Background: an optimization exercise with open tools, aiming at small area, a short achievable clock period and few clock cycles. Do not read the settings as production practice.
The RTL was checked by simulation tests, not by an equivalence proof against the original design.
Not every run is shown, and edits may drop behaviour that the tests do not exercise.

run_1/floorplan.png
Drawn at 1.5 px/um. Pins as bars on the die edge. Tap cells in grey.
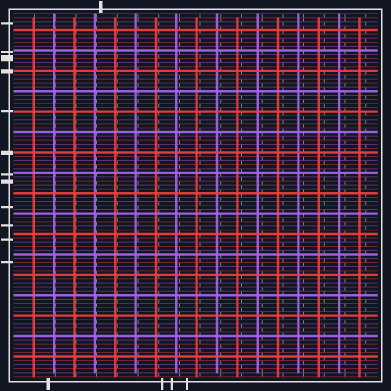
run_1/class_map.png
Drawn at 3 px/um. Fill, decap, tap and diode cells in grey.
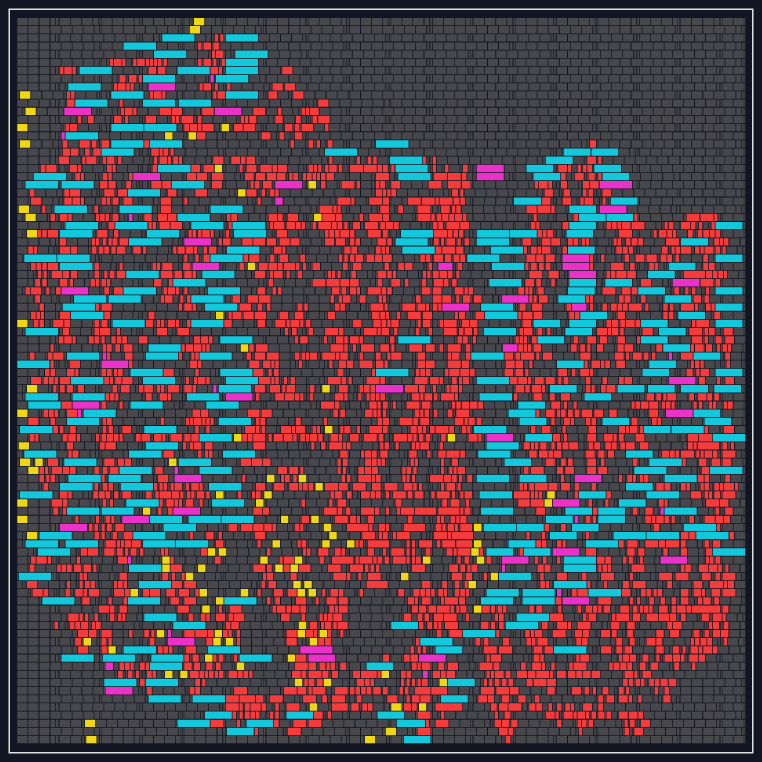
run_1/clock_wires.png
Drawn at 2 px/um.
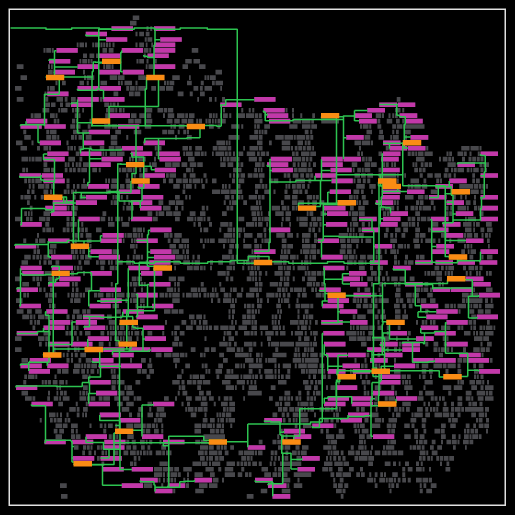
run_1/layers.png
Drawn at 1.5 px/um.
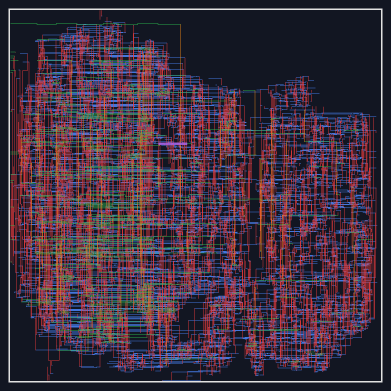
`design/flow/design.v`:
```
`timescale 1ps/1ps
module geofence ( clk,reset,X,Y,valid,is_inside);
  input clk;
  input reset;
  input [9:0] X;
  input [9:0] Y;
  output reg valid;
  output reg is_inside;
  reg me;
  reg  signed [11:0] ma,mb;
  wire signed [23:0] mo; 
  wire mv;
  multi_div #(
    .SIZE_A(12),
    .SIZE_B(12),
    .SIGNED(1),
    .STEP_SIZE(1) 
  ) multi_u1(
    .clk(clk),.reset(reset),
    .en(me),
    .select(1'b0),
    .a(ma),
    .b(mb),
    .P(mo),
    .div_zero(),
    .Valid(mv),
    .Busy()
  );
  reg [2:0] state;
  reg [2:0] state_counter_0,state_counter_1;
  reg [2:0] state_step;
  reg [9:0] check_point [1:0];
  reg [9:0] geofence_point [5:0][1:0];
  reg       check_signed;
  reg signed [26:0] DATA_REG;
  parameter READ_DATA     = 0;
  parameter SORT_POINT    = 1;
  parameter CHECK_IN_SIDE = 2;
  parameter DATA_OUT      = 3;
  integer i;
  always @(posedge clk or posedge reset) begin
    if (reset) begin
      state <= READ_DATA;
      state_step <= 0;
      state_counter_0 <= 0;
      state_counter_1 <= 0;
      me <= 0;
      is_inside <= 1;
    end else begin
      case (state)
        READ_DATA:begin
          if(state_counter_0==0)begin
            check_point[0] <= X;
            check_point[1] <= Y;
            state_counter_0 <= state_counter_0 + 1;
          end
          else begin
            if(state_counter_0 == 6)begin
              state <= SORT_POINT;
              state_counter_0 <= 1;
              state_counter_1 <= 2;
              me <= 0;
            end
            else state_counter_0 <= state_counter_0 + 1;
            geofence_point[state_counter_0-1][0] <= X;
            geofence_point[state_counter_0-1][1] <= Y;
          end 
        end
        SORT_POINT:begin
          case(state_step)
            0:begin
              ma <= (geofence_point[state_counter_0][0] - geofence_point[0][0]) ;  
              mb <= (geofence_point[state_counter_1][1] - geofence_point[0][1]) ;  
              me <= 1;
              state_step <= state_step + 1;
            end
            1:begin
              me <= 0;
              if(mv)begin
                me <= 1;
                DATA_REG <= mo; 
                state_step <= state_step + 1;
                ma <= (geofence_point[state_counter_0][1] - geofence_point[0][1]) ;  
                mb <= (geofence_point[state_counter_1][0] - geofence_point[0][0]) ;  
              end
            end
            2:begin
              me <= 0;
              if(mv)begin
                DATA_REG <= $signed($signed(DATA_REG)-$signed(mo));
                state_step <= state_step + 1;
              end
            end
            3:begin
                if( $signed(DATA_REG) <= 0 )begin
                  geofence_point[state_counter_0][0] <= geofence_point[state_counter_1][0]; 
                  geofence_point[state_counter_0][1] <= geofence_point[state_counter_1][1]; 
                  geofence_point[state_counter_1][0] <= geofence_point[state_counter_0][0]; 
                  geofence_point[state_counter_1][1] <= geofence_point[state_counter_0][1]; 
                end
              state_step <= state_step + 1;
            end
            4:begin
              if(state_counter_0==4)begin
                state <= CHECK_IN_SIDE;
                state_counter_0 <= 0;
                state_counter_1 <= 0;
              end
              else if(state_counter_1==5)begin
                state_counter_0 <= state_counter_0 + 1;
                state_counter_1 <= state_counter_0 + 2;
              end 
              else begin
                state_counter_1 <= state_counter_1 + 1;
              end
              state_step <= 0;
            end
          endcase
        end
        CHECK_IN_SIDE:begin
          case(state_step)
            0:begin 
              ma <= (geofence_point[state_counter_0][0] - check_point[0] );
              mb <= (geofence_point[ ((state_counter_0+1)==6 ? 0:(state_counter_0+1)) ][1] - geofence_point[state_counter_0][1] );
              me <= 1;
              state_step <= state_step + 1;
            end
            1:begin
              me <= 0;
              if(mv)begin
                DATA_REG <= mo;
                state_step <= state_step + 1;
              end
            end
            2:begin
              ma <= (geofence_point[state_counter_0][1] - check_point[1] );
              mb <= (geofence_point[ ((state_counter_0+1)==6 ? 0:(state_counter_0+1)) ][0] - geofence_point[state_counter_0][0]);
              me <= 1;
              state_step <= state_step + 1;
            end
            3:begin
              me <= 0;
              if(mv)begin
                if(state_counter_0==0) begin
                  check_signed <= (($signed(DATA_REG)-$signed(mo))>0)? 1:0;
                  state_counter_0 <= state_counter_0 + 1;
                end
                else begin
                  if(check_signed != ((($signed(DATA_REG)-$signed(mo))>0)? 1:0) )begin
                    is_inside <= 0;
                    state <= DATA_OUT;
                  end else if(state_counter_0==5)begin
                    state <= DATA_OUT;
                  end else begin
                    state_counter_0 <= state_counter_0 + 1;
                  end
                end
                state_step <= 0;
              end
            end
          endcase
        end
        default begin
          state <= READ_DATA;
          state_step <= 0;
          state_counter_0 <= 0;
          state_counter_1 <= 0;
          me <= 0;
          is_inside <= 1;
        end
      endcase
    end
  end
  always@(*)begin
    valid <= (state == DATA_OUT) ? 1'b1:1'b0;
  end
endmodule
module multi_div
#(
  parameter SIZE_A = 128,
  parameter SIZE_B = 64,
  parameter SIGNED = 0,
  parameter STEP_SIZE = 1 
)(
  input wire clk,reset,
  input wire en,
  input wire select,
  input wire [SIZE_A-1:0] a,
  input wire [SIZE_B-1:0] b,
  output reg [SIZE_A+SIZE_B-1:0] P,
  output reg div_zero,
  output reg Valid,
  output reg Busy
);
  parameter READ_IN       = 0,
            CALCULATE     = 1,
            PREPARE_DATA  = 2,
            DATA_OUT      = 3;
  reg [1:0] state;
  reg [9:0] state_counter;
  reg neg_signed;
  reg [SIZE_A-1:0] data_b;
  reg [SIZE_A+SIZE_B:0] r;   
  always@(*)begin
    Valid <= (state == DATA_OUT) ? 1'b1:1'b0;
    Busy  <= (state == CALCULATE || state == PREPARE_DATA) ? 1'b1:1'b0;
  end
  always@(posedge clk or posedge reset)begin
    if(reset)begin
      state <= READ_IN;
      state_counter <= 0;
    end else begin
      case(state)
        READ_IN   :begin
          if(en)begin
            if(select && b==0)begin
              state <= DATA_OUT;
              div_zero <= 1;
            end else begin
              state <= CALCULATE;
              div_zero <= 0;
            end 
            state_counter <= 0;
          end  
        end
        CALCULATE :begin
          if(state_counter == (SIZE_A/STEP_SIZE)-1)begin
            state <= PREPARE_DATA;
            state_counter <= 0;
          end
          else begin
            state_counter <= state_counter + 1;
          end
        end
        PREPARE_DATA:begin
          state <= DATA_OUT;
          state_counter <= 0;
        end
        DATA_OUT  :begin
          state <= READ_IN;
          state_counter <= 0;
        end
        default begin
          state <= READ_IN;
          state_counter <= 0;
        end
      endcase
    end
  end
  reg [SIZE_A-1:0] na;
  reg [SIZE_B-1:0] nb;
  reg in_select;
  integer i;
  always@(posedge clk or posedge reset)begin
    if(reset)begin
      r = 0;
      data_b = 0;
			P = 0;
      neg_signed = 0;
    end else begin
      case(state)
        READ_IN   :begin
          if(en)begin
            if(SIGNED)begin
              neg_signed = a[SIZE_A-1] ^ b[SIZE_B-1];
              na = a[SIZE_A-1] ? -a:a;
              nb = b[SIZE_B-1] ? -b:b;
            end
            else begin
              na = a;
              nb = b;
            end
            r = {na,1'b0,{SIZE_B{1'b0}}};
            data_b = nb;
            in_select = select;
          end  
        end
        CALCULATE :begin
          for(i=0;i<STEP_SIZE;i=i+1)begin 
          	r = r[SIZE_A+SIZE_B] ? ((r<<1)+data_b) : (r<<1);
          end
        end
        PREPARE_DATA:begin
          P = r[SIZE_A+SIZE_B-1:0];
          if(neg_signed)begin
            P = -P;
          end
        end
      endcase
    end
  end
endmodule
```
`design/flow/run.sh`:
```
#!/bin/bash
# synth_recipe.tcl (not shown) runs the flow's synth.tcl, then flattens the netlist and writes it again
# the make line also repeats each setting of config.mk as NAME=value (left out here)
make -C /OpenROAD-flow-scripts/flow DESIGN_CONFIG=/design/flow/config.mk WORK_HOME=/design/flow/orfs CLKGATE_MAP_FILE= SYNTH_SCRIPT=/design/flow/synth_recipe.tcl finish
```
`design/flow/config.mk`:
```
export PLATFORM = sky130hd
export DESIGN_NAME = geofence
export DESIGN_NICKNAME = geofence
export VERILOG_FILES = /design/flow/design.v
export SDC_FILE = /design/flow/constraint.sdc
export NUM_CORES = 4
export LEC_CHECK = 0
export CAP_MARGIN = 20
export CORE_MARGIN = 2
export CORE_UTILIZATION = 40
export SLEW_MARGIN = 20
```
`design/flow/constraint.sdc`:
```
create_clock -name core_clock -period 5.5 [get_ports {clk}]
set_input_delay 1.1000 -clock core_clock [delete_from_list [all_inputs] [get_ports {clk}]]
set_output_delay 1.1000 -clock core_clock [all_outputs]
set_load 0.01 [all_outputs]
```
==> impl_metrics.ini, run 1 <==
[run_status]
status = timing/DRC/antenna clean

[setup_path]
timing.rr.end = mb[10]
max_stage_delay_ns = 0.52
crit_top_cell = o21ai_0
crit_end = mb[10]
r2r_start = state_counter_1[1]
cp-startpoint = state_counter_1[1]
slowest_stage = ha_2
crit_path_cell_trace = inv_1 -> ha_2 -> buf_4 -> mux2_2 -> a222oi_1 -> o21ai_0 -> a21oi_1 -> inv_1 -> ha_1 -> o21ai_0 -> a21boi_0 -> o21ai_0 -> a21boi_0 -> o21ai_0 -> nand2b_1 -> and2_1 -> o21ai_0 -> a221oi_1 -> a21oi_1
cp_max_fo = 27
critPathTopFamily = compound AO/OA/AOI/OAI gates
reg2reg_slack_ns = 0.37

[synthesis]
yosysMostFrequentCell = nand2_1
synthTopCellsByCount = nand2_1, a21oi_1, o21ai_0
ys_ff_latch = 277
synth_flop_cell = edfxtp_1
synth-edff-count = 190
synth_xor_area_frac = 0.04624
synth_compound_area_frac = 0.2547
synth-seq-area-share = 0.3330
async_flop_share = 0.3141
synth.top_cell.area_share = 0.2410
synth-simple-area-share = 0.1732
synth_area_leaders = edfxtp_1, dfrtp_1, ha_1
synth_cell_types = 82
netlist_instances = 2859
synthMuxAreaShare = 0.04581
syn_area_sq_um = 23680
synth_nets = 3044
synth.avg_cell_area_sq_um = 8.282
synth-adder-area-share = 0.08930

[die]
initial_core_util = 0.4027
die_h_um = 247.3
rows = 89
io_pins = 24

[grt]
grtUsageMet1 = 0.3471
grtUsageMet3 = 0.04743
grt_pass1_vias = 21675
grt_overflow = 0
grt_pass1_wl_um = 127900
grt_max_degree = 104
met2_usage = 0.4603
top_usage_layer = met2
antenna_found_initial = 2

[cells_and_area]
clk_share = 0.04335
layout_common_cells = nand2_1, a21oi_1, o21ai_0
multi_input_area_share = 0.5578
largest_reg_flops = 120
num_antenna_cells = 1
num-multi-input-gates = 2221
largest_class = multi-input combinational cells
clock_buffers = 49
area_growth_pct = 9.718
top_register = geofence_point
utilization = 0.4418
nNetsFinal = 3002
nNonClkInverters = 178
stdcell_count = 3614
buffers = 104
multi_input_area_sq_um = 14490
regArea_sq_um = 7884
design_area_sq_um = 25980

[sta]
timing.fmax_mhz = 194.8
worst_pin_slew_ns = 1.098
maxSlewHeadroom = 0.2681
rsz0062_at_grt = no
finalHoldViolations = 0
finalCritPeriodShare = 0.9332
tns_ns = 0
finalWorstSetupSlack_ns = 0.3676
clock-skew-final_ns = 0.03577
hold_slack_ns = 0.4860
fin_crit_ns = 5.132
finalSetupViolCount = 0

[cts]
cts_made_buffers = 35
cts_setup_buffers = 0
post_cts_resized = 0
htree_levels = 2
tritoncts = built
ctsLongestPathBuffers = 3
clk_latency_ns = 0.57
hold_buffers = 0

[placement]
placed_cell_area_sq_um = 24850
place_worst_setup_slack_ns = 0.4622
hpwl_um = 63770
placed_cells = 3553
port_buffers = 23
gp_congestion = 0.9713

[detailed_routing]
vias_per_cell = 6.144
ant_nets = 0
met3_length_um = 6754
wl_met1_um = 35130
wl_per_cell_um = 23.38
drt_first_pass_iters = 8
drtIter0Drc = 2459
wl_met2_um = 39760
top_layer = met5
drt_wl_total_um = 84480

[run]
drv_cap = 0

[hold_path]
hold_path_startpoint = multi_u1.data_b[0]
Testbench counts for the RTL of run 1, summed over its fixed seeds: cycles 787,840.
About floorplan.png:
net	colour
VSS	red
VDD	purple
signal pins	24
met1 rails	90
tap cells	773

About class_map.png:
class	colour	cells	share of their area
remaining buffers and delay cells	yellow	104	3.4%
clock drivers and dummy loads	magenta	60	4.5%
remaining logic cells	red	2399	61%
registers	cyan	277	32%

About clock_wires.png:
[clock-net drivers] orange | count: 35
[clock wires] green | length: 4550 um
[flip-flops] magenta | count: 277
flops lie	all over the die

About layers.png:
layer	colour	wire length
M1	blue	35.1 mm
M3	green	6750 um
M4	orange	2810 um
M2	red	39.8 mm
M5	purple	17.5 um

==> run 2: a larger rewrite; changed files in full <==
==> design/flow/design.v <==
module geofence (clk, reset, X, Y, valid, is_inside);
  input clk;
  input reset;
  input [9:0] X;
  input [9:0] Y;
  output valid;
  output is_inside;
  localparam S_IN = 2'd0, S_SCAN = 2'd1, S_PAIR = 2'd2, S_WAIT = 2'd3;
  reg [1:0] st;
  reg [3:0] cnt;
  reg [2:0] scfg;
  reg [2:0] mask;
  reg [1:0] tp;
  reg       opp, hf;
  reg [2:0] ph, rnd;
  reg [9:0] tx, ty;
  always @(posedge clk) if (st == S_IN && cnt == 4'd1) begin tx <= X; ty <= Y; end
  wire        sxn = X < tx;
  wire        syn = Y < ty;
  wire [9:0]  mxn = sxn ? tx - X : X - tx;
  wire [9:0]  myn = syn ? ty - Y : Y - ty;
  reg [21:0] dr0, dr1, dr2, dr3, dr4, dr5;
  wire wr_d = (st == S_IN) && (cnt >= 4'd2) && (cnt <= 4'd7);
  always @(posedge clk) begin
    dr0 <= wr_d ? {sxn, mxn, syn, myn} : dr5;
    dr1 <= dr0; dr2 <= dr1; dr3 <= dr2; dr4 <= dr3; dr5 <= dr4;
  end
  wire       bsx = dr0[21];
  wire [9:0] bax = dr0[20:11];
  wire       bsy = dr0[10];
  wire [9:0] bay = dr0[9:0];
  wire nzx = |bax;
  wire nzy = |bay;
  wire q0 = ~bsx & nzx & ~bsy;
  wire q1 = (bsx | ~nzx) & ~bsy & nzy;
  wire q3 = ~bsx & bsy;
  wire [1:0] quad = {~q0 & ~q1, q1 | q3};
  wire odd = q1 | q3;
  wire lex = bay <= bax;
  wire eqx = bay == bax;
  wire half0 = odd ? (~lex | eqx) : lex;
  wire [9:0] mn = lex ? bay : bax;
  wire [9:0] mxv = lex ? bax : bay;
  reg [9:0] ra, rb;         
  wire fb_a, fb_b;
  wire [9:0] n0 = fb_b ? rb : (fb_a ? ra : mn);
  function [10:0] dstep;    
    input [9:0] r;
    input [9:0] d;
    reg [11:0] t;
    begin
      t = {1'b0, r, 1'b0} - {2'b0, d};
      dstep = t[11] ? {1'b0, r[8:0], 1'b0} : {1'b1, t[9:0]};
    end
  endfunction
  wire [10:0] s1 = dstep(n0, mxv);
  wire [10:0] s2 = dstep(s1[9:0], mxv);
  reg [9:0] pr, pd;
  reg [1:0] pq, pquad;
  reg       phalf1;
  always @(posedge clk) begin
    pr <= s2[9:0]; pd <= mxv; pq <= {s1[10], s2[10]}; pquad <= quad; phalf1 <= ~half0;
  end
  wire [10:0] s3 = dstep(pr, pd);
  wire [10:0] s4 = dstep(s3[9:0], pd);
  wire [3:0]  q4 = {pq, s3[10], s4[10]};
  wire [9:0]  rem = s4[9:0];
  wire [6:0]  code = {pquad, phalf1, phalf1 ? ~q4 : q4};
  reg [9:0] e0, e1, e2, e3, e4, e5;
  wire [9:0] ev [0:5];
  assign ev[0] = e0; assign ev[1] = e1; assign ev[2] = e2;
  assign ev[3] = e3; assign ev[4] = e4; assign ev[5] = e5;
  wire [2:0] upd [0:5];
  wire [5:0] cmp_en;
  wire [5:0] a_p, a_n, a_a;
  genvar g;
  generate
    for (g = 1; g < 6; g = g + 1) begin : cmpg
      wire [6:0] dl = e0[9:3] - ev[g][9:3];
      wire amb = dl[5:0] == 6'd0;
      assign cmp_en[g] = (st == S_IN) && (cnt >= 4'd6) && (cnt <= 4'd10) && (g <= cnt - 4'd5);
      assign a_p[g] = cmp_en[g] & ~amb & ~dl[6];
      assign a_n[g] = cmp_en[g] & ~amb & dl[6];
      assign a_a[g] = cmp_en[g] & amb;
    end
  endgenerate
  assign cmp_en[0] = 1'b0;
  assign a_p[0] = 1'b0; assign a_n[0] = 1'b0; assign a_a[0] = 1'b0;
  wire       res_v;
  wire       res_pos;    
  wire [2:0] ua = res_pos ? 3'b100 : 3'b010;
  wire [2:0] ub = res_pos ? 3'b010 : 3'b100;
  wire [2:0] apos = 3'd5 - {1'b0, tp};  
  generate
    for (g = 0; g < 6; g = g + 1) begin : updg
      wire [2:0] u_in = (g == 0) ? {|a_n[5:1], |a_p[5:1], |a_a[5:1]}
                                 : {a_p[g], a_n[g], a_a[g]};
      wire [2:0] u_fb = (res_v && g == 5) ? ub :
                        (res_v && g == apos) ? ua : 3'b000;
      assign upd[g] = u_in | u_fb;
    end
  endgenerate
  wire [9:0] f0 = e0 | {7'd0, upd[0]};
  wire [9:0] f1 = e1 | {7'd0, upd[1]};
  wire [9:0] f2 = e2 | {7'd0, upd[2]};
  wire [9:0] f3 = e3 | {7'd0, upd[3]};
  wire [9:0] f4 = e4 | {7'd0, upd[4]};
  wire [9:0] f5 = e5 | {7'd0, upd[5]};
  wire wr_c = (st == S_IN) && (cnt >= 4'd4) && (cnt <= 4'd9);
  always @(posedge clk) begin
    e0 <= wr_c ? {code, 3'b000} : f5;
    e1 <= f0; e2 <= f1; e3 <= f2; e4 <= f3; e5 <= f4;
  end
  wire [5:0] fP = {f5[2], f4[2], f3[2], f2[2], f1[2], f0[2]};
  wire [5:0] fN = {f5[1], f4[1], f3[1], f2[1], f1[1], f0[1]};
  wire [5:0] fA = {f5[0], f4[0], f3[0], f2[0], f1[0], f0[0]};
  wire ins_sure = &(fP & fN);
  wire out_sure = |(~fA & ~(fP & fN));
  wire [5:0] rP = {e5[2], e4[2], e3[2], e2[2], e1[2], e0[2]};
  wire [5:0] rN = {e5[1], e4[1], e3[1], e2[1], e1[1], e0[1]};
  wire ins_now = &(rP & rN);
  wire amb1 = e4[8:3] == e5[8:3];
  wire amb2 = e4[8:3] == e0[8:3];
  wire amb3 = (e4[8:3] == e1[8:3]) && (scfg < 3'd3);
  wire [2:0] pend = {amb3, amb2, amb1} & ~mask;
  wire [1:0] tsel = pend[0] ? 2'd1 : (pend[1] ? 2'd2 : 2'd3);
  wire [2:0] tbit = pend[0] ? 3'b001 : (pend[1] ? 3'b010 : 3'b100);
  wire [9:0] eb = (tsel == 2'd1) ? e5 : ((tsel == 2'd2) ? e0 : e1);
  wire [2:0] bph_fb = 3'd6 - {1'b0, tp};               
  wire [2:0] bph_c  = (tp == 2'd1) ? 3'd0 : (3'd7 - {1'b0, tp});  
  wire [2:0] brnd   = (tp == 2'd1) ? rnd - 3'd1 : rnd;
  assign fb_a = (st == S_PAIR) && (ph == 3'd0) && (rnd != 3'd0);
  assign fb_b = (st == S_PAIR) && (ph == bph_fb) && (rnd != 3'd0);
  wire a_cap = (st == S_PAIR) && (ph == 3'd1);
  wire b_c   = (st == S_PAIR) && (ph == bph_c) && !(tp == 2'd1 && rnd == 3'd0);
  reg [3:0] ba;
  wire differ = q4 != ba;
  assign res_v = b_c && (brnd != 3'd0) && (differ || brnd == 3'd5);
  assign res_pos = differ & ((q4 > ba) ^ hf ^ opp);
  always @(posedge clk) begin
    if (a_cap) begin
      ra <= rem;
      ba <= q4;
    end
    if (b_c) rb <= rem;
  end
  wire fin_scan = (st == S_SCAN) && (ins_now || (pend == 3'd0 && scfg == 3'd5));
  assign valid = ((st == S_IN) && (cnt == 4'd10) && (ins_sure | out_sure)) || fin_scan;
  assign is_inside = (st == S_IN) ? ins_sure : ins_now;
  always @(posedge clk or posedge reset) begin
    if (reset) begin
      st <= S_IN;
      cnt <= 4'd1;
      scfg <= 3'd0;
      mask <= 3'd0;
      tp <= 2'd1;
      opp <= 1'b0;
      hf <= 1'b0;
      ph <= 3'd0;
      rnd <= 3'd0;
    end else begin
      case (st)
        S_IN: begin
          if (cnt == 4'd10) begin
            cnt <= 4'd1;
            if (!(ins_sure | out_sure)) begin
              st <= S_SCAN;
              scfg <= 3'd0;
              mask <= 3'd0;
            end
          end else
            cnt <= cnt + 4'd1;
        end
        S_SCAN: begin
          if (fin_scan) begin
            st <= S_IN;
            cnt <= 4'd1;
          end else if (pend == 3'd0) begin
            scfg <= scfg + 3'd1;
            mask <= 3'd0;
          end else begin
            st <= S_PAIR;
            tp <= tsel;
            mask <= mask | tbit;
            opp <= e4[9] ^ eb[9];
            hf <= e4[7];
            ph <= 3'd1;
            rnd <= 3'd0;
          end
        end
        default: begin  
          if (ph == 3'd5) begin
            ph <= 3'd0;
            rnd <= rnd + 3'd1;
          end else
            ph <= ph + 3'd1;
          if (st == S_PAIR && res_v)
            st <= (ph == 3'd5) ? S_SCAN : S_WAIT;
          else if (st == S_WAIT && ph == 3'd5)
            st <= S_SCAN;
        end
      endcase
    end
  end
endmodule
run_2/layers.png
Drawn at 2 px/um.
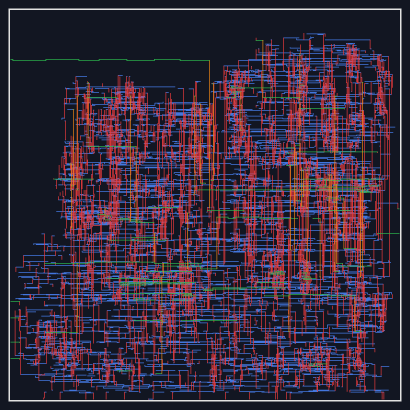
layer	colour	wire length
M1	blue	16800 um
M3	green	1300 um
M2	red	16800 um
M4	orange	1310 um

run_2/clock_wires.png
Drawn at 2 px/um.
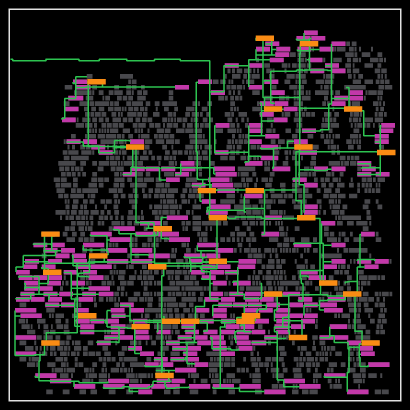
clk_skew: 0.009942 ns
Skew-Pair Late Insertion Delay: 0.57 ns

run_2/critical_path.png
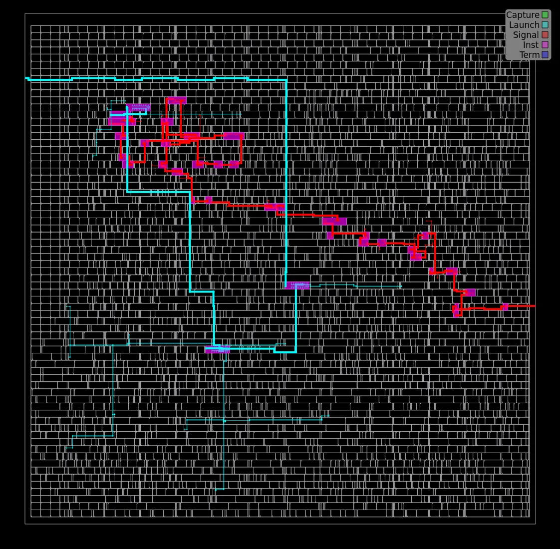
total negative slack: -6.847 ns
post-layout util: 0.5219
post-route minimum period: 7.348 ns
non-filler cells, final: 2277
PnR worst setup slack: -1.848 ns

==> run 2 against run 1 <==
Against the previous run:
- the layout now fails its checks (negative setup slack)
- die area shrank 38%
- worst hold slack lost 0.16 ns
- global-route usage shrank 8.3 points
- via count shrank 48%
- critical path depth grew 15
- worst setup slack lost 2.2 ns
- synthesized cell count shrank 46%
- register-to-register slack lost 0.85 ns
- sequential share of layout area grew 3.1 points
- critical path type is now reg2out
- highest routed layer is now met4
==> impl_metrics.ini, run 2 <==
[synthesis]
synth.avg_cell_area_sq_um = 9.477
synth.top_cell.area_share = 0.2976
synth_flop_cell = dfxtp_1
synth_area_leaders = dfxtp_1, ha_1, edfxtp_1
synth_xor_area_frac = 0.04201
synth_cell_types = 84
syn_area_sq_um = 14600
synth-adder-area-share = 0.1253
synth-edff-count = 44
synthMuxAreaShare = 0.04286
synth-seq-area-share = 0.4261
synth_nets = 1704
netlist_instances = 1540

[cells_and_area]
nNetsFinal = 1956
area_growth_pct = 27.80
largest_class = multi-input combinational cells
multi_input_area_share = 0.4420
nNonClkInverters = 151
clk_share = 0.05373
design_area_sq_um = 18650
buffers = 256
clock_buffers = 39
num_antenna_cells = 0
regArea_sq_um = 6231
layout_common_cells = buf_4, dfxtp_1, inv_1

[setup_path]
cp_max_fo = 4
crit_top_cell = o21ai_2
timing.rr.end = scfg[1]
r2r_start = pd[1]
reg2reg_slack_ns = -0.48
max_stage_delay_ns = 0.55
cp-startpoint = pd[1]
slowest_stage = or4_4

[sta]
finalSetupViolCount = 14
timing.fmax_mhz = 136.1
finalCritPeriodShare = 1.336
worst_pin_slew_ns = 0.7065
rsz0062_at_grt = yes
finalWorstSetupSlack_ns = -1.848

[die]
io_pins = 24
rows = 69
die_h_um = 195.0

[detailed_routing]
top_layer = met4
wl_met1_um = 16800
drt_first_pass_iters = 5
met3_length_um = 1298
ant_nets = 0
drtIter0Drc = 686
wl_per_cell_um = 15.92
drt_wl_total_um = 36250

[cts]
ctsLongestPathBuffers = 3
htree_levels = 1
tritoncts = built
cts_made_buffers = 31
cts_setup_buffers = 53

[grt]
grt_max_degree = 42
grt_pass1_vias = 11388
grtUsageMet3 = 0.02435
met2_usage = 0.3153
grt_pass1_wl_um = 58190

[placement]
port_buffers = 23
hpwl_um = 27450
placed_cells = 2165
gp_congestion = 0.9115

[hold_path]
hold_path_startpoint = dr3[17]

[run_status]
so.violations = negative setup slack
status = failed layout checks

[run]
drv_cap = 0
Testbench counts for the RTL of run 2, summed over its fixed seeds: cycles 16,758.
## Run 3: files that changed since run 2, shown whole
==> design/flow/design.v <==
module geofence (clk, reset, X, Y, valid, is_inside);
  input clk;
  input reset;
  input [9:0] X;
  input [9:0] Y;
  output reg valid;
  output reg is_inside;
  localparam S_IN = 2'd0, S_SCAN = 2'd1, S_PAIR = 2'd2, S_WAIT = 2'd3;
  reg [1:0] st;
  reg [3:0] cnt;
  reg [2:0] scfg;
  reg [2:0] mask;
  reg [1:0] tp;
  reg       opp, hf;
  reg [2:0] ph, rnd;
  reg       res_q, rpos_q;
  reg [9:0] tx, ty;
  always @(posedge clk) if (st == S_IN && cnt == 4'd1) begin tx <= X; ty <= Y; end
  wire        sxn = X < tx;
  wire        syn = Y < ty;
  wire [9:0]  mxn = sxn ? tx - X : X - tx;
  wire [9:0]  myn = syn ? ty - Y : Y - ty;
  reg [21:0] dr0, dr1, dr2, dr3, dr4, dr5;
  wire wr_d = (st == S_IN) && (cnt >= 4'd2) && (cnt <= 4'd7);
  always @(posedge clk) begin
    dr0 <= wr_d ? {sxn, mxn, syn, myn} : dr5;
    dr1 <= dr0; dr2 <= dr1; dr3 <= dr2; dr4 <= dr3; dr5 <= dr4;
  end
  wire       bsx = dr0[21];
  wire [9:0] bax = dr0[20:11];
  wire       bsy = dr0[10];
  wire [9:0] bay = dr0[9:0];
  wire nzx = |bax;
  wire nzy = |bay;
  wire q0 = ~bsx & nzx & ~bsy;
  wire q1 = (bsx | ~nzx) & ~bsy & nzy;
  wire q3 = ~bsx & bsy;
  wire [1:0] quad = {~q0 & ~q1, q1 | q3};
  wire odd = q1 | q3;
  wire lex = bay <= bax;
  wire eqx = bay == bax;
  wire half0 = odd ? (~lex | eqx) : lex;
  reg [9:0] ra, rb;         
  wire fb_a, fb_b;
  wire [9:0] n0 = fb_b ? rb : (fb_a ? ra : (lex ? bay : bax));
  wire [9:0] mxv = lex ? bax : bay;
  reg [9:0] br, bd;
  reg [1:0] bquad;
  reg       bh1;
  always @(posedge clk) begin
    br <= n0; bd <= mxv; bquad <= quad; bh1 <= ~half0;
  end
  function [11:0] r4step;
    input [9:0] r;
    input [9:0] d;
    reg [12:0] t1, t2, t3;
    begin
      t1 = {1'b0, r, 2'b00} - {3'b000, d};
      t2 = {1'b0, r, 2'b00} - {2'b00, d, 1'b0};
      t3 = {1'b0, r, 2'b00} - {2'b00, d, 1'b0} - {3'b000, d};
      if (!t3[12])      r4step = {2'd3, t3[9:0]};
      else if (!t2[12]) r4step = {2'd2, t2[9:0]};
      else if (!t1[12]) r4step = {2'd1, t1[9:0]};
      else              r4step = {2'd0, r[7:0], 2'b00};
    end
  endfunction
  wire [11:0] sc = r4step(br, bd);
  reg [9:0] cr, cd;
  reg [1:0] cq, cquad;
  reg       ch1;
  always @(posedge clk) begin
    cr <= sc[9:0]; cd <= bd; cq <= sc[11:10]; cquad <= bquad; ch1 <= bh1;
  end
  wire [11:0] sd = r4step(cr, cd);
  wire [3:0]  q4 = {cq, sd[11:10]};
  wire [9:0]  rem = sd[9:0];
  wire [6:0]  code = {cquad, ch1, ch1 ? ~q4 : q4};
  reg [9:0] e0, e1, e2, e3, e4, e5;
  wire [9:0] ev [0:5];
  assign ev[0] = e0; assign ev[1] = e1; assign ev[2] = e2;
  assign ev[3] = e3; assign ev[4] = e4; assign ev[5] = e5;
  wire [5:0] a_p, a_n, a_a;
  genvar g;
  generate
    for (g = 1; g < 6; g = g + 1) begin : cmpg
      wire [6:0] dl = e0[9:3] - ev[g][9:3];
      wire amb = dl[5:0] == 6'd0;
      wire en = (st == S_IN) && (cnt >= 4'd7) && (cnt <= 4'd11) && (g <= cnt - 4'd6);
      assign a_p[g] = en & ~amb & ~dl[6];
      assign a_n[g] = en & ~amb & dl[6];
      assign a_a[g] = en & amb;
    end
  endgenerate
  assign a_p[0] = 1'b0; assign a_n[0] = 1'b0; assign a_a[0] = 1'b0;
  wire [2:0] ua = rpos_q ? 3'b100 : 3'b010;
  wire [2:0] ub = rpos_q ? 3'b010 : 3'b100;
  wire [2:0] apos = 3'd6 - {1'b0, tp};    
  wire [2:0] upd [0:5];
  wire [2:0] fin [0:5];
  generate
    for (g = 0; g < 6; g = g + 1) begin : updg
      assign fin[g] = (g == 0) ? {|a_n[5:1], |a_p[5:1], |a_a[5:1]}
                               : {a_p[g], a_n[g], a_a[g]};
      wire [2:0] u_fb = (res_q && g == 0) ? ub :
                        (res_q && g == apos) ? ua : 3'b000;
      assign upd[g] = fin[g] | u_fb;
    end
  endgenerate
  wire wr_c = (st == S_IN) && (cnt >= 4'd5) && (cnt <= 4'd10);
  always @(posedge clk) begin
    e0 <= wr_c ? {code, 3'b000} : (e5 | {7'd0, upd[5]});
    e1 <= e0 | {7'd0, upd[0]};
    e2 <= e1 | {7'd0, upd[1]};
    e3 <= e2 | {7'd0, upd[2]};
    e4 <= e3 | {7'd0, upd[3]};
    e5 <= e4 | {7'd0, upd[4]};
  end
  wire [5:0] fP, fN, fA;
  generate
    for (g = 0; g < 6; g = g + 1) begin : fg
      assign fP[g] = ev[g][2] | fin[g][2];
      assign fN[g] = ev[g][1] | fin[g][1];
      assign fA[g] = ev[g][0] | fin[g][0];
    end
  endgenerate
  wire ins_sure = &(fP & fN);
  wire out_sure = |(~fA & ~(fP & fN));
  wire [5:0] rP = {e5[2], e4[2], e3[2], e2[2], e1[2], e0[2]};
  wire [5:0] rN = {e5[1], e4[1], e3[1], e2[1], e1[1], e0[1]};
  wire ins_now = &(rP & rN);
  wire amb1 = e3[8:3] == e4[8:3];
  wire amb2 = e3[8:3] == e5[8:3];
  wire amb3 = (e3[8:3] == e0[8:3]) && (scfg < 3'd3);
  wire [2:0] pend = {amb3, amb2, amb1} & ~mask;
  wire [1:0] tsel = pend[0] ? 2'd1 : (pend[1] ? 2'd2 : 2'd3);
  wire [2:0] tbit = pend[0] ? 3'b001 : (pend[1] ? 3'b010 : 3'b100);
  wire       eb9 = (tsel == 2'd1) ? e4[9] : ((tsel == 2'd2) ? e5[9] : e0[9]);
  wire inp = (st == S_PAIR);
  assign fb_a = inp && (ph == 3'd0) && (rnd != 3'd0);
  assign fb_b = inp && (rnd != 3'd0) &&
                ((tp == 2'd1) ? (ph == 3'd5) : (tp == 2'd2) ? (ph == 3'd4) : (ph == 3'd3));
  wire a_d = inp && (ph == 3'd2);
  wire b_d = inp && ((tp == 2'd1) ? (ph == 3'd1 && rnd != 3'd0) :
                     (tp == 2'd2) ? (ph == 3'd0 && rnd != 3'd0) : (ph == 3'd5));
  wire [2:0] brnd = (tp == 2'd3) ? rnd : rnd - 3'd1;
  reg [3:0] ba;
  wire differ = q4 != ba;
  wire res = b_d && (brnd != 3'd0) && (differ || brnd == 3'd5);
  wire rpos = differ & ((q4 > ba) ^ hf ^ opp);
  always @(posedge clk) begin
    if (a_d) begin
      ra <= rem;
      ba <= q4;
    end
    if (b_d) rb <= rem;
  end
  wire fin_scan = (st == S_SCAN) && (ins_now || (pend == 3'd0 && scfg == 3'd5));
  always @(posedge clk or posedge reset) begin
    if (reset) begin
      st <= S_IN;
      cnt <= 4'd1;
      scfg <= 3'd0;
      mask <= 3'd0;
      tp <= 2'd1;
      opp <= 1'b0;
      hf <= 1'b0;
      ph <= 3'd0;
      rnd <= 3'd0;
      res_q <= 1'b0;
      rpos_q <= 1'b0;
      valid <= 1'b0;
      is_inside <= 1'b0;
    end else begin
      res_q <= res;
      rpos_q <= rpos;
      valid <= 1'b0;
      case (st)
        S_IN: begin
          if (cnt == 4'd11) begin
            cnt <= 4'd12;
            valid <= ins_sure | out_sure;
            is_inside <= ins_sure;
            if (!(ins_sure | out_sure)) begin
              st <= S_SCAN;
              scfg <= 3'd0;
              mask <= 3'd0;
            end
          end else if (cnt == 4'd12)
            cnt <= 4'd1;
          else
            cnt <= cnt + 4'd1;
        end
        S_SCAN: begin
          if (fin_scan) begin
            valid <= 1'b1;
            is_inside <= ins_now;
            st <= S_IN;
            cnt <= 4'd12;
          end else if (pend == 3'd0) begin
            scfg <= scfg + 3'd1;
            mask <= 3'd0;
          end else begin
            st <= S_PAIR;
            tp <= tsel;
            mask <= mask | tbit;
            opp <= e3[9] ^ eb9;
            hf <= e3[7];
            ph <= 3'd1;
            rnd <= 3'd0;
          end
        end
        default: begin  
          if (ph == 3'd5) begin
            ph <= 3'd0;
            rnd <= rnd + 3'd1;
          end else
            ph <= ph + 3'd1;
          if (st == S_PAIR && res)
            st <= S_WAIT;
          else if (st == S_WAIT && ph == 3'd5)
            st <= S_SCAN;
        end
      endcase
    end
  end
endmodule
run_3/class_map.png
Drawn at 3 px/um. Fill, decap, tap and diode cells in grey.
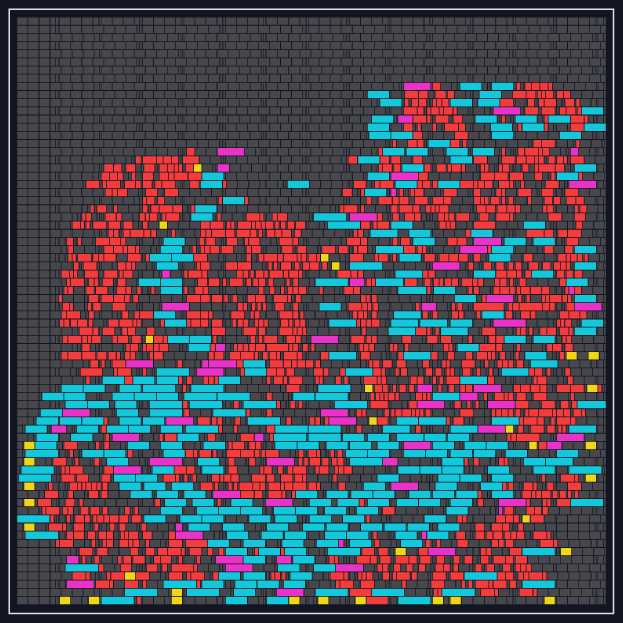
class	colour	cells	share of their area
clock drivers and dummy loads	magenta	64	7.5%
registers	cyan	310	40%
remaining buffers and delay cells	yellow	33	1.8%
remaining logic cells	red	1256	51%

run_3/clock_wires.png
Drawn at 2 px/um.
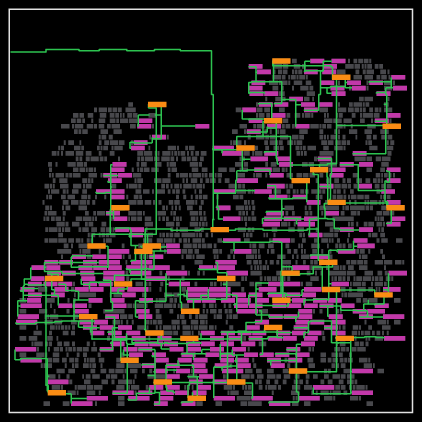
[clock wires] green | length: 3880 um
[flip-flops] magenta | count: 310
[clock-net drivers] orange | count: 35
flops lie	all over the die
routed clock nets	36

run_3/floorplan.png
Drawn at 2 px/um. Pins as bars on the die edge. Tap cells in grey.
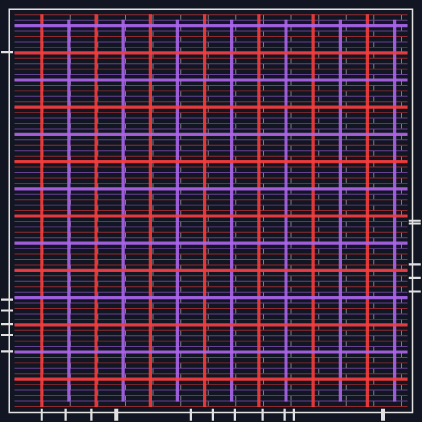
net	colour
VSS	red
VDD	purple
met4 straps	14
tap cells	518

==> run 3 against run 2 <==
Against the previous run:
- the run now finishes clean
- wire length fell by 8.0%
- maximum frequency rose by 49%
- synthesized cell count rose by 4.0%
- synthesized area rose by 6.3%
- cell count fell by 4.2%
- largest cell class unchanged
- highest routed layer unchanged
- register-to-register slack improved by 1.1 ns
- first-iteration DRC count fell by 26%
==> impl_metrics.ini, run 3 <==
[run_status]
status = timing/DRC/antenna clean

[detailed_routing]
met3_length_um = 1310
wl_met1_um = 16510
drt_first_pass_iters = 5
wl_per_cell_um = 15.29
top_layer = met4
wl_met2_um = 14880
drtIter0Drc = 506

[cts]
cts_setup_buffers = 0
clk_latency_ns = 0.53
tritoncts = built
cts_made_buffers = 35
htree_levels = 2
ctsLongestPathBuffers = 3

[die]
initial_core_util = 0.4032
io_pins = 24
rows = 72
die_h_um = 200.9

[synthesis]
synth_nets = 1783
synth_xor_area_frac = 0.04904
synth_flop_cell = dfxtp_1
ys_ff_latch = 310
netlist_instances = 1602
synth-simple-area-share = 0.1272
synthTopCellsByCount = dfxtp_1, inv_1, ha_1
async_flop_share = 0.08387
synth-seq-area-share = 0.4370
synth_compound_area_frac = 0.1663
yosysMostFrequentCell = dfxtp_1
synth.top_cell.area_share = 0.3098
synth-adder-area-share = 0.1316
synth.avg_cell_area_sq_um = 9.682
synth_cell_types = 84

[cells_and_area]
layout_common_cells = dfxtp_1, inv_1, ha_1
clock_buffers = 49
multi_input_area_share = 0.4536
num_antenna_cells = 0
utilization = 0.4582
largest_class = multi-input combinational cells
regArea_sq_um = 6779
stdcell_count = 2181
buffers = 33
nNonClkInverters = 165

[sta]
rsz0062_at_grt = no
clock-skew-final_ns = 0.02573
finalCritPeriodShare = 0.8952
worst_pin_slew_ns = 0.9773
tns_ns = 0
hold_slack_ns = 0.3209
maxSlewHeadroom = 0.3469
timing.fmax_mhz = 203.1
finalWorstSetupSlack_ns = 0.5764
finalHoldViolations = 0

[setup_path]
r2r_start = cr[0]
critPathTopFamily = compound AO/OA/AOI/OAI gates
reg2reg_slack_ns = 0.58
crit_top_cell = a21oi_1
cp-startpoint = cr[0]
timing.rr.end = st[1]
cp_max_fo = 4
max_stage_delay_ns = 0.45
slowest_stage = fa_1

[run]
drv_cap = 0

[grt]
grt_pass1_vias = 10647
antenna_found_initial = 0
grtUsageMet3 = 0.02971
met2_usage = 0.2630
grt_overflow = 0
grt_pass1_wl_um = 54820
grt_max_degree = 44
top_usage_layer = met2

[placement]
placed_cells = 2117
placed_cell_area_sq_um = 16340
place_worst_setup_slack_ns = 0.6047
gp_congestion = 0.8513
port_buffers = 23
hpwl_um = 24900
Testbench counts for the RTL of run 3, summed over its fixed seeds: cycles 20,092.
==> inputs of run 4 (changes only) <==
--- a/design/flow/config.mk
+++ b/design/flow/config.mk
@@ -6,6 +6,8 @@
 export NUM_CORES = 4
 export LEC_CHECK = 0
+export ABC_CLOCK_PERIOD_IN_PS = 3000
 export CAP_MARGIN = 20
 export CORE_MARGIN = 2
 export CORE_UTILIZATION = 40
+export SETUP_SLACK_MARGIN = 2.5
 export SLEW_MARGIN = 20
run_4/routed.png
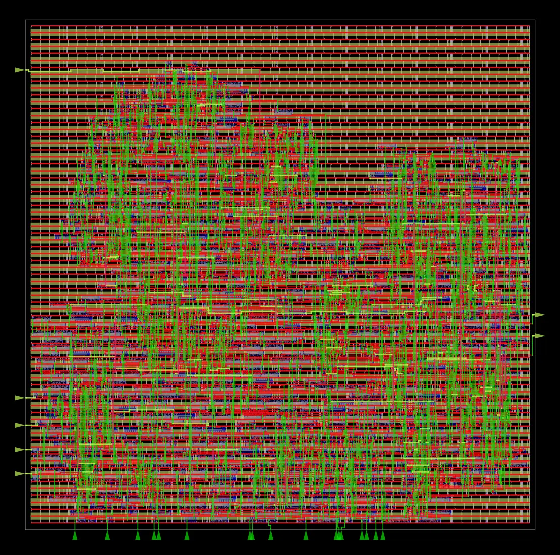
routed wl met3: 987 um
final wirelength: 35900 um
Tot GR Track Use: 0.1771
met1 wire length: 16470 um
wire length per cell: 15.89 um

run_4/layers.png
Drawn at 2 px/um.
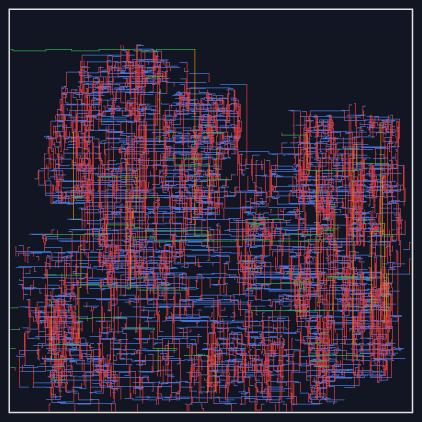
layer	colour	wire length
M2	red	17500 um
M3	green	987 um
M1	blue	16500 um
M4	orange	913 um

run_4/critical_path.png
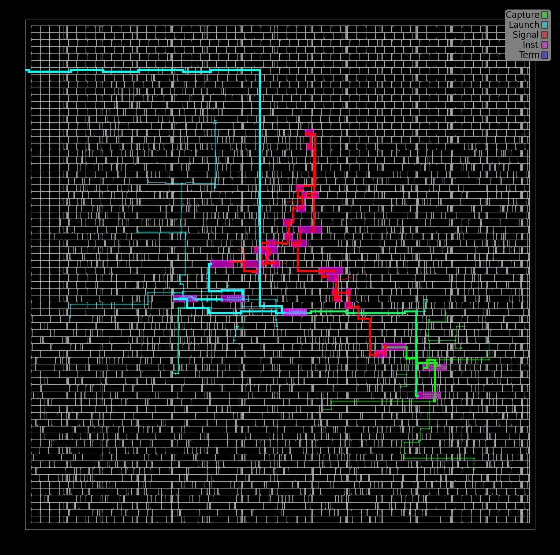
post-layout util: 0.5019
total negative slack: 0 ns

==> run 4 against run 3 <==
Against the previous run:
- still clean
- critical path depth did not move
- synthesized area did not move
- via count rose by 5.1%
- die area did not move
- cell count rose by 3.6%
- core utilization rose by 4.4 points
- wire length rose by 7.7%
- largest cell class unchanged
==> impl_metrics.ini, run 4 <==
[run_status]
status = timing/DRC/antenna clean

[synthesis]
synth-seq-area-share = 0.4370
synthTopCellsByCount = dfxtp_1, inv_1, ha_1
synthMuxAreaShare = 0.03912
synth-adder-area-share = 0.1316
synth-simple-area-share = 0.1272
netlist_instances = 1602
synth-edff-count = 44
synth_nets = 1783
synth_area_leaders = dfxtp_1, ha_1, edfxtp_1
synth.avg_cell_area_sq_um = 9.682

[cells_and_area]
clk_share = 0.05736
multi_input_area_sq_um = 9086
area_growth_pct = 24.46
stdcell_count = 2259
buffers = 113
num_antenna_cells = 0
nNetsFinal = 1896
largest_class = multi-input combinational cells
regArea_sq_um = 6823
num-multi-input-gates = 1091
nNonClkInverters = 165
design_area_sq_um = 19300
layout_common_cells = dfxtp_1, inv_1, nand2_1, ha_1, nor2_1

[hold_path]
hold_path_startpoint = dr3[3]

[detailed_routing]
vias_per_cell = 5.163
wl_met2_um = 17540
ant_nets = 0
top_layer = met4
drt_first_pass_iters = 5

[cts]
clk_latency_ns = 0.53
hold_buffers = 0
cts_setup_buffers = 56
post_cts_resized = 190

[setup_path]
critPathTopFamily = compound AO/OA/AOI/OAI gates
cp_max_fo = 4
r2r_start = cr[0]
crit_path_cell_trace = inv_2 -> fa_2 -> inv_2 -> ha_4 -> o21a_1 -> o21ai_2 -> a21oi_2 -> o21ai_2 -> a21oi_2 -> o21ai_1 -> nand2b_1 -> a21o_1 -> a21oi_2 -> nand4_1 -> ha_4 -> a21oi_4 -> ha_4 -> and4_4 -> o21ai_1 -> a21oi_1 -> a21oi_1 -> o21a_1 -> o221ai_1 -> nand2_1
cp-startpoint = cr[0]
crit_end = st[0]
slowest_stage = fa_2

[grt]
grtUsageMet3 = 0.02565
top_usage_layer = met2
grt_overflow = 0
antenna_found_initial = 0
grt_pass1_wl_um = 58950
met2_usage = 0.3146
grtUsageMet1 = 0.2226
grt_pass1_vias = 11770

[placement]
placed_cell_area_sq_um = 16590
gp_congestion = 0.8426
hpwl_um = 25470
port_buffers = 23
place_worst_setup_slack_ns = 0.7853

[sta]
fin_crit_ns = 4.293
finalSetupViolCount = 0
hold_slack_ns = 0.3160
clock-skew-final_ns = 0.01744

[die]
io_pins = 24
rows = 72

[run]
drv_cap = 0
==> inputs of run 5 (changes only) <==
--- a/design/flow/design.v
+++ b/design/flow/design.v
@@ -17,8 +17,12 @@
   reg [9:0] tx, ty;
   always @(posedge clk) if (st == S_IN && cnt == 4'd1) begin tx <= X; ty <= Y; end
-  wire        sxn = X < tx;
-  wire        syn = Y < ty;
-  wire [9:0]  mxn = sxn ? tx - X : X - tx;
-  wire [9:0]  myn = syn ? ty - Y : Y - ty;
+  wire [10:0] dxp = {1'b0, X} - {1'b0, tx};
+  wire [10:0] dxm = {1'b0, tx} - {1'b0, X};
+  wire [10:0] dyp = {1'b0, Y} - {1'b0, ty};
+  wire [10:0] dym = {1'b0, ty} - {1'b0, Y};
+  wire        sxn = dxp[10];
+  wire        syn = dyp[10];
+  wire [9:0]  mxn = sxn ? dxm[9:0] : dxp[9:0];
+  wire [9:0]  myn = syn ? dym[9:0] : dyp[9:0];
   reg [21:0] dr0, dr1, dr2, dr3, dr4, dr5;
   wire wr_d = (st == S_IN) && (cnt >= 4'd2) && (cnt <= 4'd7);
@@ -45,18 +49,23 @@
   wire [9:0] n0 = fb_b ? rb : (fb_a ? ra : (lex ? bay : bax));
   wire [9:0] mxv = lex ? bax : bay;
+  wire [11:0] x3 = {2'b00, bax} + {1'b0, bax, 1'b0};
+  wire [11:0] y3 = {2'b00, bay} + {1'b0, bay, 1'b0};
+  wire [11:0] mx3 = lex ? x3 : y3;
   reg [9:0] br, bd;
+  reg [11:0] bd3;
   reg [1:0] bquad;
   reg       bh1;
   always @(posedge clk) begin
-    br <= n0; bd <= mxv; bquad <= quad; bh1 <= ~half0;
+    br <= n0; bd <= mxv; bd3 <= mx3; bquad <= quad; bh1 <= ~half0;
   end
   function [11:0] r4step;
     input [9:0] r;
     input [9:0] d;
+    input [11:0] d3;
     reg [12:0] t1, t2, t3;
     begin
       t1 = {1'b0, r, 2'b00} - {3'b000, d};
       t2 = {1'b0, r, 2'b00} - {2'b00, d, 1'b0};
-      t3 = {1'b0, r, 2'b00} - {2'b00, d, 1'b0} - {3'b000, d};
+      t3 = {1'b0, r, 2'b00} - {1'b0, d3};
       if (!t3[12])      r4step = {2'd3, t3[9:0]};
       else if (!t2[12]) r4step = {2'd2, t2[9:0]};
@@ -65,12 +74,13 @@
     end
   endfunction
-  wire [11:0] sc = r4step(br, bd);
+  wire [11:0] sc = r4step(br, bd, bd3);
   reg [9:0] cr, cd;
+  reg [11:0] cd3;
   reg [1:0] cq, cquad;
   reg       ch1;
   always @(posedge clk) begin
-    cr <= sc[9:0]; cd <= bd; cq <= sc[11:10]; cquad <= bquad; ch1 <= bh1;
-  end
-  wire [11:0] sd = r4step(cr, cd);
+    cr <= sc[9:0]; cd <= bd; cd3 <= bd3; cq <= sc[11:10]; cquad <= bquad; ch1 <= bh1;
+  end
+  wire [11:0] sd = r4step(cr, cd, cd3);
   wire [3:0]  q4 = {cq, sd[11:10]};
   wire [9:0]  rem = sd[9:0];
@@ -95,5 +105,5 @@
   wire [2:0] ua = rpos_q ? 3'b100 : 3'b010;
   wire [2:0] ub = rpos_q ? 3'b010 : 3'b100;
-  wire [2:0] apos = 3'd6 - {1'b0, tp};    
+  wire [2:0] apos = (tp == 2'd1) ? 3'd0 : (3'd7 - {1'b0, tp});    
   wire [2:0] upd [0:5];
   wire [2:0] fin [0:5];
@@ -102,5 +112,5 @@
       assign fin[g] = (g == 0) ? {|a_n[5:1], |a_p[5:1], |a_a[5:1]}
                                : {a_p[g], a_n[g], a_a[g]};
-      wire [2:0] u_fb = (res_q && g == 0) ? ub :
+      wire [2:0] u_fb = (res_q && g == 1) ? ub :
                         (res_q && g == apos) ? ua : 3'b000;
       assign upd[g] = fin[g] | u_fb;
@@ -129,7 +139,13 @@
   wire [5:0] rN = {e5[1], e4[1], e3[1], e2[1], e1[1], e0[1]};
   wire ins_now = &(rP & rN);
-  wire amb1 = e3[8:3] == e4[8:3];
-  wire amb2 = e3[8:3] == e5[8:3];
-  wire amb3 = (e3[8:3] == e0[8:3]) && (scfg < 3'd3);
+  reg nb1, nb2, nb3;
+  always @(posedge clk) begin
+    nb1 <= e2[8:3] == e3[8:3];
+    nb2 <= e2[8:3] == e4[8:3];
+    nb3 <= e2[8:3] == e5[8:3];
+  end
+  wire amb1 = nb1;
+  wire amb2 = nb2;
+  wire amb3 = nb3 && (scfg < 3'd3);
   wire [2:0] pend = {amb3, amb2, amb1} & ~mask;
   wire [1:0] tsel = pend[0] ? 2'd1 : (pend[1] ? 2'd2 : 2'd3);
@@ -144,8 +160,9 @@
                      (tp == 2'd2) ? (ph == 3'd0 && rnd != 3'd0) : (ph == 3'd5));
   wire [2:0] brnd = (tp == 2'd3) ? rnd : rnd - 3'd1;
-  reg [3:0] ba;
-  wire differ = q4 != ba;
-  wire res = b_d && (brnd != 3'd0) && (differ || brnd == 3'd5);
-  wire rpos = differ & ((q4 > ba) ^ hf ^ opp);
+  reg [3:0] ba, qb;
+  reg       bchk, blast;
+  wire differ = qb != ba;
+  wire res = bchk && (differ || blast);
+  wire rpos = differ & ((qb > ba) ^ hf ^ opp);
   always @(posedge clk) begin
     if (a_d) begin
@@ -154,4 +171,7 @@
     end
     if (b_d) rb <= rem;
+    qb <= q4;
+    bchk <= b_d && (brnd != 3'd0);
+    blast <= brnd == 3'd5;
   end
   wire fin_scan = (st == S_SCAN) && (ins_now || (pend == 3'd0 && scfg == 3'd5));
run_5/layers.png
Drawn at 2 px/um.
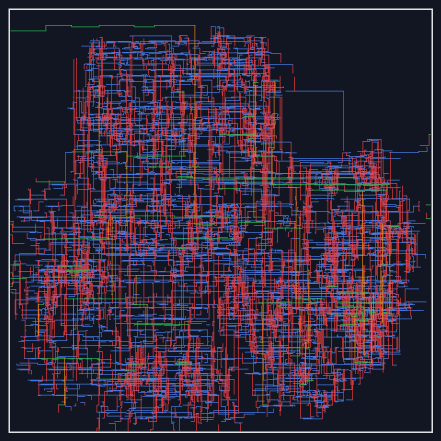
layer	colour	wire length
M1	blue	18700 um
M4	orange	993 um
M3	green	1360 um
M2	red	18700 um

run_5/clock_wires.png
Drawn at 2 px/um.
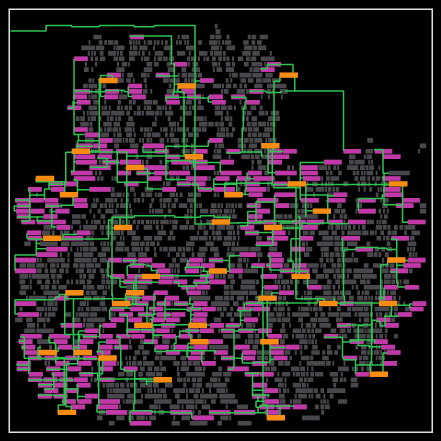
Skew-Pair Late Insertion Delay: 0.56 ns

run_5/routed.png
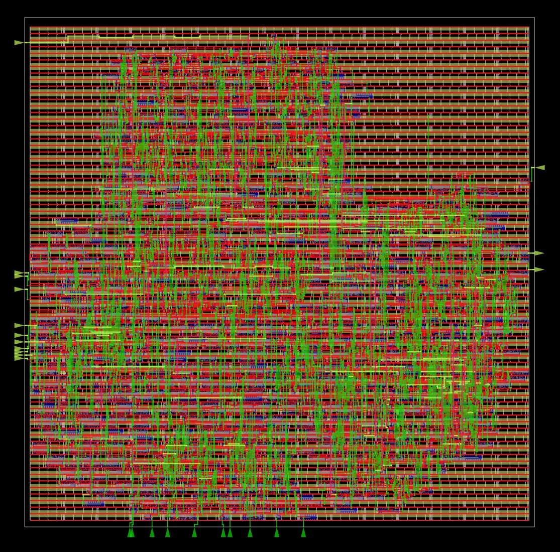
routed wl met3: 1363 um
top sig layer: met4

==> run 5 against run 4 <==
Against the previous run:
- still clean
- die area increased by 10%
- non-clock buffer count fell by 38
- wire length grew 11%
- global-route usage shrank 0.13 points
- maximum frequency is 33% higher
==> impl_metrics.ini, run 5 <==
[cts]
post_cts_resized = 91
hold_buffers = 0
cts_setup_buffers = 14

[synthesis]
synth_nets = 1992
synthTopCellsByCount = dfxtp_1, inv_1, ha_1
netlist_instances = 1777
synth_xor_area_frac = 0.05022
yosysMostFrequentCell = dfxtp_1
ys_ff_latch = 341
synth-seq-area-share = 0.4329
synth_area_leaders = dfxtp_1, ha_1, edfxtp_1
synthMuxAreaShare = 0.02182
synth-adder-area-share = 0.1448
synth.top_cell.area_share = 0.3174
syn_area_sq_um = 17090
synth_compound_area_frac = 0.1742
synth.avg_cell_area_sq_um = 9.618

[cells_and_area]
largest_class = multi-input combinational cells
buffers = 75
num-multi-input-gates = 1191
design_area_sq_um = 20640
clock_buffers = 47
clk_share = 0.06311
nNetsFinal = 2073
multi_input_area_share = 0.4702
stdcell_count = 2427

[grt]
antenna_found_initial = 0
track_usage = 0.1758
grtUsageMet1 = 0.2314
grtUsageMet3 = 0.02483
met2_usage = 0.3007
grt_overflow = 0
grt_pass1_wl_um = 62930

[sta]
finalWorstSetupSlack_ns = 2.263
fin_crit_ns = 3.237
clock-skew-final_ns = 0.02286
timing.fmax_mhz = 308.9
finalHoldViolations = 0
tns_ns = 0
hold_slack_ns = 0.3190
worst_pin_slew_ns = 0.8494

[detailed_routing]
vias_per_cell = 5.162
drt_wl_total_um = 39720
wl_met1_um = 18690
wl_met2_um = 18680
drt_first_pass_iters = 5
drtIter0Drc = 584
wl_per_cell_um = 16.37

[setup_path]
crit_end = dr0[20]
slowest_stage = or3_1
r2r_start = tx[0]
cp_max_fo = 5
crit_path_cell_trace = buf_12 -> inv_12 -> ha_4 -> fa_2 -> and2b_1 -> o21ai_2 -> a21o_1 -> and3_4 -> o41ai_4 -> o22ai_2 -> a31oi_2 -> o21ai_2 -> or3_1 -> a31oi_1
crit_top_cell = o21ai_2
reg2reg_slack_ns = 2.47

[placement]
placed_cell_area_sq_um = 18020
place_worst_setup_slack_ns = 1.002
port_buffers = 23
hpwl_um = 28630

[die]
die_h_um = 210.7

[hold_path]
hold_path_startpoint = dr4[12]

[run]
drv_cap = 0

[run_status]
status = timing/DRC/antenna clean
Testbench counts for the RTL of run 5, summed over its fixed seeds: cycles 20,092.
==> inputs of run 6 (changes only) <==
--- a/design/flow/config.mk
+++ b/design/flow/config.mk
@@ -6,8 +6,8 @@
 export NUM_CORES = 4
 export LEC_CHECK = 0
-export ABC_CLOCK_PERIOD_IN_PS = 3000
+export ABC_CLOCK_PERIOD_IN_PS = 3500
 export CAP_MARGIN = 20
 export CORE_MARGIN = 2
 export CORE_UTILIZATION = 40
-export SETUP_SLACK_MARGIN = 2.5
+export SETUP_SLACK_MARGIN = 2.0
 export SLEW_MARGIN = 20
run_6/critical_path.png
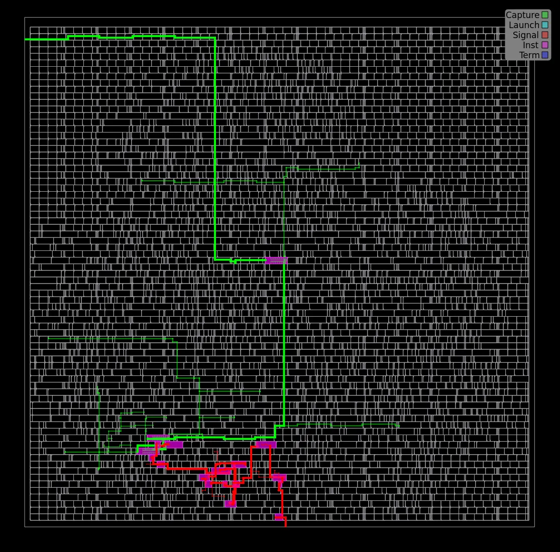
PnR worst setup slack: 1.967 ns
post-layout util: 0.4615
post-route minimum period: 3.533 ns
non-filler cells, final: 2386

run_6/floorplan.png
Drawn at 2 px/um. Pins as bars on the die edge. Tap cells in grey.
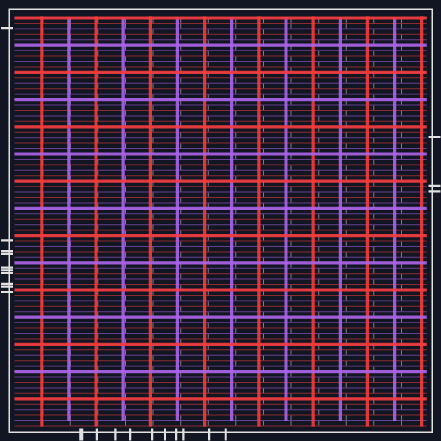
Die X: 210.7 um
Die Ht: 210.7 um
core box area: 42040 sq um

run_6/class_map.png
Drawn at 3 px/um. Fill, decap, tap and diode cells in grey.
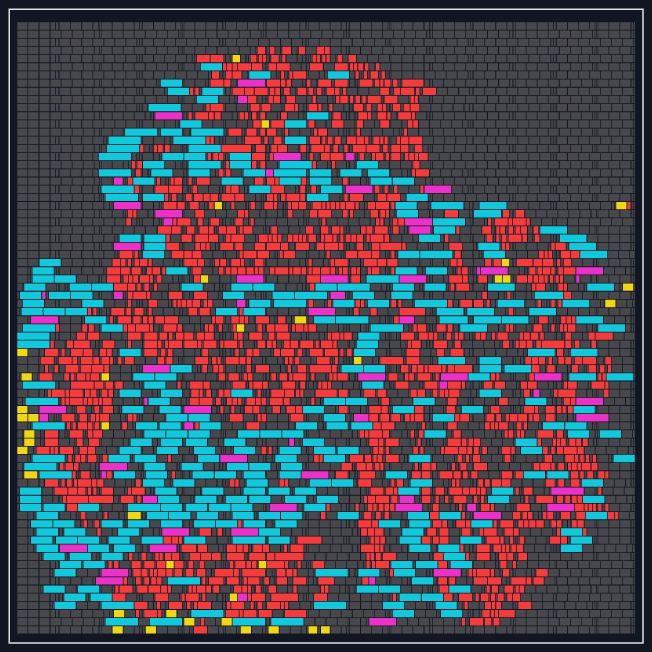
class	colour	cells	share of their area
clock drivers and dummy loads	magenta	66	6.6%
remaining buffers and delay cells	yellow	38	1.9%
remaining logic cells	red	1401	52%
registers	cyan	341	40%

==> run 6 against run 5 <==
Against the previous run:
- maximum frequency shrank 8.4%
- wire length shrank 3.7%
- worst setup slack lost 0.30 ns
- sequential cell count is the same
- synthesized area is the same
- final area shrank 6.0%
- first-iteration DRC count grew 24%
- die area is the same
- largest cell class unchanged
==> impl_metrics.ini, run 6 <==
[run_status]
status = timing/DRC/antenna clean

[setup_path]
crit_path_cell_trace = dlygate4sd2_1 -> inv_1 -> ha_2 -> fa_2 -> and2b_1 -> o21ai_1 -> a21o_1 -> and3_4 -> o41ai_2 -> o22ai_2 -> a31oi_4 -> o21ai_2 -> or3_1 -> a31oi_1
timing.rr.end = mask[1]
crit_end = dr0[20]
cp_max_fo = 5
slowest_stage = o41ai_2
max_stage_delay_ns = 0.39
r2r_start = cnt[2]
critPathTopFamily = compound AO/OA/AOI/OAI gates
cp-startpoint = X[0]

[grt]
grt_max_degree = 39
top_usage_layer = met2
met2_usage = 0.2978
grt_pass1_vias = 12082
antenna_found_initial = 1
track_usage = 0.1748
grt_overflow = 0
grtUsageMet3 = 0.03434
grtUsageMet1 = 0.2224

[detailed_routing]
drt_first_pass_iters = 6
met3_length_um = 1587
drt_wl_total_um = 38240
wl_met1_um = 17630
wl_per_cell_um = 16.03
ant_nets = 0
wl_met2_um = 18070
vias_per_cell = 5.165

[die]
rows = 75
initial_core_util = 0.4065
die_area_sq_um = 44400

[synthesis]
synth_nets = 1992
synth-adder-area-share = 0.1448
yosysMostFrequentCell = dfxtp_1
synth_flop_cell = dfxtp_1
synth.top_cell.area_share = 0.3174
synth_area_leader_cell = dfxtp_1
ys_ff_latch = 341
synth-edff-count = 44
syn_area_sq_um = 17090
synth-seq-area-share = 0.4329
netlist_instances = 1777
synth_compound_area_frac = 0.1742
async_flop_share = 0.07625
synth-simple-area-share = 0.1204
synth_cell_types = 96

[sta]
rsz0062_at_grt = yes
finalCritPeriodShare = 0.6424
finalSetupViolCount = 0
maxSlewHeadroom = 0.3261
timing.fmax_mhz = 283.0
clock-skew-final_ns = 0.02019
tns_ns = 0
hold_slack_ns = 0.3205

[cells_and_area]
design_area_sq_um = 19400
largest_class = multi-input combinational cells
multi_input_area_share = 0.4611
regArea_sq_um = 7400
num-multi-input-gates = 1190
multi_input_area_sq_um = 8946
layout_common_cells = dfxtp_1, inv_1, ha_1
clk_share = 0.06390
num_antenna_cells = 1
buffers = 38
nNonClkInverters = 211
nNetsFinal = 2034
area_growth_pct = 13.53

[placement]
place_worst_setup_slack_ns = 0.8740
placed_cells = 2314
gp_congestion = 0.8759
hpwl_um = 28870
placed_cell_area_sq_um = 17960

[cts]
cts_setup_buffers = 4
cts_made_buffers = 37
ctsLongestPathBuffers = 3
post_cts_resized = 19
htree_levels = 2
clk_latency_ns = 0.55
hold_buffers = 0

[hold_path]
hold_path_startpoint = dr3[18]

[run]
drv_cap = 0
==> inputs of run 7 (changes only) <==
--- a/design/flow/design.v
+++ b/design/flow/design.v
@@ -15,4 +15,6 @@
   reg [2:0] ph, rnd;
   reg       res_q, rpos_q;
+  reg [5:1] cmpm;           
+  reg       dec, wrd, wrc;  
   reg [9:0] tx, ty;
   always @(posedge clk) if (st == S_IN && cnt == 4'd1) begin tx <= X; ty <= Y; end
@@ -26,5 +28,5 @@
   wire [9:0]  myn = syn ? dym[9:0] : dyp[9:0];
   reg [21:0] dr0, dr1, dr2, dr3, dr4, dr5;
-  wire wr_d = (st == S_IN) && (cnt >= 4'd2) && (cnt <= 4'd7);
+  wire wr_d = wrd;
   always @(posedge clk) begin
     dr0 <= wr_d ? {sxn, mxn, syn, myn} : dr5;
@@ -96,5 +98,5 @@
       wire [6:0] dl = e0[9:3] - ev[g][9:3];
       wire amb = dl[5:0] == 6'd0;
-      wire en = (st == S_IN) && (cnt >= 4'd7) && (cnt <= 4'd11) && (g <= cnt - 4'd6);
+      wire en = cmpm[g];
       assign a_p[g] = en & ~amb & ~dl[6];
       assign a_n[g] = en & ~amb & dl[6];
@@ -117,5 +119,5 @@
     end
   endgenerate
-  wire wr_c = (st == S_IN) && (cnt >= 4'd5) && (cnt <= 4'd10);
+  wire wr_c = wrc;
   always @(posedge clk) begin
     e0 <= wr_c ? {code, 3'b000} : (e5 | {7'd0, upd[5]});
@@ -189,4 +191,8 @@
       res_q <= 1'b0;
       rpos_q <= 1'b0;
+      cmpm <= 5'd0;
+      dec <= 1'b0;
+      wrd <= 1'b0;
+      wrc <= 1'b0;
       valid <= 1'b0;
       is_inside <= 1'b0;
@@ -195,7 +201,11 @@
       rpos_q <= rpos;
       valid <= 1'b0;
+      cmpm <= (st == S_IN && cnt >= 4'd6 && cnt <= 4'd10) ? {cmpm[4:1], 1'b1} : 5'd0;
+      dec <= (st == S_IN && cnt == 4'd10);
+      wrd <= (st == S_IN && cnt >= 4'd1 && cnt <= 4'd6);
+      wrc <= (st == S_IN && cnt >= 4'd4 && cnt <= 4'd9);
       case (st)
         S_IN: begin
-          if (cnt == 4'd11) begin
+          if (dec) begin
             cnt <= 4'd12;
             valid <= ins_sure | out_sure;
--- a/design/flow/config.mk
+++ b/design/flow/config.mk
@@ -6,8 +6,8 @@
 export NUM_CORES = 4
 export LEC_CHECK = 0
-export ABC_CLOCK_PERIOD_IN_PS = 3500
+export ABC_CLOCK_PERIOD_IN_PS = 3000
 export CAP_MARGIN = 20
 export CORE_MARGIN = 2
 export CORE_UTILIZATION = 40
-export SETUP_SLACK_MARGIN = 2.0
+export SETUP_SLACK_MARGIN = 2.5
 export SLEW_MARGIN = 20
run_7/class_map.png
Drawn at 3 px/um. Fill, decap, tap and diode cells in grey.
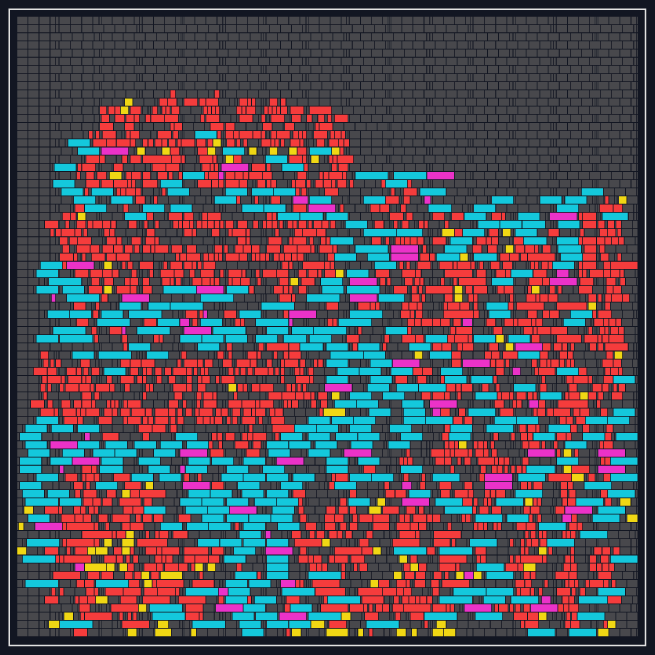
class	colour	cells	share of their area
registers	cyan	349	38%
remaining logic cells	red	1382	52%
clock drivers and dummy loads	magenta	64	5.9%
remaining buffers and delay cells	yellow	94	4.1%

run_7/layers.png
Drawn at 2 px/um.
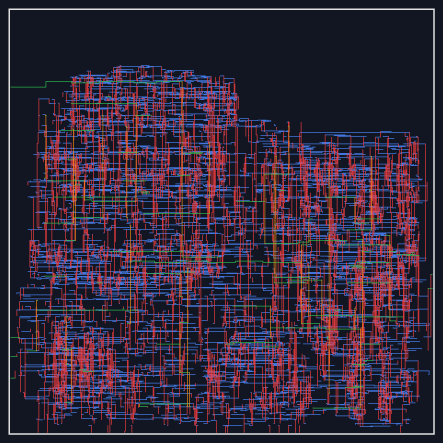
total number of vias: 12562
wire length per cell: 16.00 um
Tot GR Track Use: 0.1781
final wirelength: 38980 um

run_7/critical_path.png
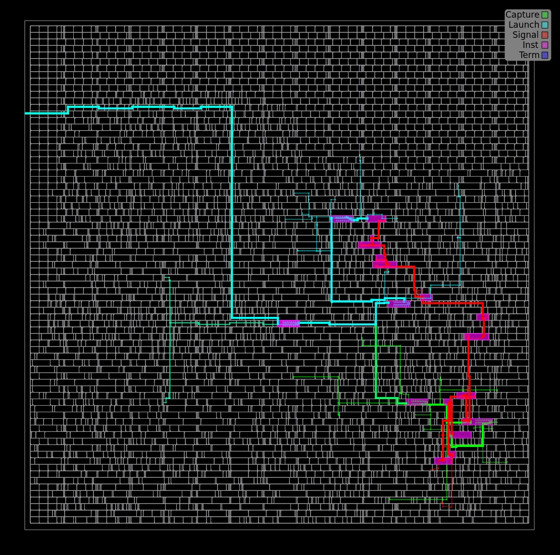
non-filler cells, final: 2436
post-route minimum period: 3.538 ns
PnR worst setup slack: 1.962 ns
post-layout util: 0.4836

==> run 7 against run 6 <==
Against the previous run:
- still clean on timing, DRC and antenna
- cell count grew 2.1%
- global-route usage grew 0.34 points
- critical path depth shrank 2
- synthesized cell count shrank 0.90%
- final area grew 6.6%
- die area grew 0.83%
- via count grew 1.9%
- core utilization grew 2.2 points
- critical endpoint is now mask[0]
- largest cell class unchanged
- highest routed layer unchanged
==> impl_metrics.ini, run 7 <==
[run_status]
status = timing/DRC/antenna clean

[setup_path]
reg2reg_slack_ns = 1.96
crit_end = mask[0]
cp-startpoint = e4[7]
timing.rr.end = mask[0]

[synthesis]
ys_ff_latch = 349
yosysMostFrequentCell = dfxtp_1
synthMuxAreaShare = 0.03375
synth_flop_cell = dfxtp_1
synth-seq-area-share = 0.4409
synth_cell_types = 76
syn_area_sq_um = 17240
synth_xor_area_frac = 0.05030
synth_nets = 1972
synth_area_leader_cell = dfxtp_1
netlist_instances = 1761

[cells_and_area]
regArea_sq_um = 7629
clock_buffers = 47
nNetsFinal = 2074
buffers = 94
design_area_sq_um = 20690
nNonClkInverters = 194
multi_input_area_sq_um = 9617
largest_class = multi-input combinational cells

[sta]
maxSlewHeadroom = 0.4477
hold_slack_ns = 0.3188
worst_pin_slew_ns = 0.8263
clock-skew-final_ns = 0.01423
finalCritPeriodShare = 0.6433
timing.fmax_mhz = 282.7

[detailed_routing]
met3_length_um = 1184
top_layer = met4
wl_met1_um = 18400
ant_nets = 0

[cts]
hold_buffers = 0
tritoncts = built
cts_setup_buffers = 34
post_cts_resized = 157

[grt]
met2_usage = 0.3023
top_usage_layer = met2
grtUsageMet3 = 0.02566
grt_overflow = 0
grt_pass1_wl_um = 64440
grt_pass1_vias = 12796

[die]
die_area_sq_um = 44770
die_h_um = 211.6
die_w_um = 211.6

[hold_path]
hold_path_startpoint = dr1[10]

[placement]
place_worst_setup_slack_ns = 0.6307
gp_congestion = 0.8792
port_buffers = 23
placed_cell_area_sq_um = 18400

[pwr]
Testbench counts for the RTL of run 7, summed over its fixed seeds: cycles 20,092.
==> inputs of run 8 (changes only) <==
--- a/design/flow/design.v
+++ b/design/flow/design.v
@@ -207,13 +207,12 @@
       case (st)
         S_IN: begin
+          scfg <= 3'd0;
+          mask <= 3'd0;
           if (dec) begin
             cnt <= 4'd12;
             valid <= ins_sure | out_sure;
             is_inside <= ins_sure;
-            if (!(ins_sure | out_sure)) begin
+            if (!(ins_sure | out_sure))
               st <= S_SCAN;
-              scfg <= 3'd0;
-              mask <= 3'd0;
-            end
           end else if (cnt == 4'd12)
             cnt <= 4'd1;
--- a/design/flow/config.mk
+++ b/design/flow/config.mk
@@ -6,8 +6,9 @@
 export NUM_CORES = 4
 export LEC_CHECK = 0
+export ABC_AREA = 1
 export ABC_CLOCK_PERIOD_IN_PS = 3000
 export CAP_MARGIN = 20
 export CORE_MARGIN = 2
-export CORE_UTILIZATION = 40
+export CORE_UTILIZATION = 55
 export SETUP_SLACK_MARGIN = 2.5
 export SLEW_MARGIN = 20
run_8/critical_path.png
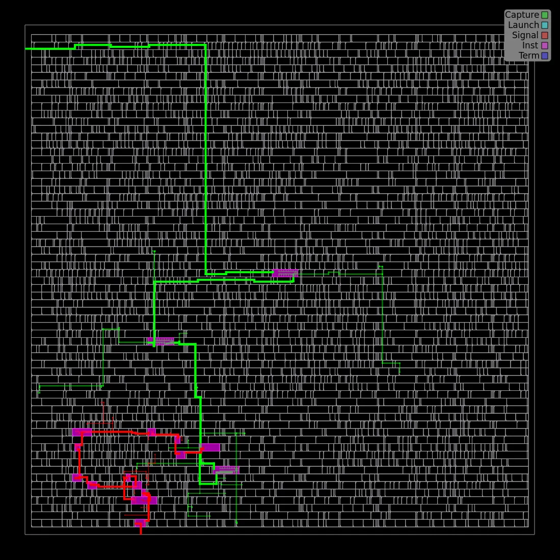
post-layout util: 0.6241
post-route minimum period: 2.852 ns

run_8/routed.png
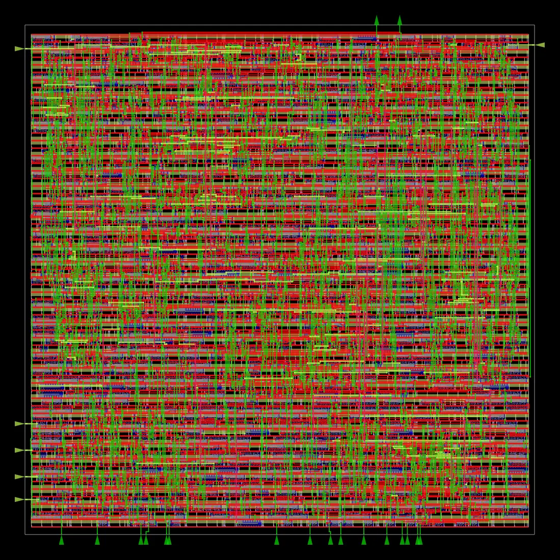
DR WL met2: 18410 um
Tot GR Track Use: 0.2498
total number of vias: 13451
wire length per cell: 16.09 um
routed wl met3: 1540 um

run_8/clock_wires.png
Drawn at 2 px/um.
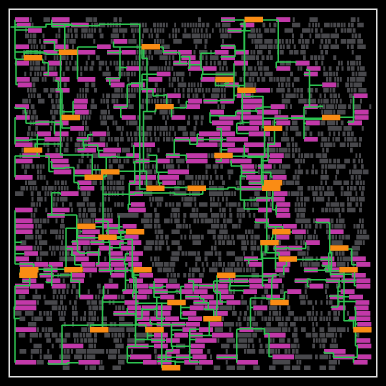
[clock wires] green | length: 3890 um
[clock-net drivers] orange | count: 38
[flip-flops] magenta | count: 349
routed clock nets	39

==> run 8 against run 7 <==
Against the previous run:
- still clean
- die area decreased by 25%
- sequential cell count unchanged
- maximum frequency increased by 24%
- sequential share of layout area increased by 1.7 points
- critical endpoint is now dr0[12]
==> impl_metrics.ini, run 8 <==
[cells_and_area]
regArea_sq_um = 7600
clock_buffers = 44
largest_class = multi-input combinational cells
multi_input_area_sq_um = 8646
clk_share = 0.06500
num-multi-input-gates = 1358
nNonClkInverters = 346
num_antenna_cells = 0

[synthesis]
syn_area_sq_um = 17610
synthMuxAreaShare = 0.0005683
synthTopCellsByCount = nand2_1, inv_1, dfxtp_1
synth-seq-area-share = 0.4315
synth_area_leader_cell = dfxtp_1
synth-simple-area-share = 0.1664
ys_ff_latch = 349
netlist_instances = 2089
async_flop_share = 0.09742
synth_compound_area_frac = 0.1347
synth_xor_area_frac = 0.04475
synth.top_cell.area_share = 0.3080
synth.avg_cell_area_sq_um = 8.431
yosysMostFrequentCell = nand2_1

[cts]
cts_made_buffers = 38
hold_buffers = 0
htree_levels = 2
clk_latency_ns = 0.53
post_cts_resized = 10
tritoncts = built

[placement]
gp_congestion = 0.8794
place_worst_setup_slack_ns = 1.536
port_buffers = 23
hpwl_um = 32030

[die]
core_sq_um = 31560
io_pins = 24
die_h_um = 183.0
die_area_sq_um = 33470
rows = 65
die_w_um = 183.0
initial_core_util = 0.5582

[sta]
maxSlewHeadroom = 0.5553
worst_pin_slew_ns = 0.6610
finalWorstSetupSlack_ns = 2.648
finalCritPeriodShare = 0.5185
timing.fmax_mhz = 350.6
finalSetupViolCount = 0
clock-skew-final_ns = 0.01636
finalHoldViolations = 0

[grt]
antenna_found_initial = 0
met2_usage = 0.4039
grtUsageMet3 = 0.03177
grt_max_degree = 42
top_usage_layer = met2
grt_pass1_vias = 12918

[setup_path]
max_stage_delay_ns = 0.51
critPathTopFamily = compound AO/OA/AOI/OAI gates
timing.rr.end = ra[9]
r2r_start = cr[5]
cp-startpoint = X[3]

[detailed_routing]
drt_first_pass_iters = 7
drt_wl_total_um = 41260
vias_per_cell = 5.246

[hold_path]
hold_path_startpoint = dr3[7]

[run_status]
status = timing/DRC/antenna clean

[run]
drv_cap = 0
Testbench counts for the RTL of run 8, summed over its fixed seeds: cycles 20,092.
==> inputs of run 9 (changes only) <==
--- a/design/flow/config.mk
+++ b/design/flow/config.mk
@@ -6,9 +6,8 @@
 export NUM_CORES = 4
 export LEC_CHECK = 0
-export ABC_AREA = 1
-export ABC_CLOCK_PERIOD_IN_PS = 3000
+export ABC_CLOCK_PERIOD_IN_PS = 2800
 export CAP_MARGIN = 20
 export CORE_MARGIN = 2
 export CORE_UTILIZATION = 55
-export SETUP_SLACK_MARGIN = 2.5
+export SETUP_SLACK_MARGIN = 3.0
 export SLEW_MARGIN = 20
run_9/layers.png
Drawn at 2 px/um.
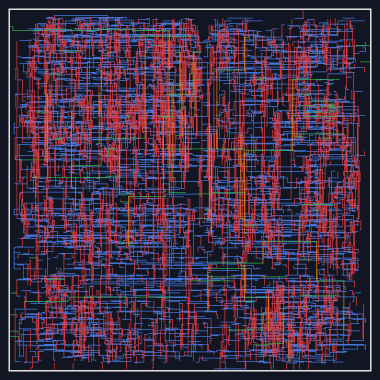
layer	colour	wire length
M1	blue	19300 um
M2	red	19800 um
M3	green	961 um
M4	orange	1050 um

run_9/clock_wires.png
Drawn at 3 px/um.
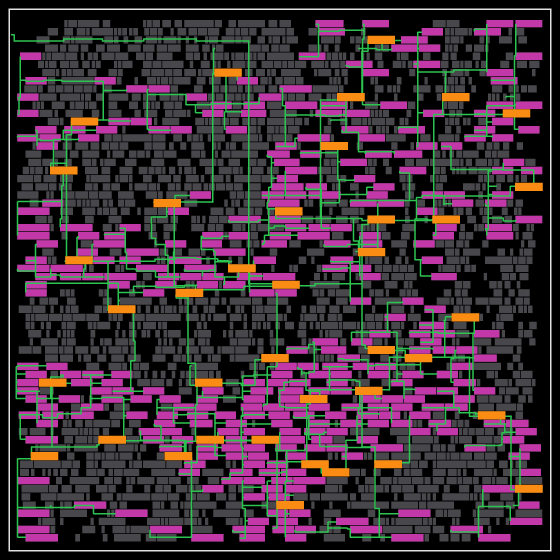
clk_skew: 0.01451 ns

run_9/floorplan.png
Drawn at 2 px/um. Pins as bars on the die edge. Tap cells in grey.
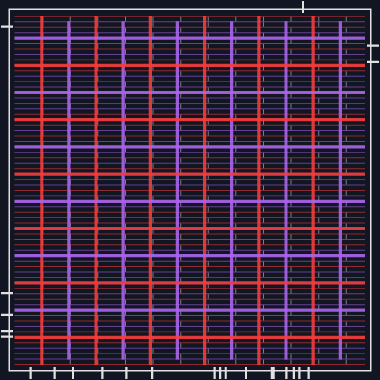
net	colour
VSS	red
VDD	purple
rows	64
met4 straps	12

==> run 9 against run 8 <==
Against the previous run:
- clock skew decreased by 0.0018 ns
- worst hold slack lost 0.0064 ns
- synthesized area is 3.3% lower
- die area fell by 3.2%
- cell count fell by 9.0%
- critical path depth rose by 2
- non-clock buffer count is 119 higher
- largest cell class unchanged
==> impl_metrics.ini, run 9 <==
[setup_path]
reg2reg_slack_ns = 2.42
crit_path_cell_trace = buf_12 -> inv_12 -> ha_4 -> fa_2 -> nor2b_4 -> o21bai_4 -> and4b_2 -> nor2_4 -> mux2i_4 -> a31oi_4 -> o31ai_2 -> nand2_2 -> xnor2_2 -> mux2_4
critPathTopFamily = simple AND/OR/NAND/NOR gates
cp_max_fo = 7
slowest_stage = fa_2
timing.rr.end = dr0[18]

[cts]
cts_setup_buffers = 68
ctsLongestPathBuffers = 3
clk_latency_ns = 0.52

[die]
core_sq_um = 30510
die_h_um = 180.0

[sta]
finalHoldViolations = 0
finalCritPeriodShare = 0.6043
rsz0062_at_grt = yes
worst_pin_slew_ns = 0.7720
finalWorstSetupSlack_ns = 2.177

[cells_and_area]
stdcell_count = 2334
utilization = 0.7113
multi_input_area_share = 0.4645
area_growth_pct = 27.41
layout_common_cells = dfxtp_1, inv_1, ha_1
buffers = 158
clk_share = 0.05570
nNonClkInverters = 183
multi_input_area_sq_um = 10080
num-multi-input-gates = 1180

[detailed_routing]
ant_nets = 0
vias_per_cell = 5.504
drt_wl_total_um = 41170
wl_met1_um = 19300
wl_per_cell_um = 17.64
wl_met2_um = 19850
drtIter0Drc = 566
top_layer = met4
via_count = 12847

[synthesis]
synth.top_cell.area_share = 0.3185
synth_cell_types = 83
synth_flop_cell = dfxtp_1
synth_area_leaders = dfxtp_1, ha_1, edfxtp_1
synth_nets = 1955
synthTopCellsByCount = dfxtp_1, inv_1, ha_1
synth-adder-area-share = 0.1424
synth-edff-count = 44
synth_compound_area_frac = 0.1526

[grt]
met2_usage = 0.4064
grtUsageMet3 = 0.02836
grt_max_degree = 39

[placement]
placed_cells = 2140
place_worst_setup_slack_ns = 0.8717
placed_cell_area_sq_um = 18020

[run_status]
status = timing/DRC/antenna clean
==> inputs of run 10 (changes only) <==
--- a/design/flow/config.mk
+++ b/design/flow/config.mk
@@ -6,8 +6,9 @@
 export NUM_CORES = 4
 export LEC_CHECK = 0
-export ABC_CLOCK_PERIOD_IN_PS = 2800
+export ABC_AREA = 1
+export ABC_CLOCK_PERIOD_IN_PS = 2700
 export CAP_MARGIN = 20
 export CORE_MARGIN = 2
 export CORE_UTILIZATION = 55
-export SETUP_SLACK_MARGIN = 3.0
+export SETUP_SLACK_MARGIN = 2.85
 export SLEW_MARGIN = 20
run_10/clock_wires.png
Drawn at 2 px/um.
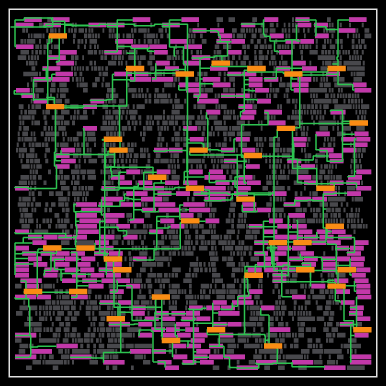
[flip-flops] magenta | count: 349
[clock wires] green | length: 4370 um
[clock-net drivers] orange | count: 38
routed clock nets	39

run_10/floorplan.png
Drawn at 2 px/um. Pins as bars on the die edge. Tap cells in grey.
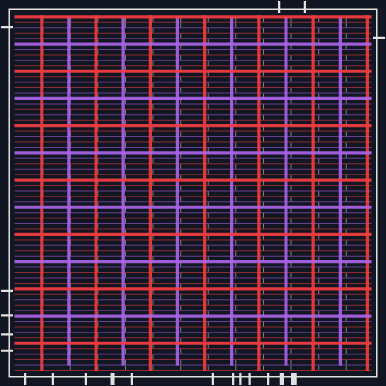
net	colour
VSS	red
VDD	purple
met5 straps	13
tap cells	402
signal pins	24
met1 rails	66

run_10/routed.png
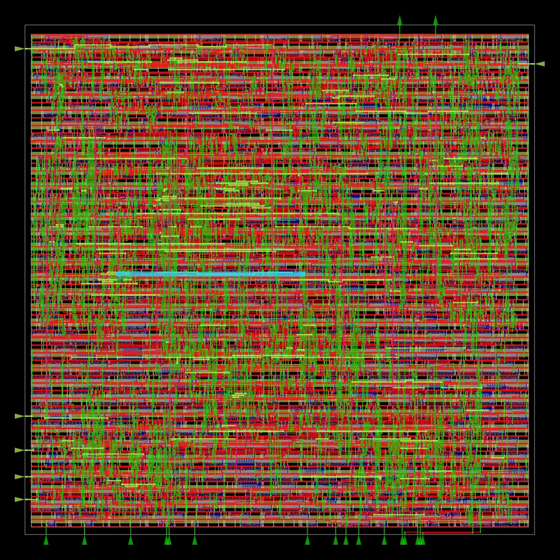
routed wl met3: 1971 um
met1 wire length: 21280 um
Tot GR Track Use: 0.2631
total number of vias: 13821

==> run 10 against run 9 <==
Against the previous run:
- critical path depth is 13 lower
- critical endpoint is now is_inside
- cell count is 11% higher
- clock skew is 0.0024 ns higher
- non-clock buffer count is 92 lower
- synthesized cell count is 20% higher
- still clean
==> impl_metrics.ini, run 10 <==
[setup_path]
r2r_start = cd[7]
slowest_stage = clkdlybuf4s50_1
reg2reg_slack_ns = 2.96
timing.rr.end = rb[6]
cp-startpoint = is_inside
crit_path_cell_trace = clkdlybuf4s50_1
critPathTopFamily = buffers and inverters
cp_max_fo = 2
critical_path_buf_inv_count = 1
crit_end = is_inside

[die]
initial_core_util = 0.5582
die_h_um = 183.0
core_sq_um = 31560
tapCellCount = 402
die_w_um = 183.0
io_pins = 24
die_area_sq_um = 33470
rows = 65

[placement]
placed_cells = 2485
place_worst_setup_slack_ns = 1.517
placed_cell_area_sq_um = 18320
hpwl_um = 32430
gp_congestion = 0.9118
port_buffers = 23

[synthesis]
synthTopCellsByCount = nand2_1, inv_1, dfxtp_1
netlist_instances = 2089
synthMuxAreaShare = 0.0005683
yosysMostFrequentCell = nand2_1
yosysWarnings = 1
synth_area_leader_cell = dfxtp_1
synth_top_family_by_area = simple AND/OR/NAND/NOR gates
synth.avg_cell_area_sq_um = 8.431
ys_ff_latch = 349
synth-adder-area-share = 0.1377
synth-seq-area-share = 0.4315
async_flop_share = 0.09742
syn_area_sq_um = 17610
synth.top_cell.area_share = 0.3080
synth_compound_area_frac = 0.1347
synth-edff-count = 44
synth_nets = 2300
synth-simple-area-share = 0.1664
synth_cell_types = 63
synth_xor_area_frac = 0.04475

[cells_and_area]
multi_input_area_sq_um = 9066
area_growth_pct = 15.71
largest_class = multi-input combinational cells
layout_common_cells = nand2_1, inv_1, dfxtp_1
buffers = 66
regArea_sq_um = 7639
multi_input_area_share = 0.4449
stdcell_count = 2592
num_antenna_cells = 0
clock_buffers = 51
utilization = 0.6458
nNetsFinal = 2373
drive_gt1_frac = 0.1210
num-multi-input-gates = 1358
design_area_sq_um = 20380
nNonClkInverters = 349

[cts]
clk_latency_ns = 0.53
hold_buffers = 0
tritoncts = built
htree_levels = 2
cts_made_buffers = 38
post_cts_resized = 55
clock-sinks = 349
ctsLongestPathBuffers = 3
cts_setup_buffers = 17

[detailed_routing]
ant_nets = 0
drt_first_pass_iters = 5
vias_per_cell = 5.332
wl_met2_um = 19120
drt_wl_total_um = 43390
top_layer = met5
wl_per_cell_um = 16.74

[sta]
hold_slack_ns = 0.3222
rsz0062_at_grt = yes
maxSlewHeadroom = 0.3683
finalHoldViolations = 0
finalSetupViolCount = 0
timing.fmax_mhz = 382.2
finalWorstSetupSlack_ns = 2.883
tns_ns = 0
fin_crit_ns = 2.617
finalCritPeriodShare = 0.4758
clock-skew-final_ns = 0.01687

[grt]
grt_pass1_vias = 13480
grtUsageMet3 = 0.03515
top_usage_layer = met2
grtUsageMet1 = 0.3774
grt_overflow = 0
grt_pass1_wl_um = 69670
antenna_found_initial = 1
grt_max_degree = 45

[run]
drv_cap = 0

[run_status]
status = timing/DRC/antenna clean

[hold_path]
hold_path_startpoint = dr2[21]
==> inputs of run 11 (changes only) <==
--- a/design/flow/design.v
+++ b/design/flow/design.v
@@ -17,4 +17,5 @@
   reg [5:1] cmpm;           
   reg       dec, wrd, wrc;  
+  reg       ewin;           
   reg [9:0] tx, ty;
   always @(posedge clk) if (st == S_IN && cnt == 4'd1) begin tx <= X; ty <= Y; end
@@ -136,5 +137,6 @@
     end
   endgenerate
-  wire ins_sure = &(fP & fN);
+  wire [5:0] cur = {cmpm, 1'b1};
+  wire ins_sure = &(~cur | (fP & fN));
   wire out_sure = |(~fA & ~(fP & fN));
   wire [5:0] rP = {e5[2], e4[2], e3[2], e2[2], e1[2], e0[2]};
@@ -193,4 +195,5 @@
       cmpm <= 5'd0;
       dec <= 1'b0;
+      ewin <= 1'b0;
       wrd <= 1'b0;
       wrc <= 1'b0;
@@ -203,4 +206,5 @@
       cmpm <= (st == S_IN && cnt >= 4'd6 && cnt <= 4'd10) ? {cmpm[4:1], 1'b1} : 5'd0;
       dec <= (st == S_IN && cnt == 4'd10);
+      ewin <= (st == S_IN && cnt >= 4'd7 && cnt <= 4'd9);
       wrd <= (st == S_IN && cnt >= 4'd1 && cnt <= 4'd6);
       wrc <= (st == S_IN && cnt >= 4'd4 && cnt <= 4'd9);
@@ -209,5 +213,11 @@
           scfg <= 3'd0;
           mask <= 3'd0;
-          if (dec) begin
+          if (cnt == 4'd12)
+            cnt <= 4'd1;
+          else if (ewin && ins_sure) begin
+            cnt <= 4'd12;
+            valid <= 1'b1;
+            is_inside <= 1'b1;
+          end else if (dec) begin
             cnt <= 4'd12;
             valid <= ins_sure | out_sure;
@@ -215,7 +225,5 @@
             if (!(ins_sure | out_sure))
               st <= S_SCAN;
-          end else if (cnt == 4'd12)
-            cnt <= 4'd1;
-          else
+          end else
             cnt <= cnt + 4'd1;
         end
--- a/design/flow/config.mk
+++ b/design/flow/config.mk
@@ -7,8 +7,8 @@
 export LEC_CHECK = 0
 export ABC_AREA = 1
-export ABC_CLOCK_PERIOD_IN_PS = 2700
+export ABC_CLOCK_PERIOD_IN_PS = 3000
 export CAP_MARGIN = 20
 export CORE_MARGIN = 2
 export CORE_UTILIZATION = 55
-export SETUP_SLACK_MARGIN = 2.85
+export SETUP_SLACK_MARGIN = 2.5
 export SLEW_MARGIN = 20
run_11/critical_path.png
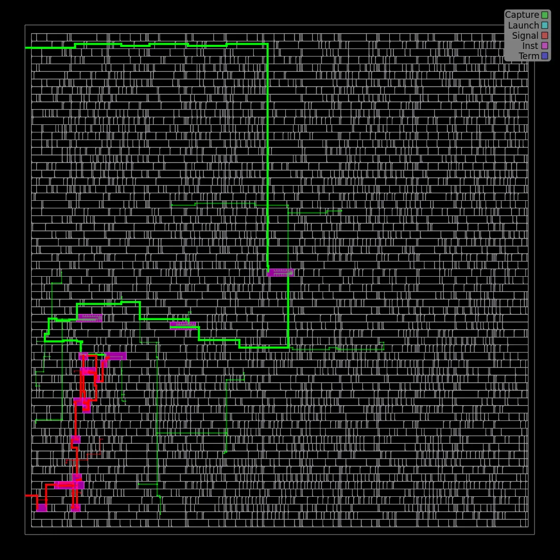
post-route minimum period: 2.899 ns
post-layout util: 0.6256
PnR worst setup slack: 2.601 ns
non-filler cells, final: 2575

run_11/floorplan.png
Drawn at 2 px/um. Pins as bars on the die edge. Tap cells in grey.
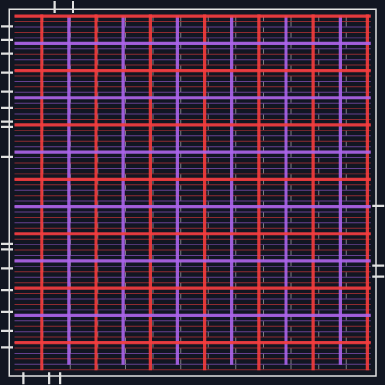
Die Ht: 182.6 um
Die X: 182.6 um
core box area: 31470 sq um

run_11/class_map.png
Drawn at 4 px/um. Fill, decap, tap and diode cells in grey.
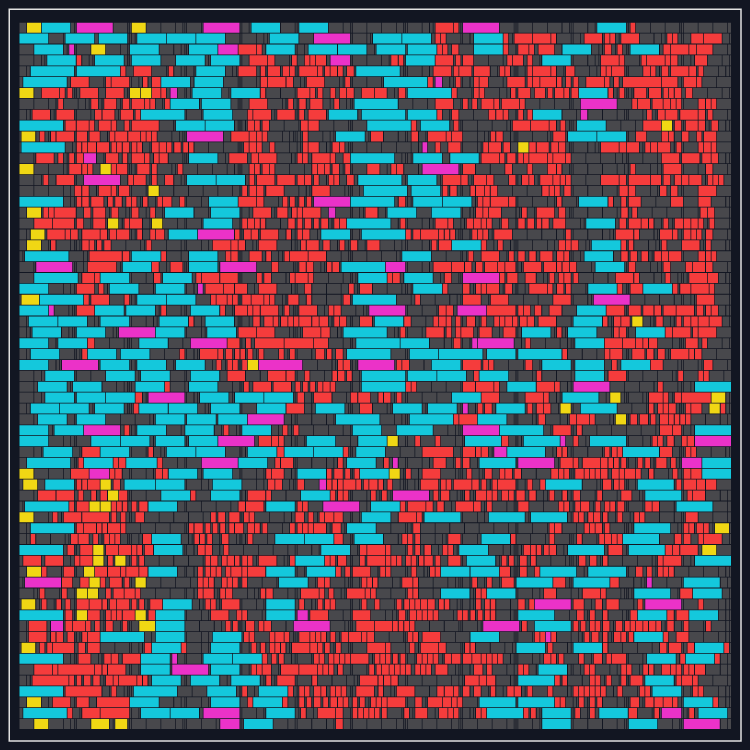
class	colour	cells	share of their area
remaining buffers and delay cells	yellow	54	2.5%
clock drivers and dummy loads	magenta	68	6.4%
remaining logic cells	red	1701	51%
registers	cyan	350	40%

==> run 11 against run 10 <==
Against the previous run:
- first-iteration DRC count decreased by 29%
- sequential share of layout area increased by 1.3 points
- cell count decreased by 0.66%
- die area decreased by 0.40%
- synthesized area decreased by 0.41%
- core utilization decreased by 2.0 points
- highest routed layer is now met4
==> impl_metrics.ini, run 11 <==
[detailed_routing]
met3_length_um = 1675
drt_first_pass_iters = 6
wl_per_cell_um = 15.45
top_layer = met4
wl_met2_um = 17830

[synthesis]
synth_compound_area_frac = 0.1327
ys_ff_latch = 350
synth-simple-area-share = 0.1647
synth-edff-count = 44
synthTopCellsByCount = nand2_1, inv_1, dfxtp_1
synth_cell_types = 63
synth_nets = 2300

[setup_path]
slowest_stage = clkdlybuf4s50_1
cp-startpoint = X[3]
max_stage_delay_ns = 0.50
critical_path_buf_inv_count = 6
crit_end = dr0[19]
reg2reg_slack_ns = 2.73
timing.rr.end = br[1]

[grt]
grtUsageMet1 = 0.3388
grt_overflow = 0
grtUsageMet3 = 0.03931

[cells_and_area]
num-multi-input-gates = 1367
largest_class = multi-input combinational cells
design_area_sq_um = 19690
area_growth_pct = 12.25
nNonClkInverters = 334
multi_input_area_sq_um = 8611

[sta]
timing.fmax_mhz = 344.9
worst_pin_slew_ns = 0.7502
finalSetupViolCount = 0
clock-skew-final_ns = 0.02057
finalCritPeriodShare = 0.5272

[cts]
htree_levels = 2
clock-sinks = 350
clk_latency_ns = 0.55
cts_setup_buffers = 15

[hold_path]
hold_path_startpoint = dr4[1]

[placement]
place_worst_setup_slack_ns = 1.496
placed_cells = 2484
hpwl_um = 30500

[die]
io_pins = 24
initial_core_util = 0.5573
die_area_sq_um = 33340

[run_status]
status = timing/DRC/antenna clean
Testbench counts for the RTL of run 11, summed over its fixed seeds: cycles 18,607.
==> inputs of run 12 (changes only) <==
--- a/design/flow/config.mk
+++ b/design/flow/config.mk
@@ -7,8 +7,8 @@
 export LEC_CHECK = 0
 export ABC_AREA = 1
-export ABC_CLOCK_PERIOD_IN_PS = 3000
+export ABC_CLOCK_PERIOD_IN_PS = 2600
 export CAP_MARGIN = 20
 export CORE_MARGIN = 2
 export CORE_UTILIZATION = 55
-export SETUP_SLACK_MARGIN = 2.5
+export SETUP_SLACK_MARGIN = 2.9
 export SLEW_MARGIN = 20
run_12/clock_wires.png
Drawn at 2 px/um.
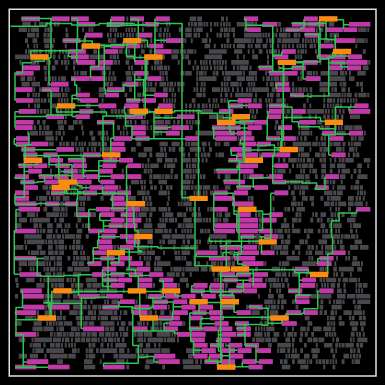
clk_skew: 0.01232 ns
Skew-Pair Late Insertion Delay: 0.52 ns

run_12/floorplan.png
Drawn at 2 px/um. Pins as bars on the die edge. Tap cells in grey.
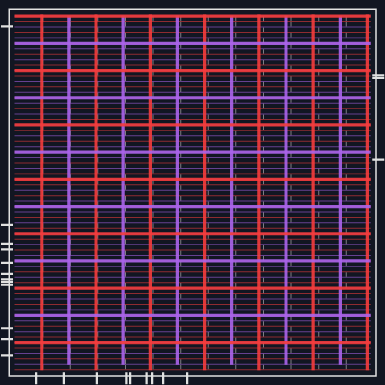
net	colour
VSS	red
VDD	purple
rows	65
met1 rails	66

run_12/layers.png
Drawn at 2 px/um.
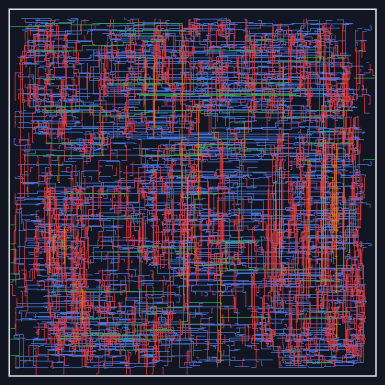
layer	colour	wire length
M1	blue	21.0 mm
M2	red	18500 um
M3	green	1830 um
M4	orange	1340 um

==> run 12 against run 11 <==
Against the previous run:
- still clean on timing, DRC and antenna
- first-iteration DRC count is 48% higher
- worst setup slack better by 0.36 ns
- worst hold slack worse by 0.0030 ns
- clock-buffer cell count is 5 lower
==> impl_metrics.ini, run 12 <==
[synthesis]
synth_cell_types = 63
async_flop_share = 0.1000
synth-edff-count = 44
synth.top_cell.area_share = 0.3093
yosysWarnings = 1
yosysMostFrequentCell = nand2_1
synth_nets = 2300
synth_top_family_by_area = simple AND/OR/NAND/NOR gates
synth.avg_cell_area_sq_um = 8.401
synthMuxAreaShare = 0.001141
syn_area_sq_um = 17540

[detailed_routing]
drt_first_pass_iters = 5
vias_per_cell = 5.299
met3_length_um = 1832

[setup_path]
slowest_stage = fa_2
r2r_start = dr0[13]
critPathTopFamily = compound AO/OA/AOI/OAI gates
max_stage_delay_ns = 0.40
reg2reg_slack_ns = 3.06

[grt]
grt_overflow = 0
grtUsageMet3 = 0.03113
track_usage = 0.2578
met2_usage = 0.3998
grtUsageMet1 = 0.3741
grt_pass1_vias = 13347

[cells_and_area]
num-multi-input-gates = 1367
area_growth_pct = 17.78
clock_buffers = 52
buffers = 82

[die]
die_w_um = 182.6
die_h_um = 182.6
initial_core_util = 0.5573
tapCellCount = 402

[placement]
placed_cell_area_sq_um = 18240
hpwl_um = 31990
place_worst_setup_slack_ns = 1.480

[cts]
cts_made_buffers = 37
post_cts_resized = 104
cts_setup_buffers = 25
clock-sinks = 350
htree_levels = 2
ctsLongestPathBuffers = 3

[sta]
hold_slack_ns = 0.3173
finalSetupViolCount = 0
fin_crit_ns = 2.537
finalWorstSetupSlack_ns = 2.963
tns_ns = 0

[run_status]
status = timing/DRC/antenna clean

[run]
drv_cap = 0
==> inputs of run 13 (changes only) <==
--- a/design/flow/config.mk
+++ b/design/flow/config.mk
@@ -7,8 +7,8 @@
 export LEC_CHECK = 0
 export ABC_AREA = 1
-export ABC_CLOCK_PERIOD_IN_PS = 2600
+export ABC_CLOCK_PERIOD_IN_PS = 2300
 export CAP_MARGIN = 20
 export CORE_MARGIN = 2
 export CORE_UTILIZATION = 55
-export SETUP_SLACK_MARGIN = 2.9
+export SETUP_SLACK_MARGIN = 3.2
 export SLEW_MARGIN = 20
run_13/routed.png
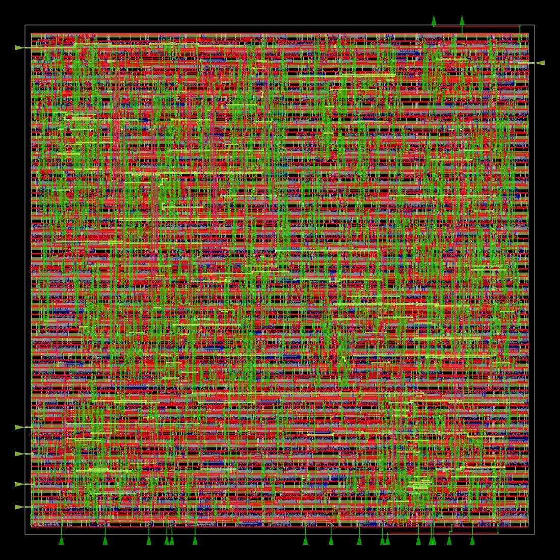
DR WL met2: 20880 um
wire length per cell: 16.82 um
Tot GR Track Use: 0.2614

run_13/clock_wires.png
Drawn at 2 px/um.
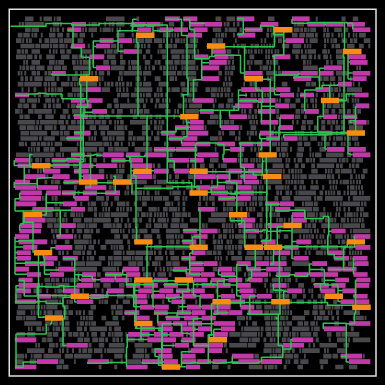
[clock-net drivers] orange | count: 37
[flip-flops] magenta | count: 350
[clock wires] green | length: 4280 um
routed clock nets	38

run_13/floorplan.png
Drawn at 2 px/um. Pins as bars on the die edge. Tap cells in grey.
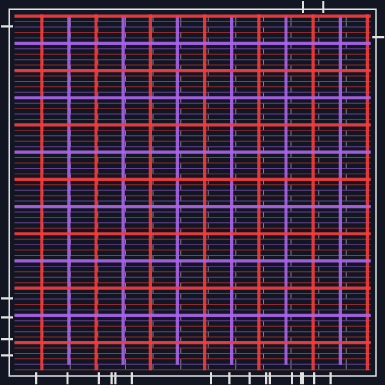
net	colour
VDD	purple
VSS	red
met5 straps	13
tap cells	402
rows	65
signal pins	24
met4 straps	13

==> run 13 against run 12 <==
Against the previous run:
- largest cell class unchanged
- wire length is 5.2% higher
- sequential cell count stayed put
- maximum frequency is 0.28% higher
==> impl_metrics.ini, run 13 <==
[run_status]
status = timing/DRC/antenna clean

[cells_and_area]
drive_gt1_frac = 0.2643
clk_share = 0.05309
nNetsFinal = 2451
multi_input_area_sq_um = 10130
num-multi-input-gates = 1367
nNonClkInverters = 334
multi_input_area_share = 0.4546
area_growth_pct = 27.10
stdcell_count = 2669
buffers = 149
design_area_sq_um = 22290

[sta]
rsz0062_at_grt = yes
maxSlewHeadroom = 0.5995
finalWorstSetupSlack_ns = 2.970
tns_ns = 0
hold_slack_ns = 0.3208
worst_pin_slew_ns = 0.5971
timing.fmax_mhz = 395.3
fin_crit_ns = 2.530
finalHoldViolations = 0

[synthesis]
synth_xor_area_frac = 0.04644
synthTopCellsByCount = nand2_1, inv_1, dfxtp_1
synth_top_family_by_area = simple AND/OR/NAND/NOR gates
netlist_instances = 2088
synth-simple-area-share = 0.1647
synth-seq-area-share = 0.4347
synth.top_cell.area_share = 0.3093
synth_flop_cell = dfxtp_1
synth_compound_area_frac = 0.1327
syn_area_sq_um = 17540
yosysWarnings = 1
synth-edff-count = 44
synth-adder-area-share = 0.1390
async_flop_share = 0.1000
synthMuxAreaShare = 0.001141
synth_nets = 2300

[grt]
grt_max_degree = 44
top_usage_layer = met2
grtUsageMet1 = 0.3492
grt_pass1_vias = 13583
grt_overflow = 0
grtUsageMet3 = 0.03812

[setup_path]
slowest_stage = fa_2
r2r_start = e0[5]
crit_end = dr0[12]
crit_path_cell_trace = buf_12 -> inv_12 -> ha_4 -> fa_2 -> o21ai_2 -> a21oi_2 -> o21ai_2 -> a21oi_2 -> o21bai_4 -> buf_12 -> buf_6 -> a21oi_2 -> a22o_1
cp_max_fo = 6
critical_path_buf_inv_count = 4
cp-startpoint = X[0]
reg2reg_slack_ns = 3.13
timing.rr.end = valid
max_stage_delay_ns = 0.35

[detailed_routing]
via_count = 14230
drt_first_pass_iters = 7
met3_length_um = 1753
top_layer = met4
ant_nets = 0
drt_wl_total_um = 44880
drtIter0Drc = 703
wl_met1_um = 20670

[die]
die_w_um = 182.6
rows = 65
initial_core_util = 0.5573
core_sq_um = 31470
die_h_um = 182.6
die_area_sq_um = 33340
tapCellCount = 402

[cts]
ctsLongestPathBuffers = 3
cts_setup_buffers = 59
hold_buffers = 0
cts_made_buffers = 37
clk_latency_ns = 0.53

[placement]
place_worst_setup_slack_ns = 1.468
hpwl_um = 31220
placed_cell_area_sq_um = 18260

[run]
drv_cap = 0
==> inputs of run 14 (changes only) <==
--- a/design/flow/design.v
+++ b/design/flow/design.v
@@ -18,4 +18,5 @@
   reg       dec, wrd, wrc;  
   reg       ewin;           
+  reg       pwin, pwout;    
   reg [9:0] tx, ty;
   always @(posedge clk) if (st == S_IN && cnt == 4'd1) begin tx <= X; ty <= Y; end
@@ -140,4 +141,21 @@
   wire ins_sure = &(~cur | (fP & fN));
   wire out_sure = |(~fA & ~(fP & fN));
+  wire [4:0] chi5 = {cquad, ch1, ch1 ? ~cq : cq};
+  wire [5:0] q_p, q_n, q_a;
+  generate
+    for (g = 0; g < 6; g = g + 1) begin : preg
+      wire [4:0] dl = chi5 - ev[g][9:5];
+      wire amb = dl[3:0] == 4'd0;
+      assign q_p[g] = cur[g] & ~amb & ~dl[4];
+      assign q_n[g] = cur[g] & ~amb & dl[4];
+      assign q_a[g] = cur[g] & amb;
+    end
+  endgenerate
+  wire       nP = |q_n, nN = |q_p, nA = |q_a;
+  wire [5:0] gP = fP | q_p;
+  wire [5:0] gN = fN | q_n;
+  wire [5:0] gA = fA | q_a;
+  wire pre_ins = nP & nN & &(~cur | (gP & gN));
+  wire pre_out = (~nA & ~(nP & nN)) | |(cur & ~gA & ~(gP & gN));
   wire [5:0] rP = {e5[2], e4[2], e3[2], e2[2], e1[2], e0[2]};
   wire [5:0] rN = {e5[1], e4[1], e3[1], e2[1], e1[1], e0[1]};
@@ -196,4 +214,6 @@
       dec <= 1'b0;
       ewin <= 1'b0;
+      pwin <= 1'b0;
+      pwout <= 1'b0;
       wrd <= 1'b0;
       wrc <= 1'b0;
@@ -207,4 +227,6 @@
       dec <= (st == S_IN && cnt == 4'd10);
       ewin <= (st == S_IN && cnt >= 4'd7 && cnt <= 4'd9);
+      pwin <= (st == S_IN && cnt >= 4'd6 && cnt <= 4'd9);
+      pwout <= (st == S_IN && cnt == 4'd9);
       wrd <= (st == S_IN && cnt >= 4'd1 && cnt <= 4'd6);
       wrc <= (st == S_IN && cnt >= 4'd4 && cnt <= 4'd9);
@@ -215,8 +237,8 @@
           if (cnt == 4'd12)
             cnt <= 4'd1;
-          else if (ewin && ins_sure) begin
+          else if ((ewin && ins_sure) || (pwin && pre_ins) || (pwout && pre_out)) begin
             cnt <= 4'd12;
             valid <= 1'b1;
-            is_inside <= 1'b1;
+            is_inside <= (ewin && ins_sure) || (pwin && pre_ins);
           end else if (dec) begin
             cnt <= 4'd12;
--- a/design/flow/config.mk
+++ b/design/flow/config.mk
@@ -7,8 +7,8 @@
 export LEC_CHECK = 0
 export ABC_AREA = 1
-export ABC_CLOCK_PERIOD_IN_PS = 2300
+export ABC_CLOCK_PERIOD_IN_PS = 2600
 export CAP_MARGIN = 20
 export CORE_MARGIN = 2
 export CORE_UTILIZATION = 55
-export SETUP_SLACK_MARGIN = 3.2
+export SETUP_SLACK_MARGIN = 2.9
 export SLEW_MARGIN = 20
run_14/class_map.png
Drawn at 4 px/um. Fill, decap, tap and diode cells in grey.
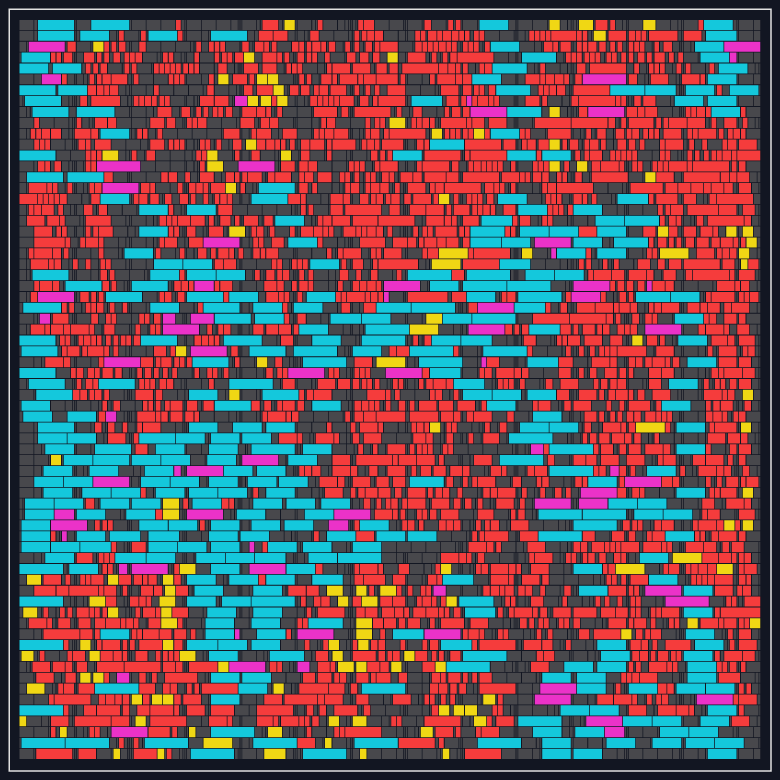
class	colour	cells	share of their area
remaining logic cells	red	1964	56%
remaining buffers and delay cells	yellow	125	4.9%
clock drivers and dummy loads	magenta	70	5.7%
registers	cyan	352	34%

run_14/routed.png
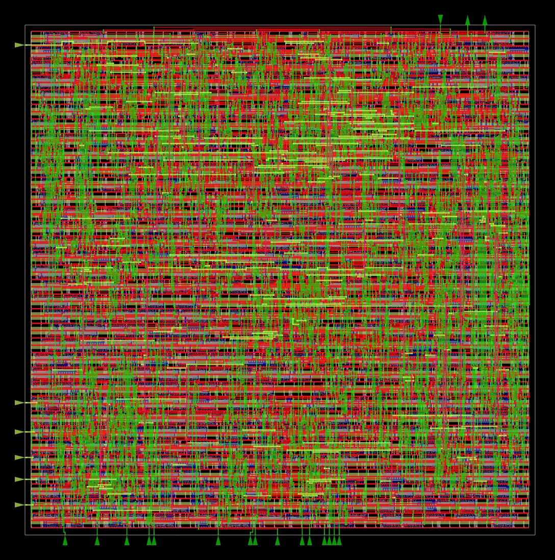
total number of vias: 16103
routed wl met3: 2343 um
met1 wire length: 24630 um
DR WL met2: 24760 um

run_14/critical_path.png
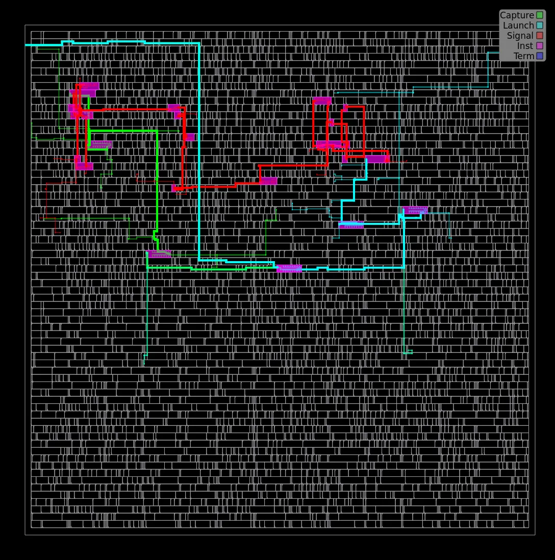
post-layout util: 0.6876
non-filler cells, final: 2968
post-route minimum period: 2.818 ns

==> run 14 against run 13 <==
Against the previous run:
- still clean
- cell count grew 11%
- worst hold slack gained 0.0043 ns
- clock skew grew 0.0012 ns
- worst setup slack lost 0.29 ns
- largest cell class unchanged
- highest routed layer unchanged
==> impl_metrics.ini, run 14 <==
[synthesis]
synthMuxAreaShare = 0.001052
synth-edff-count = 44
synth_top_family_by_area = simple AND/OR/NAND/NOR gates
synth-simple-area-share = 0.2025
syn_area_sq_um = 19040
synth.avg_cell_area_sq_um = 8.112
synth_xor_area_frac = 0.04370
yosysMostFrequentCell = nand2_1
async_flop_share = 0.1051
synth_area_leader_cell = dfxtp_1
yosysWarnings = 1
synthTopCellsByCount = nand2_1, inv_1, dfxtp_1
synth_area_leaders = dfxtp_1, ha_1, nand2_1
synth_compound_area_frac = 0.1222
synth_flop_cell = dfxtp_1
synth-adder-area-share = 0.1438
synth_cell_types = 70
synth-seq-area-share = 0.4031
ys_ff_latch = 352
netlist_instances = 2347

[grt]
top_usage_layer = met2
grt_pass1_vias = 15309
grt_max_degree = 45
met2_usage = 0.4719
grtUsageMet1 = 0.3935
grtUsageMet3 = 0.02896
track_usage = 0.2814
antenna_found_initial = 1
grt_pass1_wl_um = 79870

[sta]
worst_pin_slew_ns = 0.8651
hold_slack_ns = 0.3251
finalCritPeriodShare = 0.5124
finalHoldViolations = 0
maxSlewHeadroom = 0.4197
tns_ns = 0
timing.fmax_mhz = 354.9
finalWorstSetupSlack_ns = 2.682
finalSetupViolCount = 0
clock-skew-final_ns = 0.01664

[cts]
tritoncts = built
clock-sinks = 352
ctsLongestPathBuffers = 3
cts_made_buffers = 38
hold_buffers = 0
htree_levels = 2
cts_setup_buffers = 57

[detailed_routing]
ant_nets = 0
wl_per_cell_um = 17.82
top_layer = met4

[setup_path]
cp-startpoint = e4[7]
reg2reg_slack_ns = 2.68
critical_path_buf_inv_count = 2
crit_path_cell_trace = inv_1 -> ha_4 -> inv_1 -> o21ai_1 -> nand2_1 -> nor2_2 -> nand3_4 -> nand3_4 -> nand2_1 -> nor2_2 -> nand3_2 -> nand2_4 -> nand3b_4 -> nor2_4 -> nor2_4 -> nand3_4 -> nand2_2 -> nand2_1 -> o21ai_1
crit_end = is_inside
max_stage_delay_ns = 0.35
slowest_stage = dfxtp_1

[run_status]
status = timing/DRC/antenna clean

[cells_and_area]
buffers = 125
multi_input_area_share = 0.4792
nNonClkInverters = 379
num_antenna_cells = 2
clock_buffers = 50
num-multi-input-gates = 1585
regArea_sq_um = 7765
drive_gt1_frac = 0.2294
clk_share = 0.05562
multi_input_area_sq_um = 11300
layout_common_cells = nand2_1, inv_1, dfxtp_1
area_growth_pct = 23.83
nNetsFinal = 2717

[placement]
port_buffers = 23
placed_cells = 2796
placed_cell_area_sq_um = 19870
place_worst_setup_slack_ns = 1.492
hpwl_um = 37920

[hold_path]
hold_path_startpoint = dr3[19]

[die]
io_pins = 24
rows = 68
core_sq_um = 34290
initial_core_util = 0.5552
die_w_um = 190.1
tapCellCount = 455
die_area_sq_um = 36120

[run]
drv_cap = 0
Testbench counts for the RTL of run 14, summed over its fixed seeds: cycles 17,133.
==> inputs of run 15 (changes only) <==
--- a/design/flow/design.v
+++ b/design/flow/design.v
@@ -19,4 +19,5 @@
   reg       ewin;           
   reg       pwin, pwout;    
+  reg       cwin, cwout;    
   reg [9:0] tx, ty;
   always @(posedge clk) if (st == S_IN && cnt == 4'd1) begin tx <= X; ty <= Y; end
@@ -158,4 +159,27 @@
   wire pre_ins = nP & nN & &(~cur | (gP & gN));
   wire pre_out = (~nA & ~(nP & nN)) | |(cur & ~gA & ~(gP & gN));
+  wire [2:0] oc = {bquad, bh1};
+  wire [2:0] od = {cquad, ch1};
+  wire [5:0] r_p, r_n, r_a;
+  generate
+    for (g = 0; g < 6; g = g + 1) begin : prc
+      wire [2:0] dl = oc - ev[g][9:7];
+      wire amb = dl[1:0] == 2'd0;
+      assign r_p[g] = cur[g] & ~amb & ~dl[2];
+      assign r_n[g] = cur[g] & ~amb & dl[2];
+      assign r_a[g] = cur[g] & amb;
+    end
+  endgenerate
+  wire [2:0] dlx = oc - od;
+  wire ambx = dlx[1:0] == 2'd0;
+  wire x_p = ~ambx & ~dlx[2];    
+  wire x_n = ~ambx & dlx[2];
+  wire [5:0] hP = gP | r_p;
+  wire [5:0] hN = gN | r_n;
+  wire [5:0] hA = gA | r_a;
+  wire dP = nP | x_p, dN = nN | x_n, dA = nA | ambx;
+  wire cP = |r_n | x_n, cN = |r_p | x_p, cA = |r_a | ambx;
+  wire c_ins = cP & cN & dP & dN & &(~cur | (hP & hN));
+  wire c_out = (~cA & ~(cP & cN)) | (~dA & ~(dP & dN)) | |(cur & ~hA & ~(hP & hN));
   wire [5:0] rP = {e5[2], e4[2], e3[2], e2[2], e1[2], e0[2]};
   wire [5:0] rN = {e5[1], e4[1], e3[1], e2[1], e1[1], e0[1]};
@@ -216,4 +240,6 @@
       pwin <= 1'b0;
       pwout <= 1'b0;
+      cwin <= 1'b0;
+      cwout <= 1'b0;
       wrd <= 1'b0;
       wrc <= 1'b0;
@@ -229,4 +255,6 @@
       pwin <= (st == S_IN && cnt >= 4'd6 && cnt <= 4'd9);
       pwout <= (st == S_IN && cnt == 4'd9);
+      cwin <= (st == S_IN && cnt >= 4'd6 && cnt <= 4'd8);
+      cwout <= (st == S_IN && cnt == 4'd8);
       wrd <= (st == S_IN && cnt >= 4'd1 && cnt <= 4'd6);
       wrc <= (st == S_IN && cnt >= 4'd4 && cnt <= 4'd9);
@@ -237,8 +265,9 @@
           if (cnt == 4'd12)
             cnt <= 4'd1;
-          else if ((ewin && ins_sure) || (pwin && pre_ins) || (pwout && pre_out)) begin
+          else if ((ewin && ins_sure) || (pwin && pre_ins) || (pwout && pre_out) ||
+                   (cwin && c_ins) || (cwout && c_out)) begin
             cnt <= 4'd12;
             valid <= 1'b1;
-            is_inside <= (ewin && ins_sure) || (pwin && pre_ins);
+            is_inside <= (ewin && ins_sure) || (pwin && pre_ins) || (cwin && c_ins);
           end else if (dec) begin
             cnt <= 4'd12;
run_15/routed.png
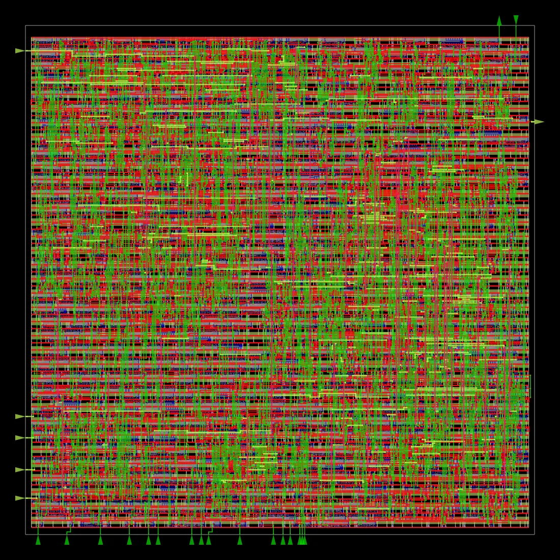
met1 wire length: 23520 um
total number of vias: 17353

run_15/floorplan.png
Drawn at 2 px/um. Pins as bars on the die edge. Tap cells in grey.
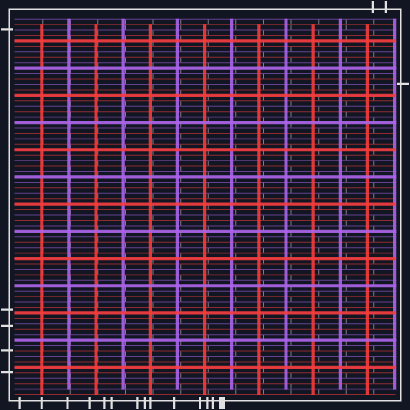
Die X: 195 um
Die Ht: 195 um

run_15/class_map.png
Drawn at 3 px/um. Fill, decap, tap and diode cells in grey.
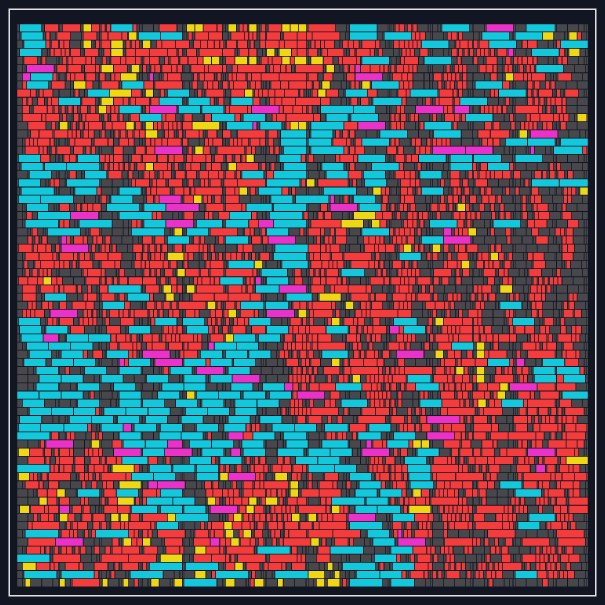
class	colour	cells	share of their area
remaining buffers and delay cells	yellow	151	5.5%
remaining logic cells	red	2144	57%
registers	cyan	354	32%
clock drivers and dummy loads	magenta	70	5.2%

==> run 15 against run 14 <==
Against the previous run:
- non-clock buffer count increased by 26
- core utilization increased by 1.7 points
- sequential share of layout area decreased by 1.8 points
- cell count increased by 7.1%
- worst setup slack got worse by 0.058 ns
- first-iteration DRC count decreased by 6.3%
- synthesized area increased by 5.4%
- wire length increased by 5.6%
- clock-buffer cell count decreased by 5
- critical endpoint is now st[0]
==> impl_metrics.ini, run 15 <==
[cells_and_area]
stdcell_count = 3180
num-multi-input-gates = 1741
multi_input_area_share = 0.4982
drive_gt1_frac = 0.2460
layout_common_cells = nand2_1, inv_1, dfxtp_1
nNetsFinal = 2939
nNonClkInverters = 403
num_antenna_cells = 0
buffers = 151

[cts]
tritoncts = built
hold_buffers = 0
ctsLongestPathBuffers = 3
post_cts_resized = 302

[setup_path]
crit_path_cell_trace = xor2_4 -> buf_12 -> ha_4 -> nand2_4 -> nand2_4 -> nand2_4 -> nand2_2 -> nand2_1 -> nand2_2 -> nand3_4 -> buf_6 -> nand4_1 -> nand2_1 -> nand2_1 -> nand3_2 -> nor2_2 -> nand3_2 -> nand2_2 -> nand3_4 -> nand2_2 -> nand3_2 -> nand2_1 -> nand2_1
crit_end = st[0]
cp-startpoint = ch1

[detailed_routing]
vias_per_cell = 5.457
drtIter0Drc = 940
top_layer = met4

[grt]
grtUsageMet1 = 0.3484
track_usage = 0.2862
grt_max_degree = 40
grt_pass1_vias = 16883
grt_overflow = 0
grt_pass1_wl_um = 86570

[sta]
fin_crit_ns = 2.876
rsz0062_at_grt = yes
clock-skew-final_ns = 0.02657

[synthesis]
synth_compound_area_frac = 0.1209
synth_cell_types = 66
synth_xor_area_frac = 0.05045
syn_area_sq_um = 20060
synth-edff-count = 44
synth_flop_cell = dfxtp_1
synth-adder-area-share = 0.1452

[die]
tapCellCount = 461
die_area_sq_um = 38030

[placement]
place_worst_setup_slack_ns = 1.394

[run_status]
status = timing/DRC/antenna clean
Testbench counts for the RTL of run 15, summed over its fixed seeds: cycles 16,138.

## separate check: timing with driven ports
The results above use ideal ports. As a check the final layouts listed here were re-extracted and re-timed, cells and wires unchanged.
Step 1, drivers: a clkbuf_16 drives clk and a buf_2 each remaining input, both assumed.
Step 2 times the ports against the registers' clock, not the clock port: input delays grow and output delays shrink by t, the midpoint of the rising clock arrivals with the driver on.
a / b / c = ideal ports / drivers / drivers and shift; a / b = the first two.
run	shift t [ns]	setup slack, ns	worst data-port slew with drivers (ns)
run 1	0.613	0.368 / 0.368 / 0.368	0.09
run 2	0.611	-1.848 / -1.897 / -1.287	0.03
run 3	0.566	0.576 / 0.576 / 0.576	0.04
run 4	0.577	1.207 / 1.207 / 1.207	0.05
run 5	0.602	2.263 / 2.255 / 1.653	0.06
run 6	0.597	1.967 / 1.998 / 1.402	0.06
run 7	0.583	1.962 / 1.962 / 1.677	0.07
run 8	0.570	2.648 / 2.677 / 2.108	0.05
run 9	0.562	2.177 / 2.151 / 1.589	0.08
run 10	0.579	2.883 / 2.830 / 2.366	0.05
run 11	0.586	2.601 / 2.627 / 2.041	0.03
run 12	0.568	2.963 / 2.922 / 2.355	0.09
run 13	0.571	2.970 / 2.961 / 2.390	0.06
run 14	0.599	2.682 / 2.682 / 2.147	0.07
run 15	0.623	2.624 / 2.624 / 2.123	0.06
For run 5, which loses most, drivers alone change the setup slack by -0.008 ns; drivers and shift together by -0.610 ns.
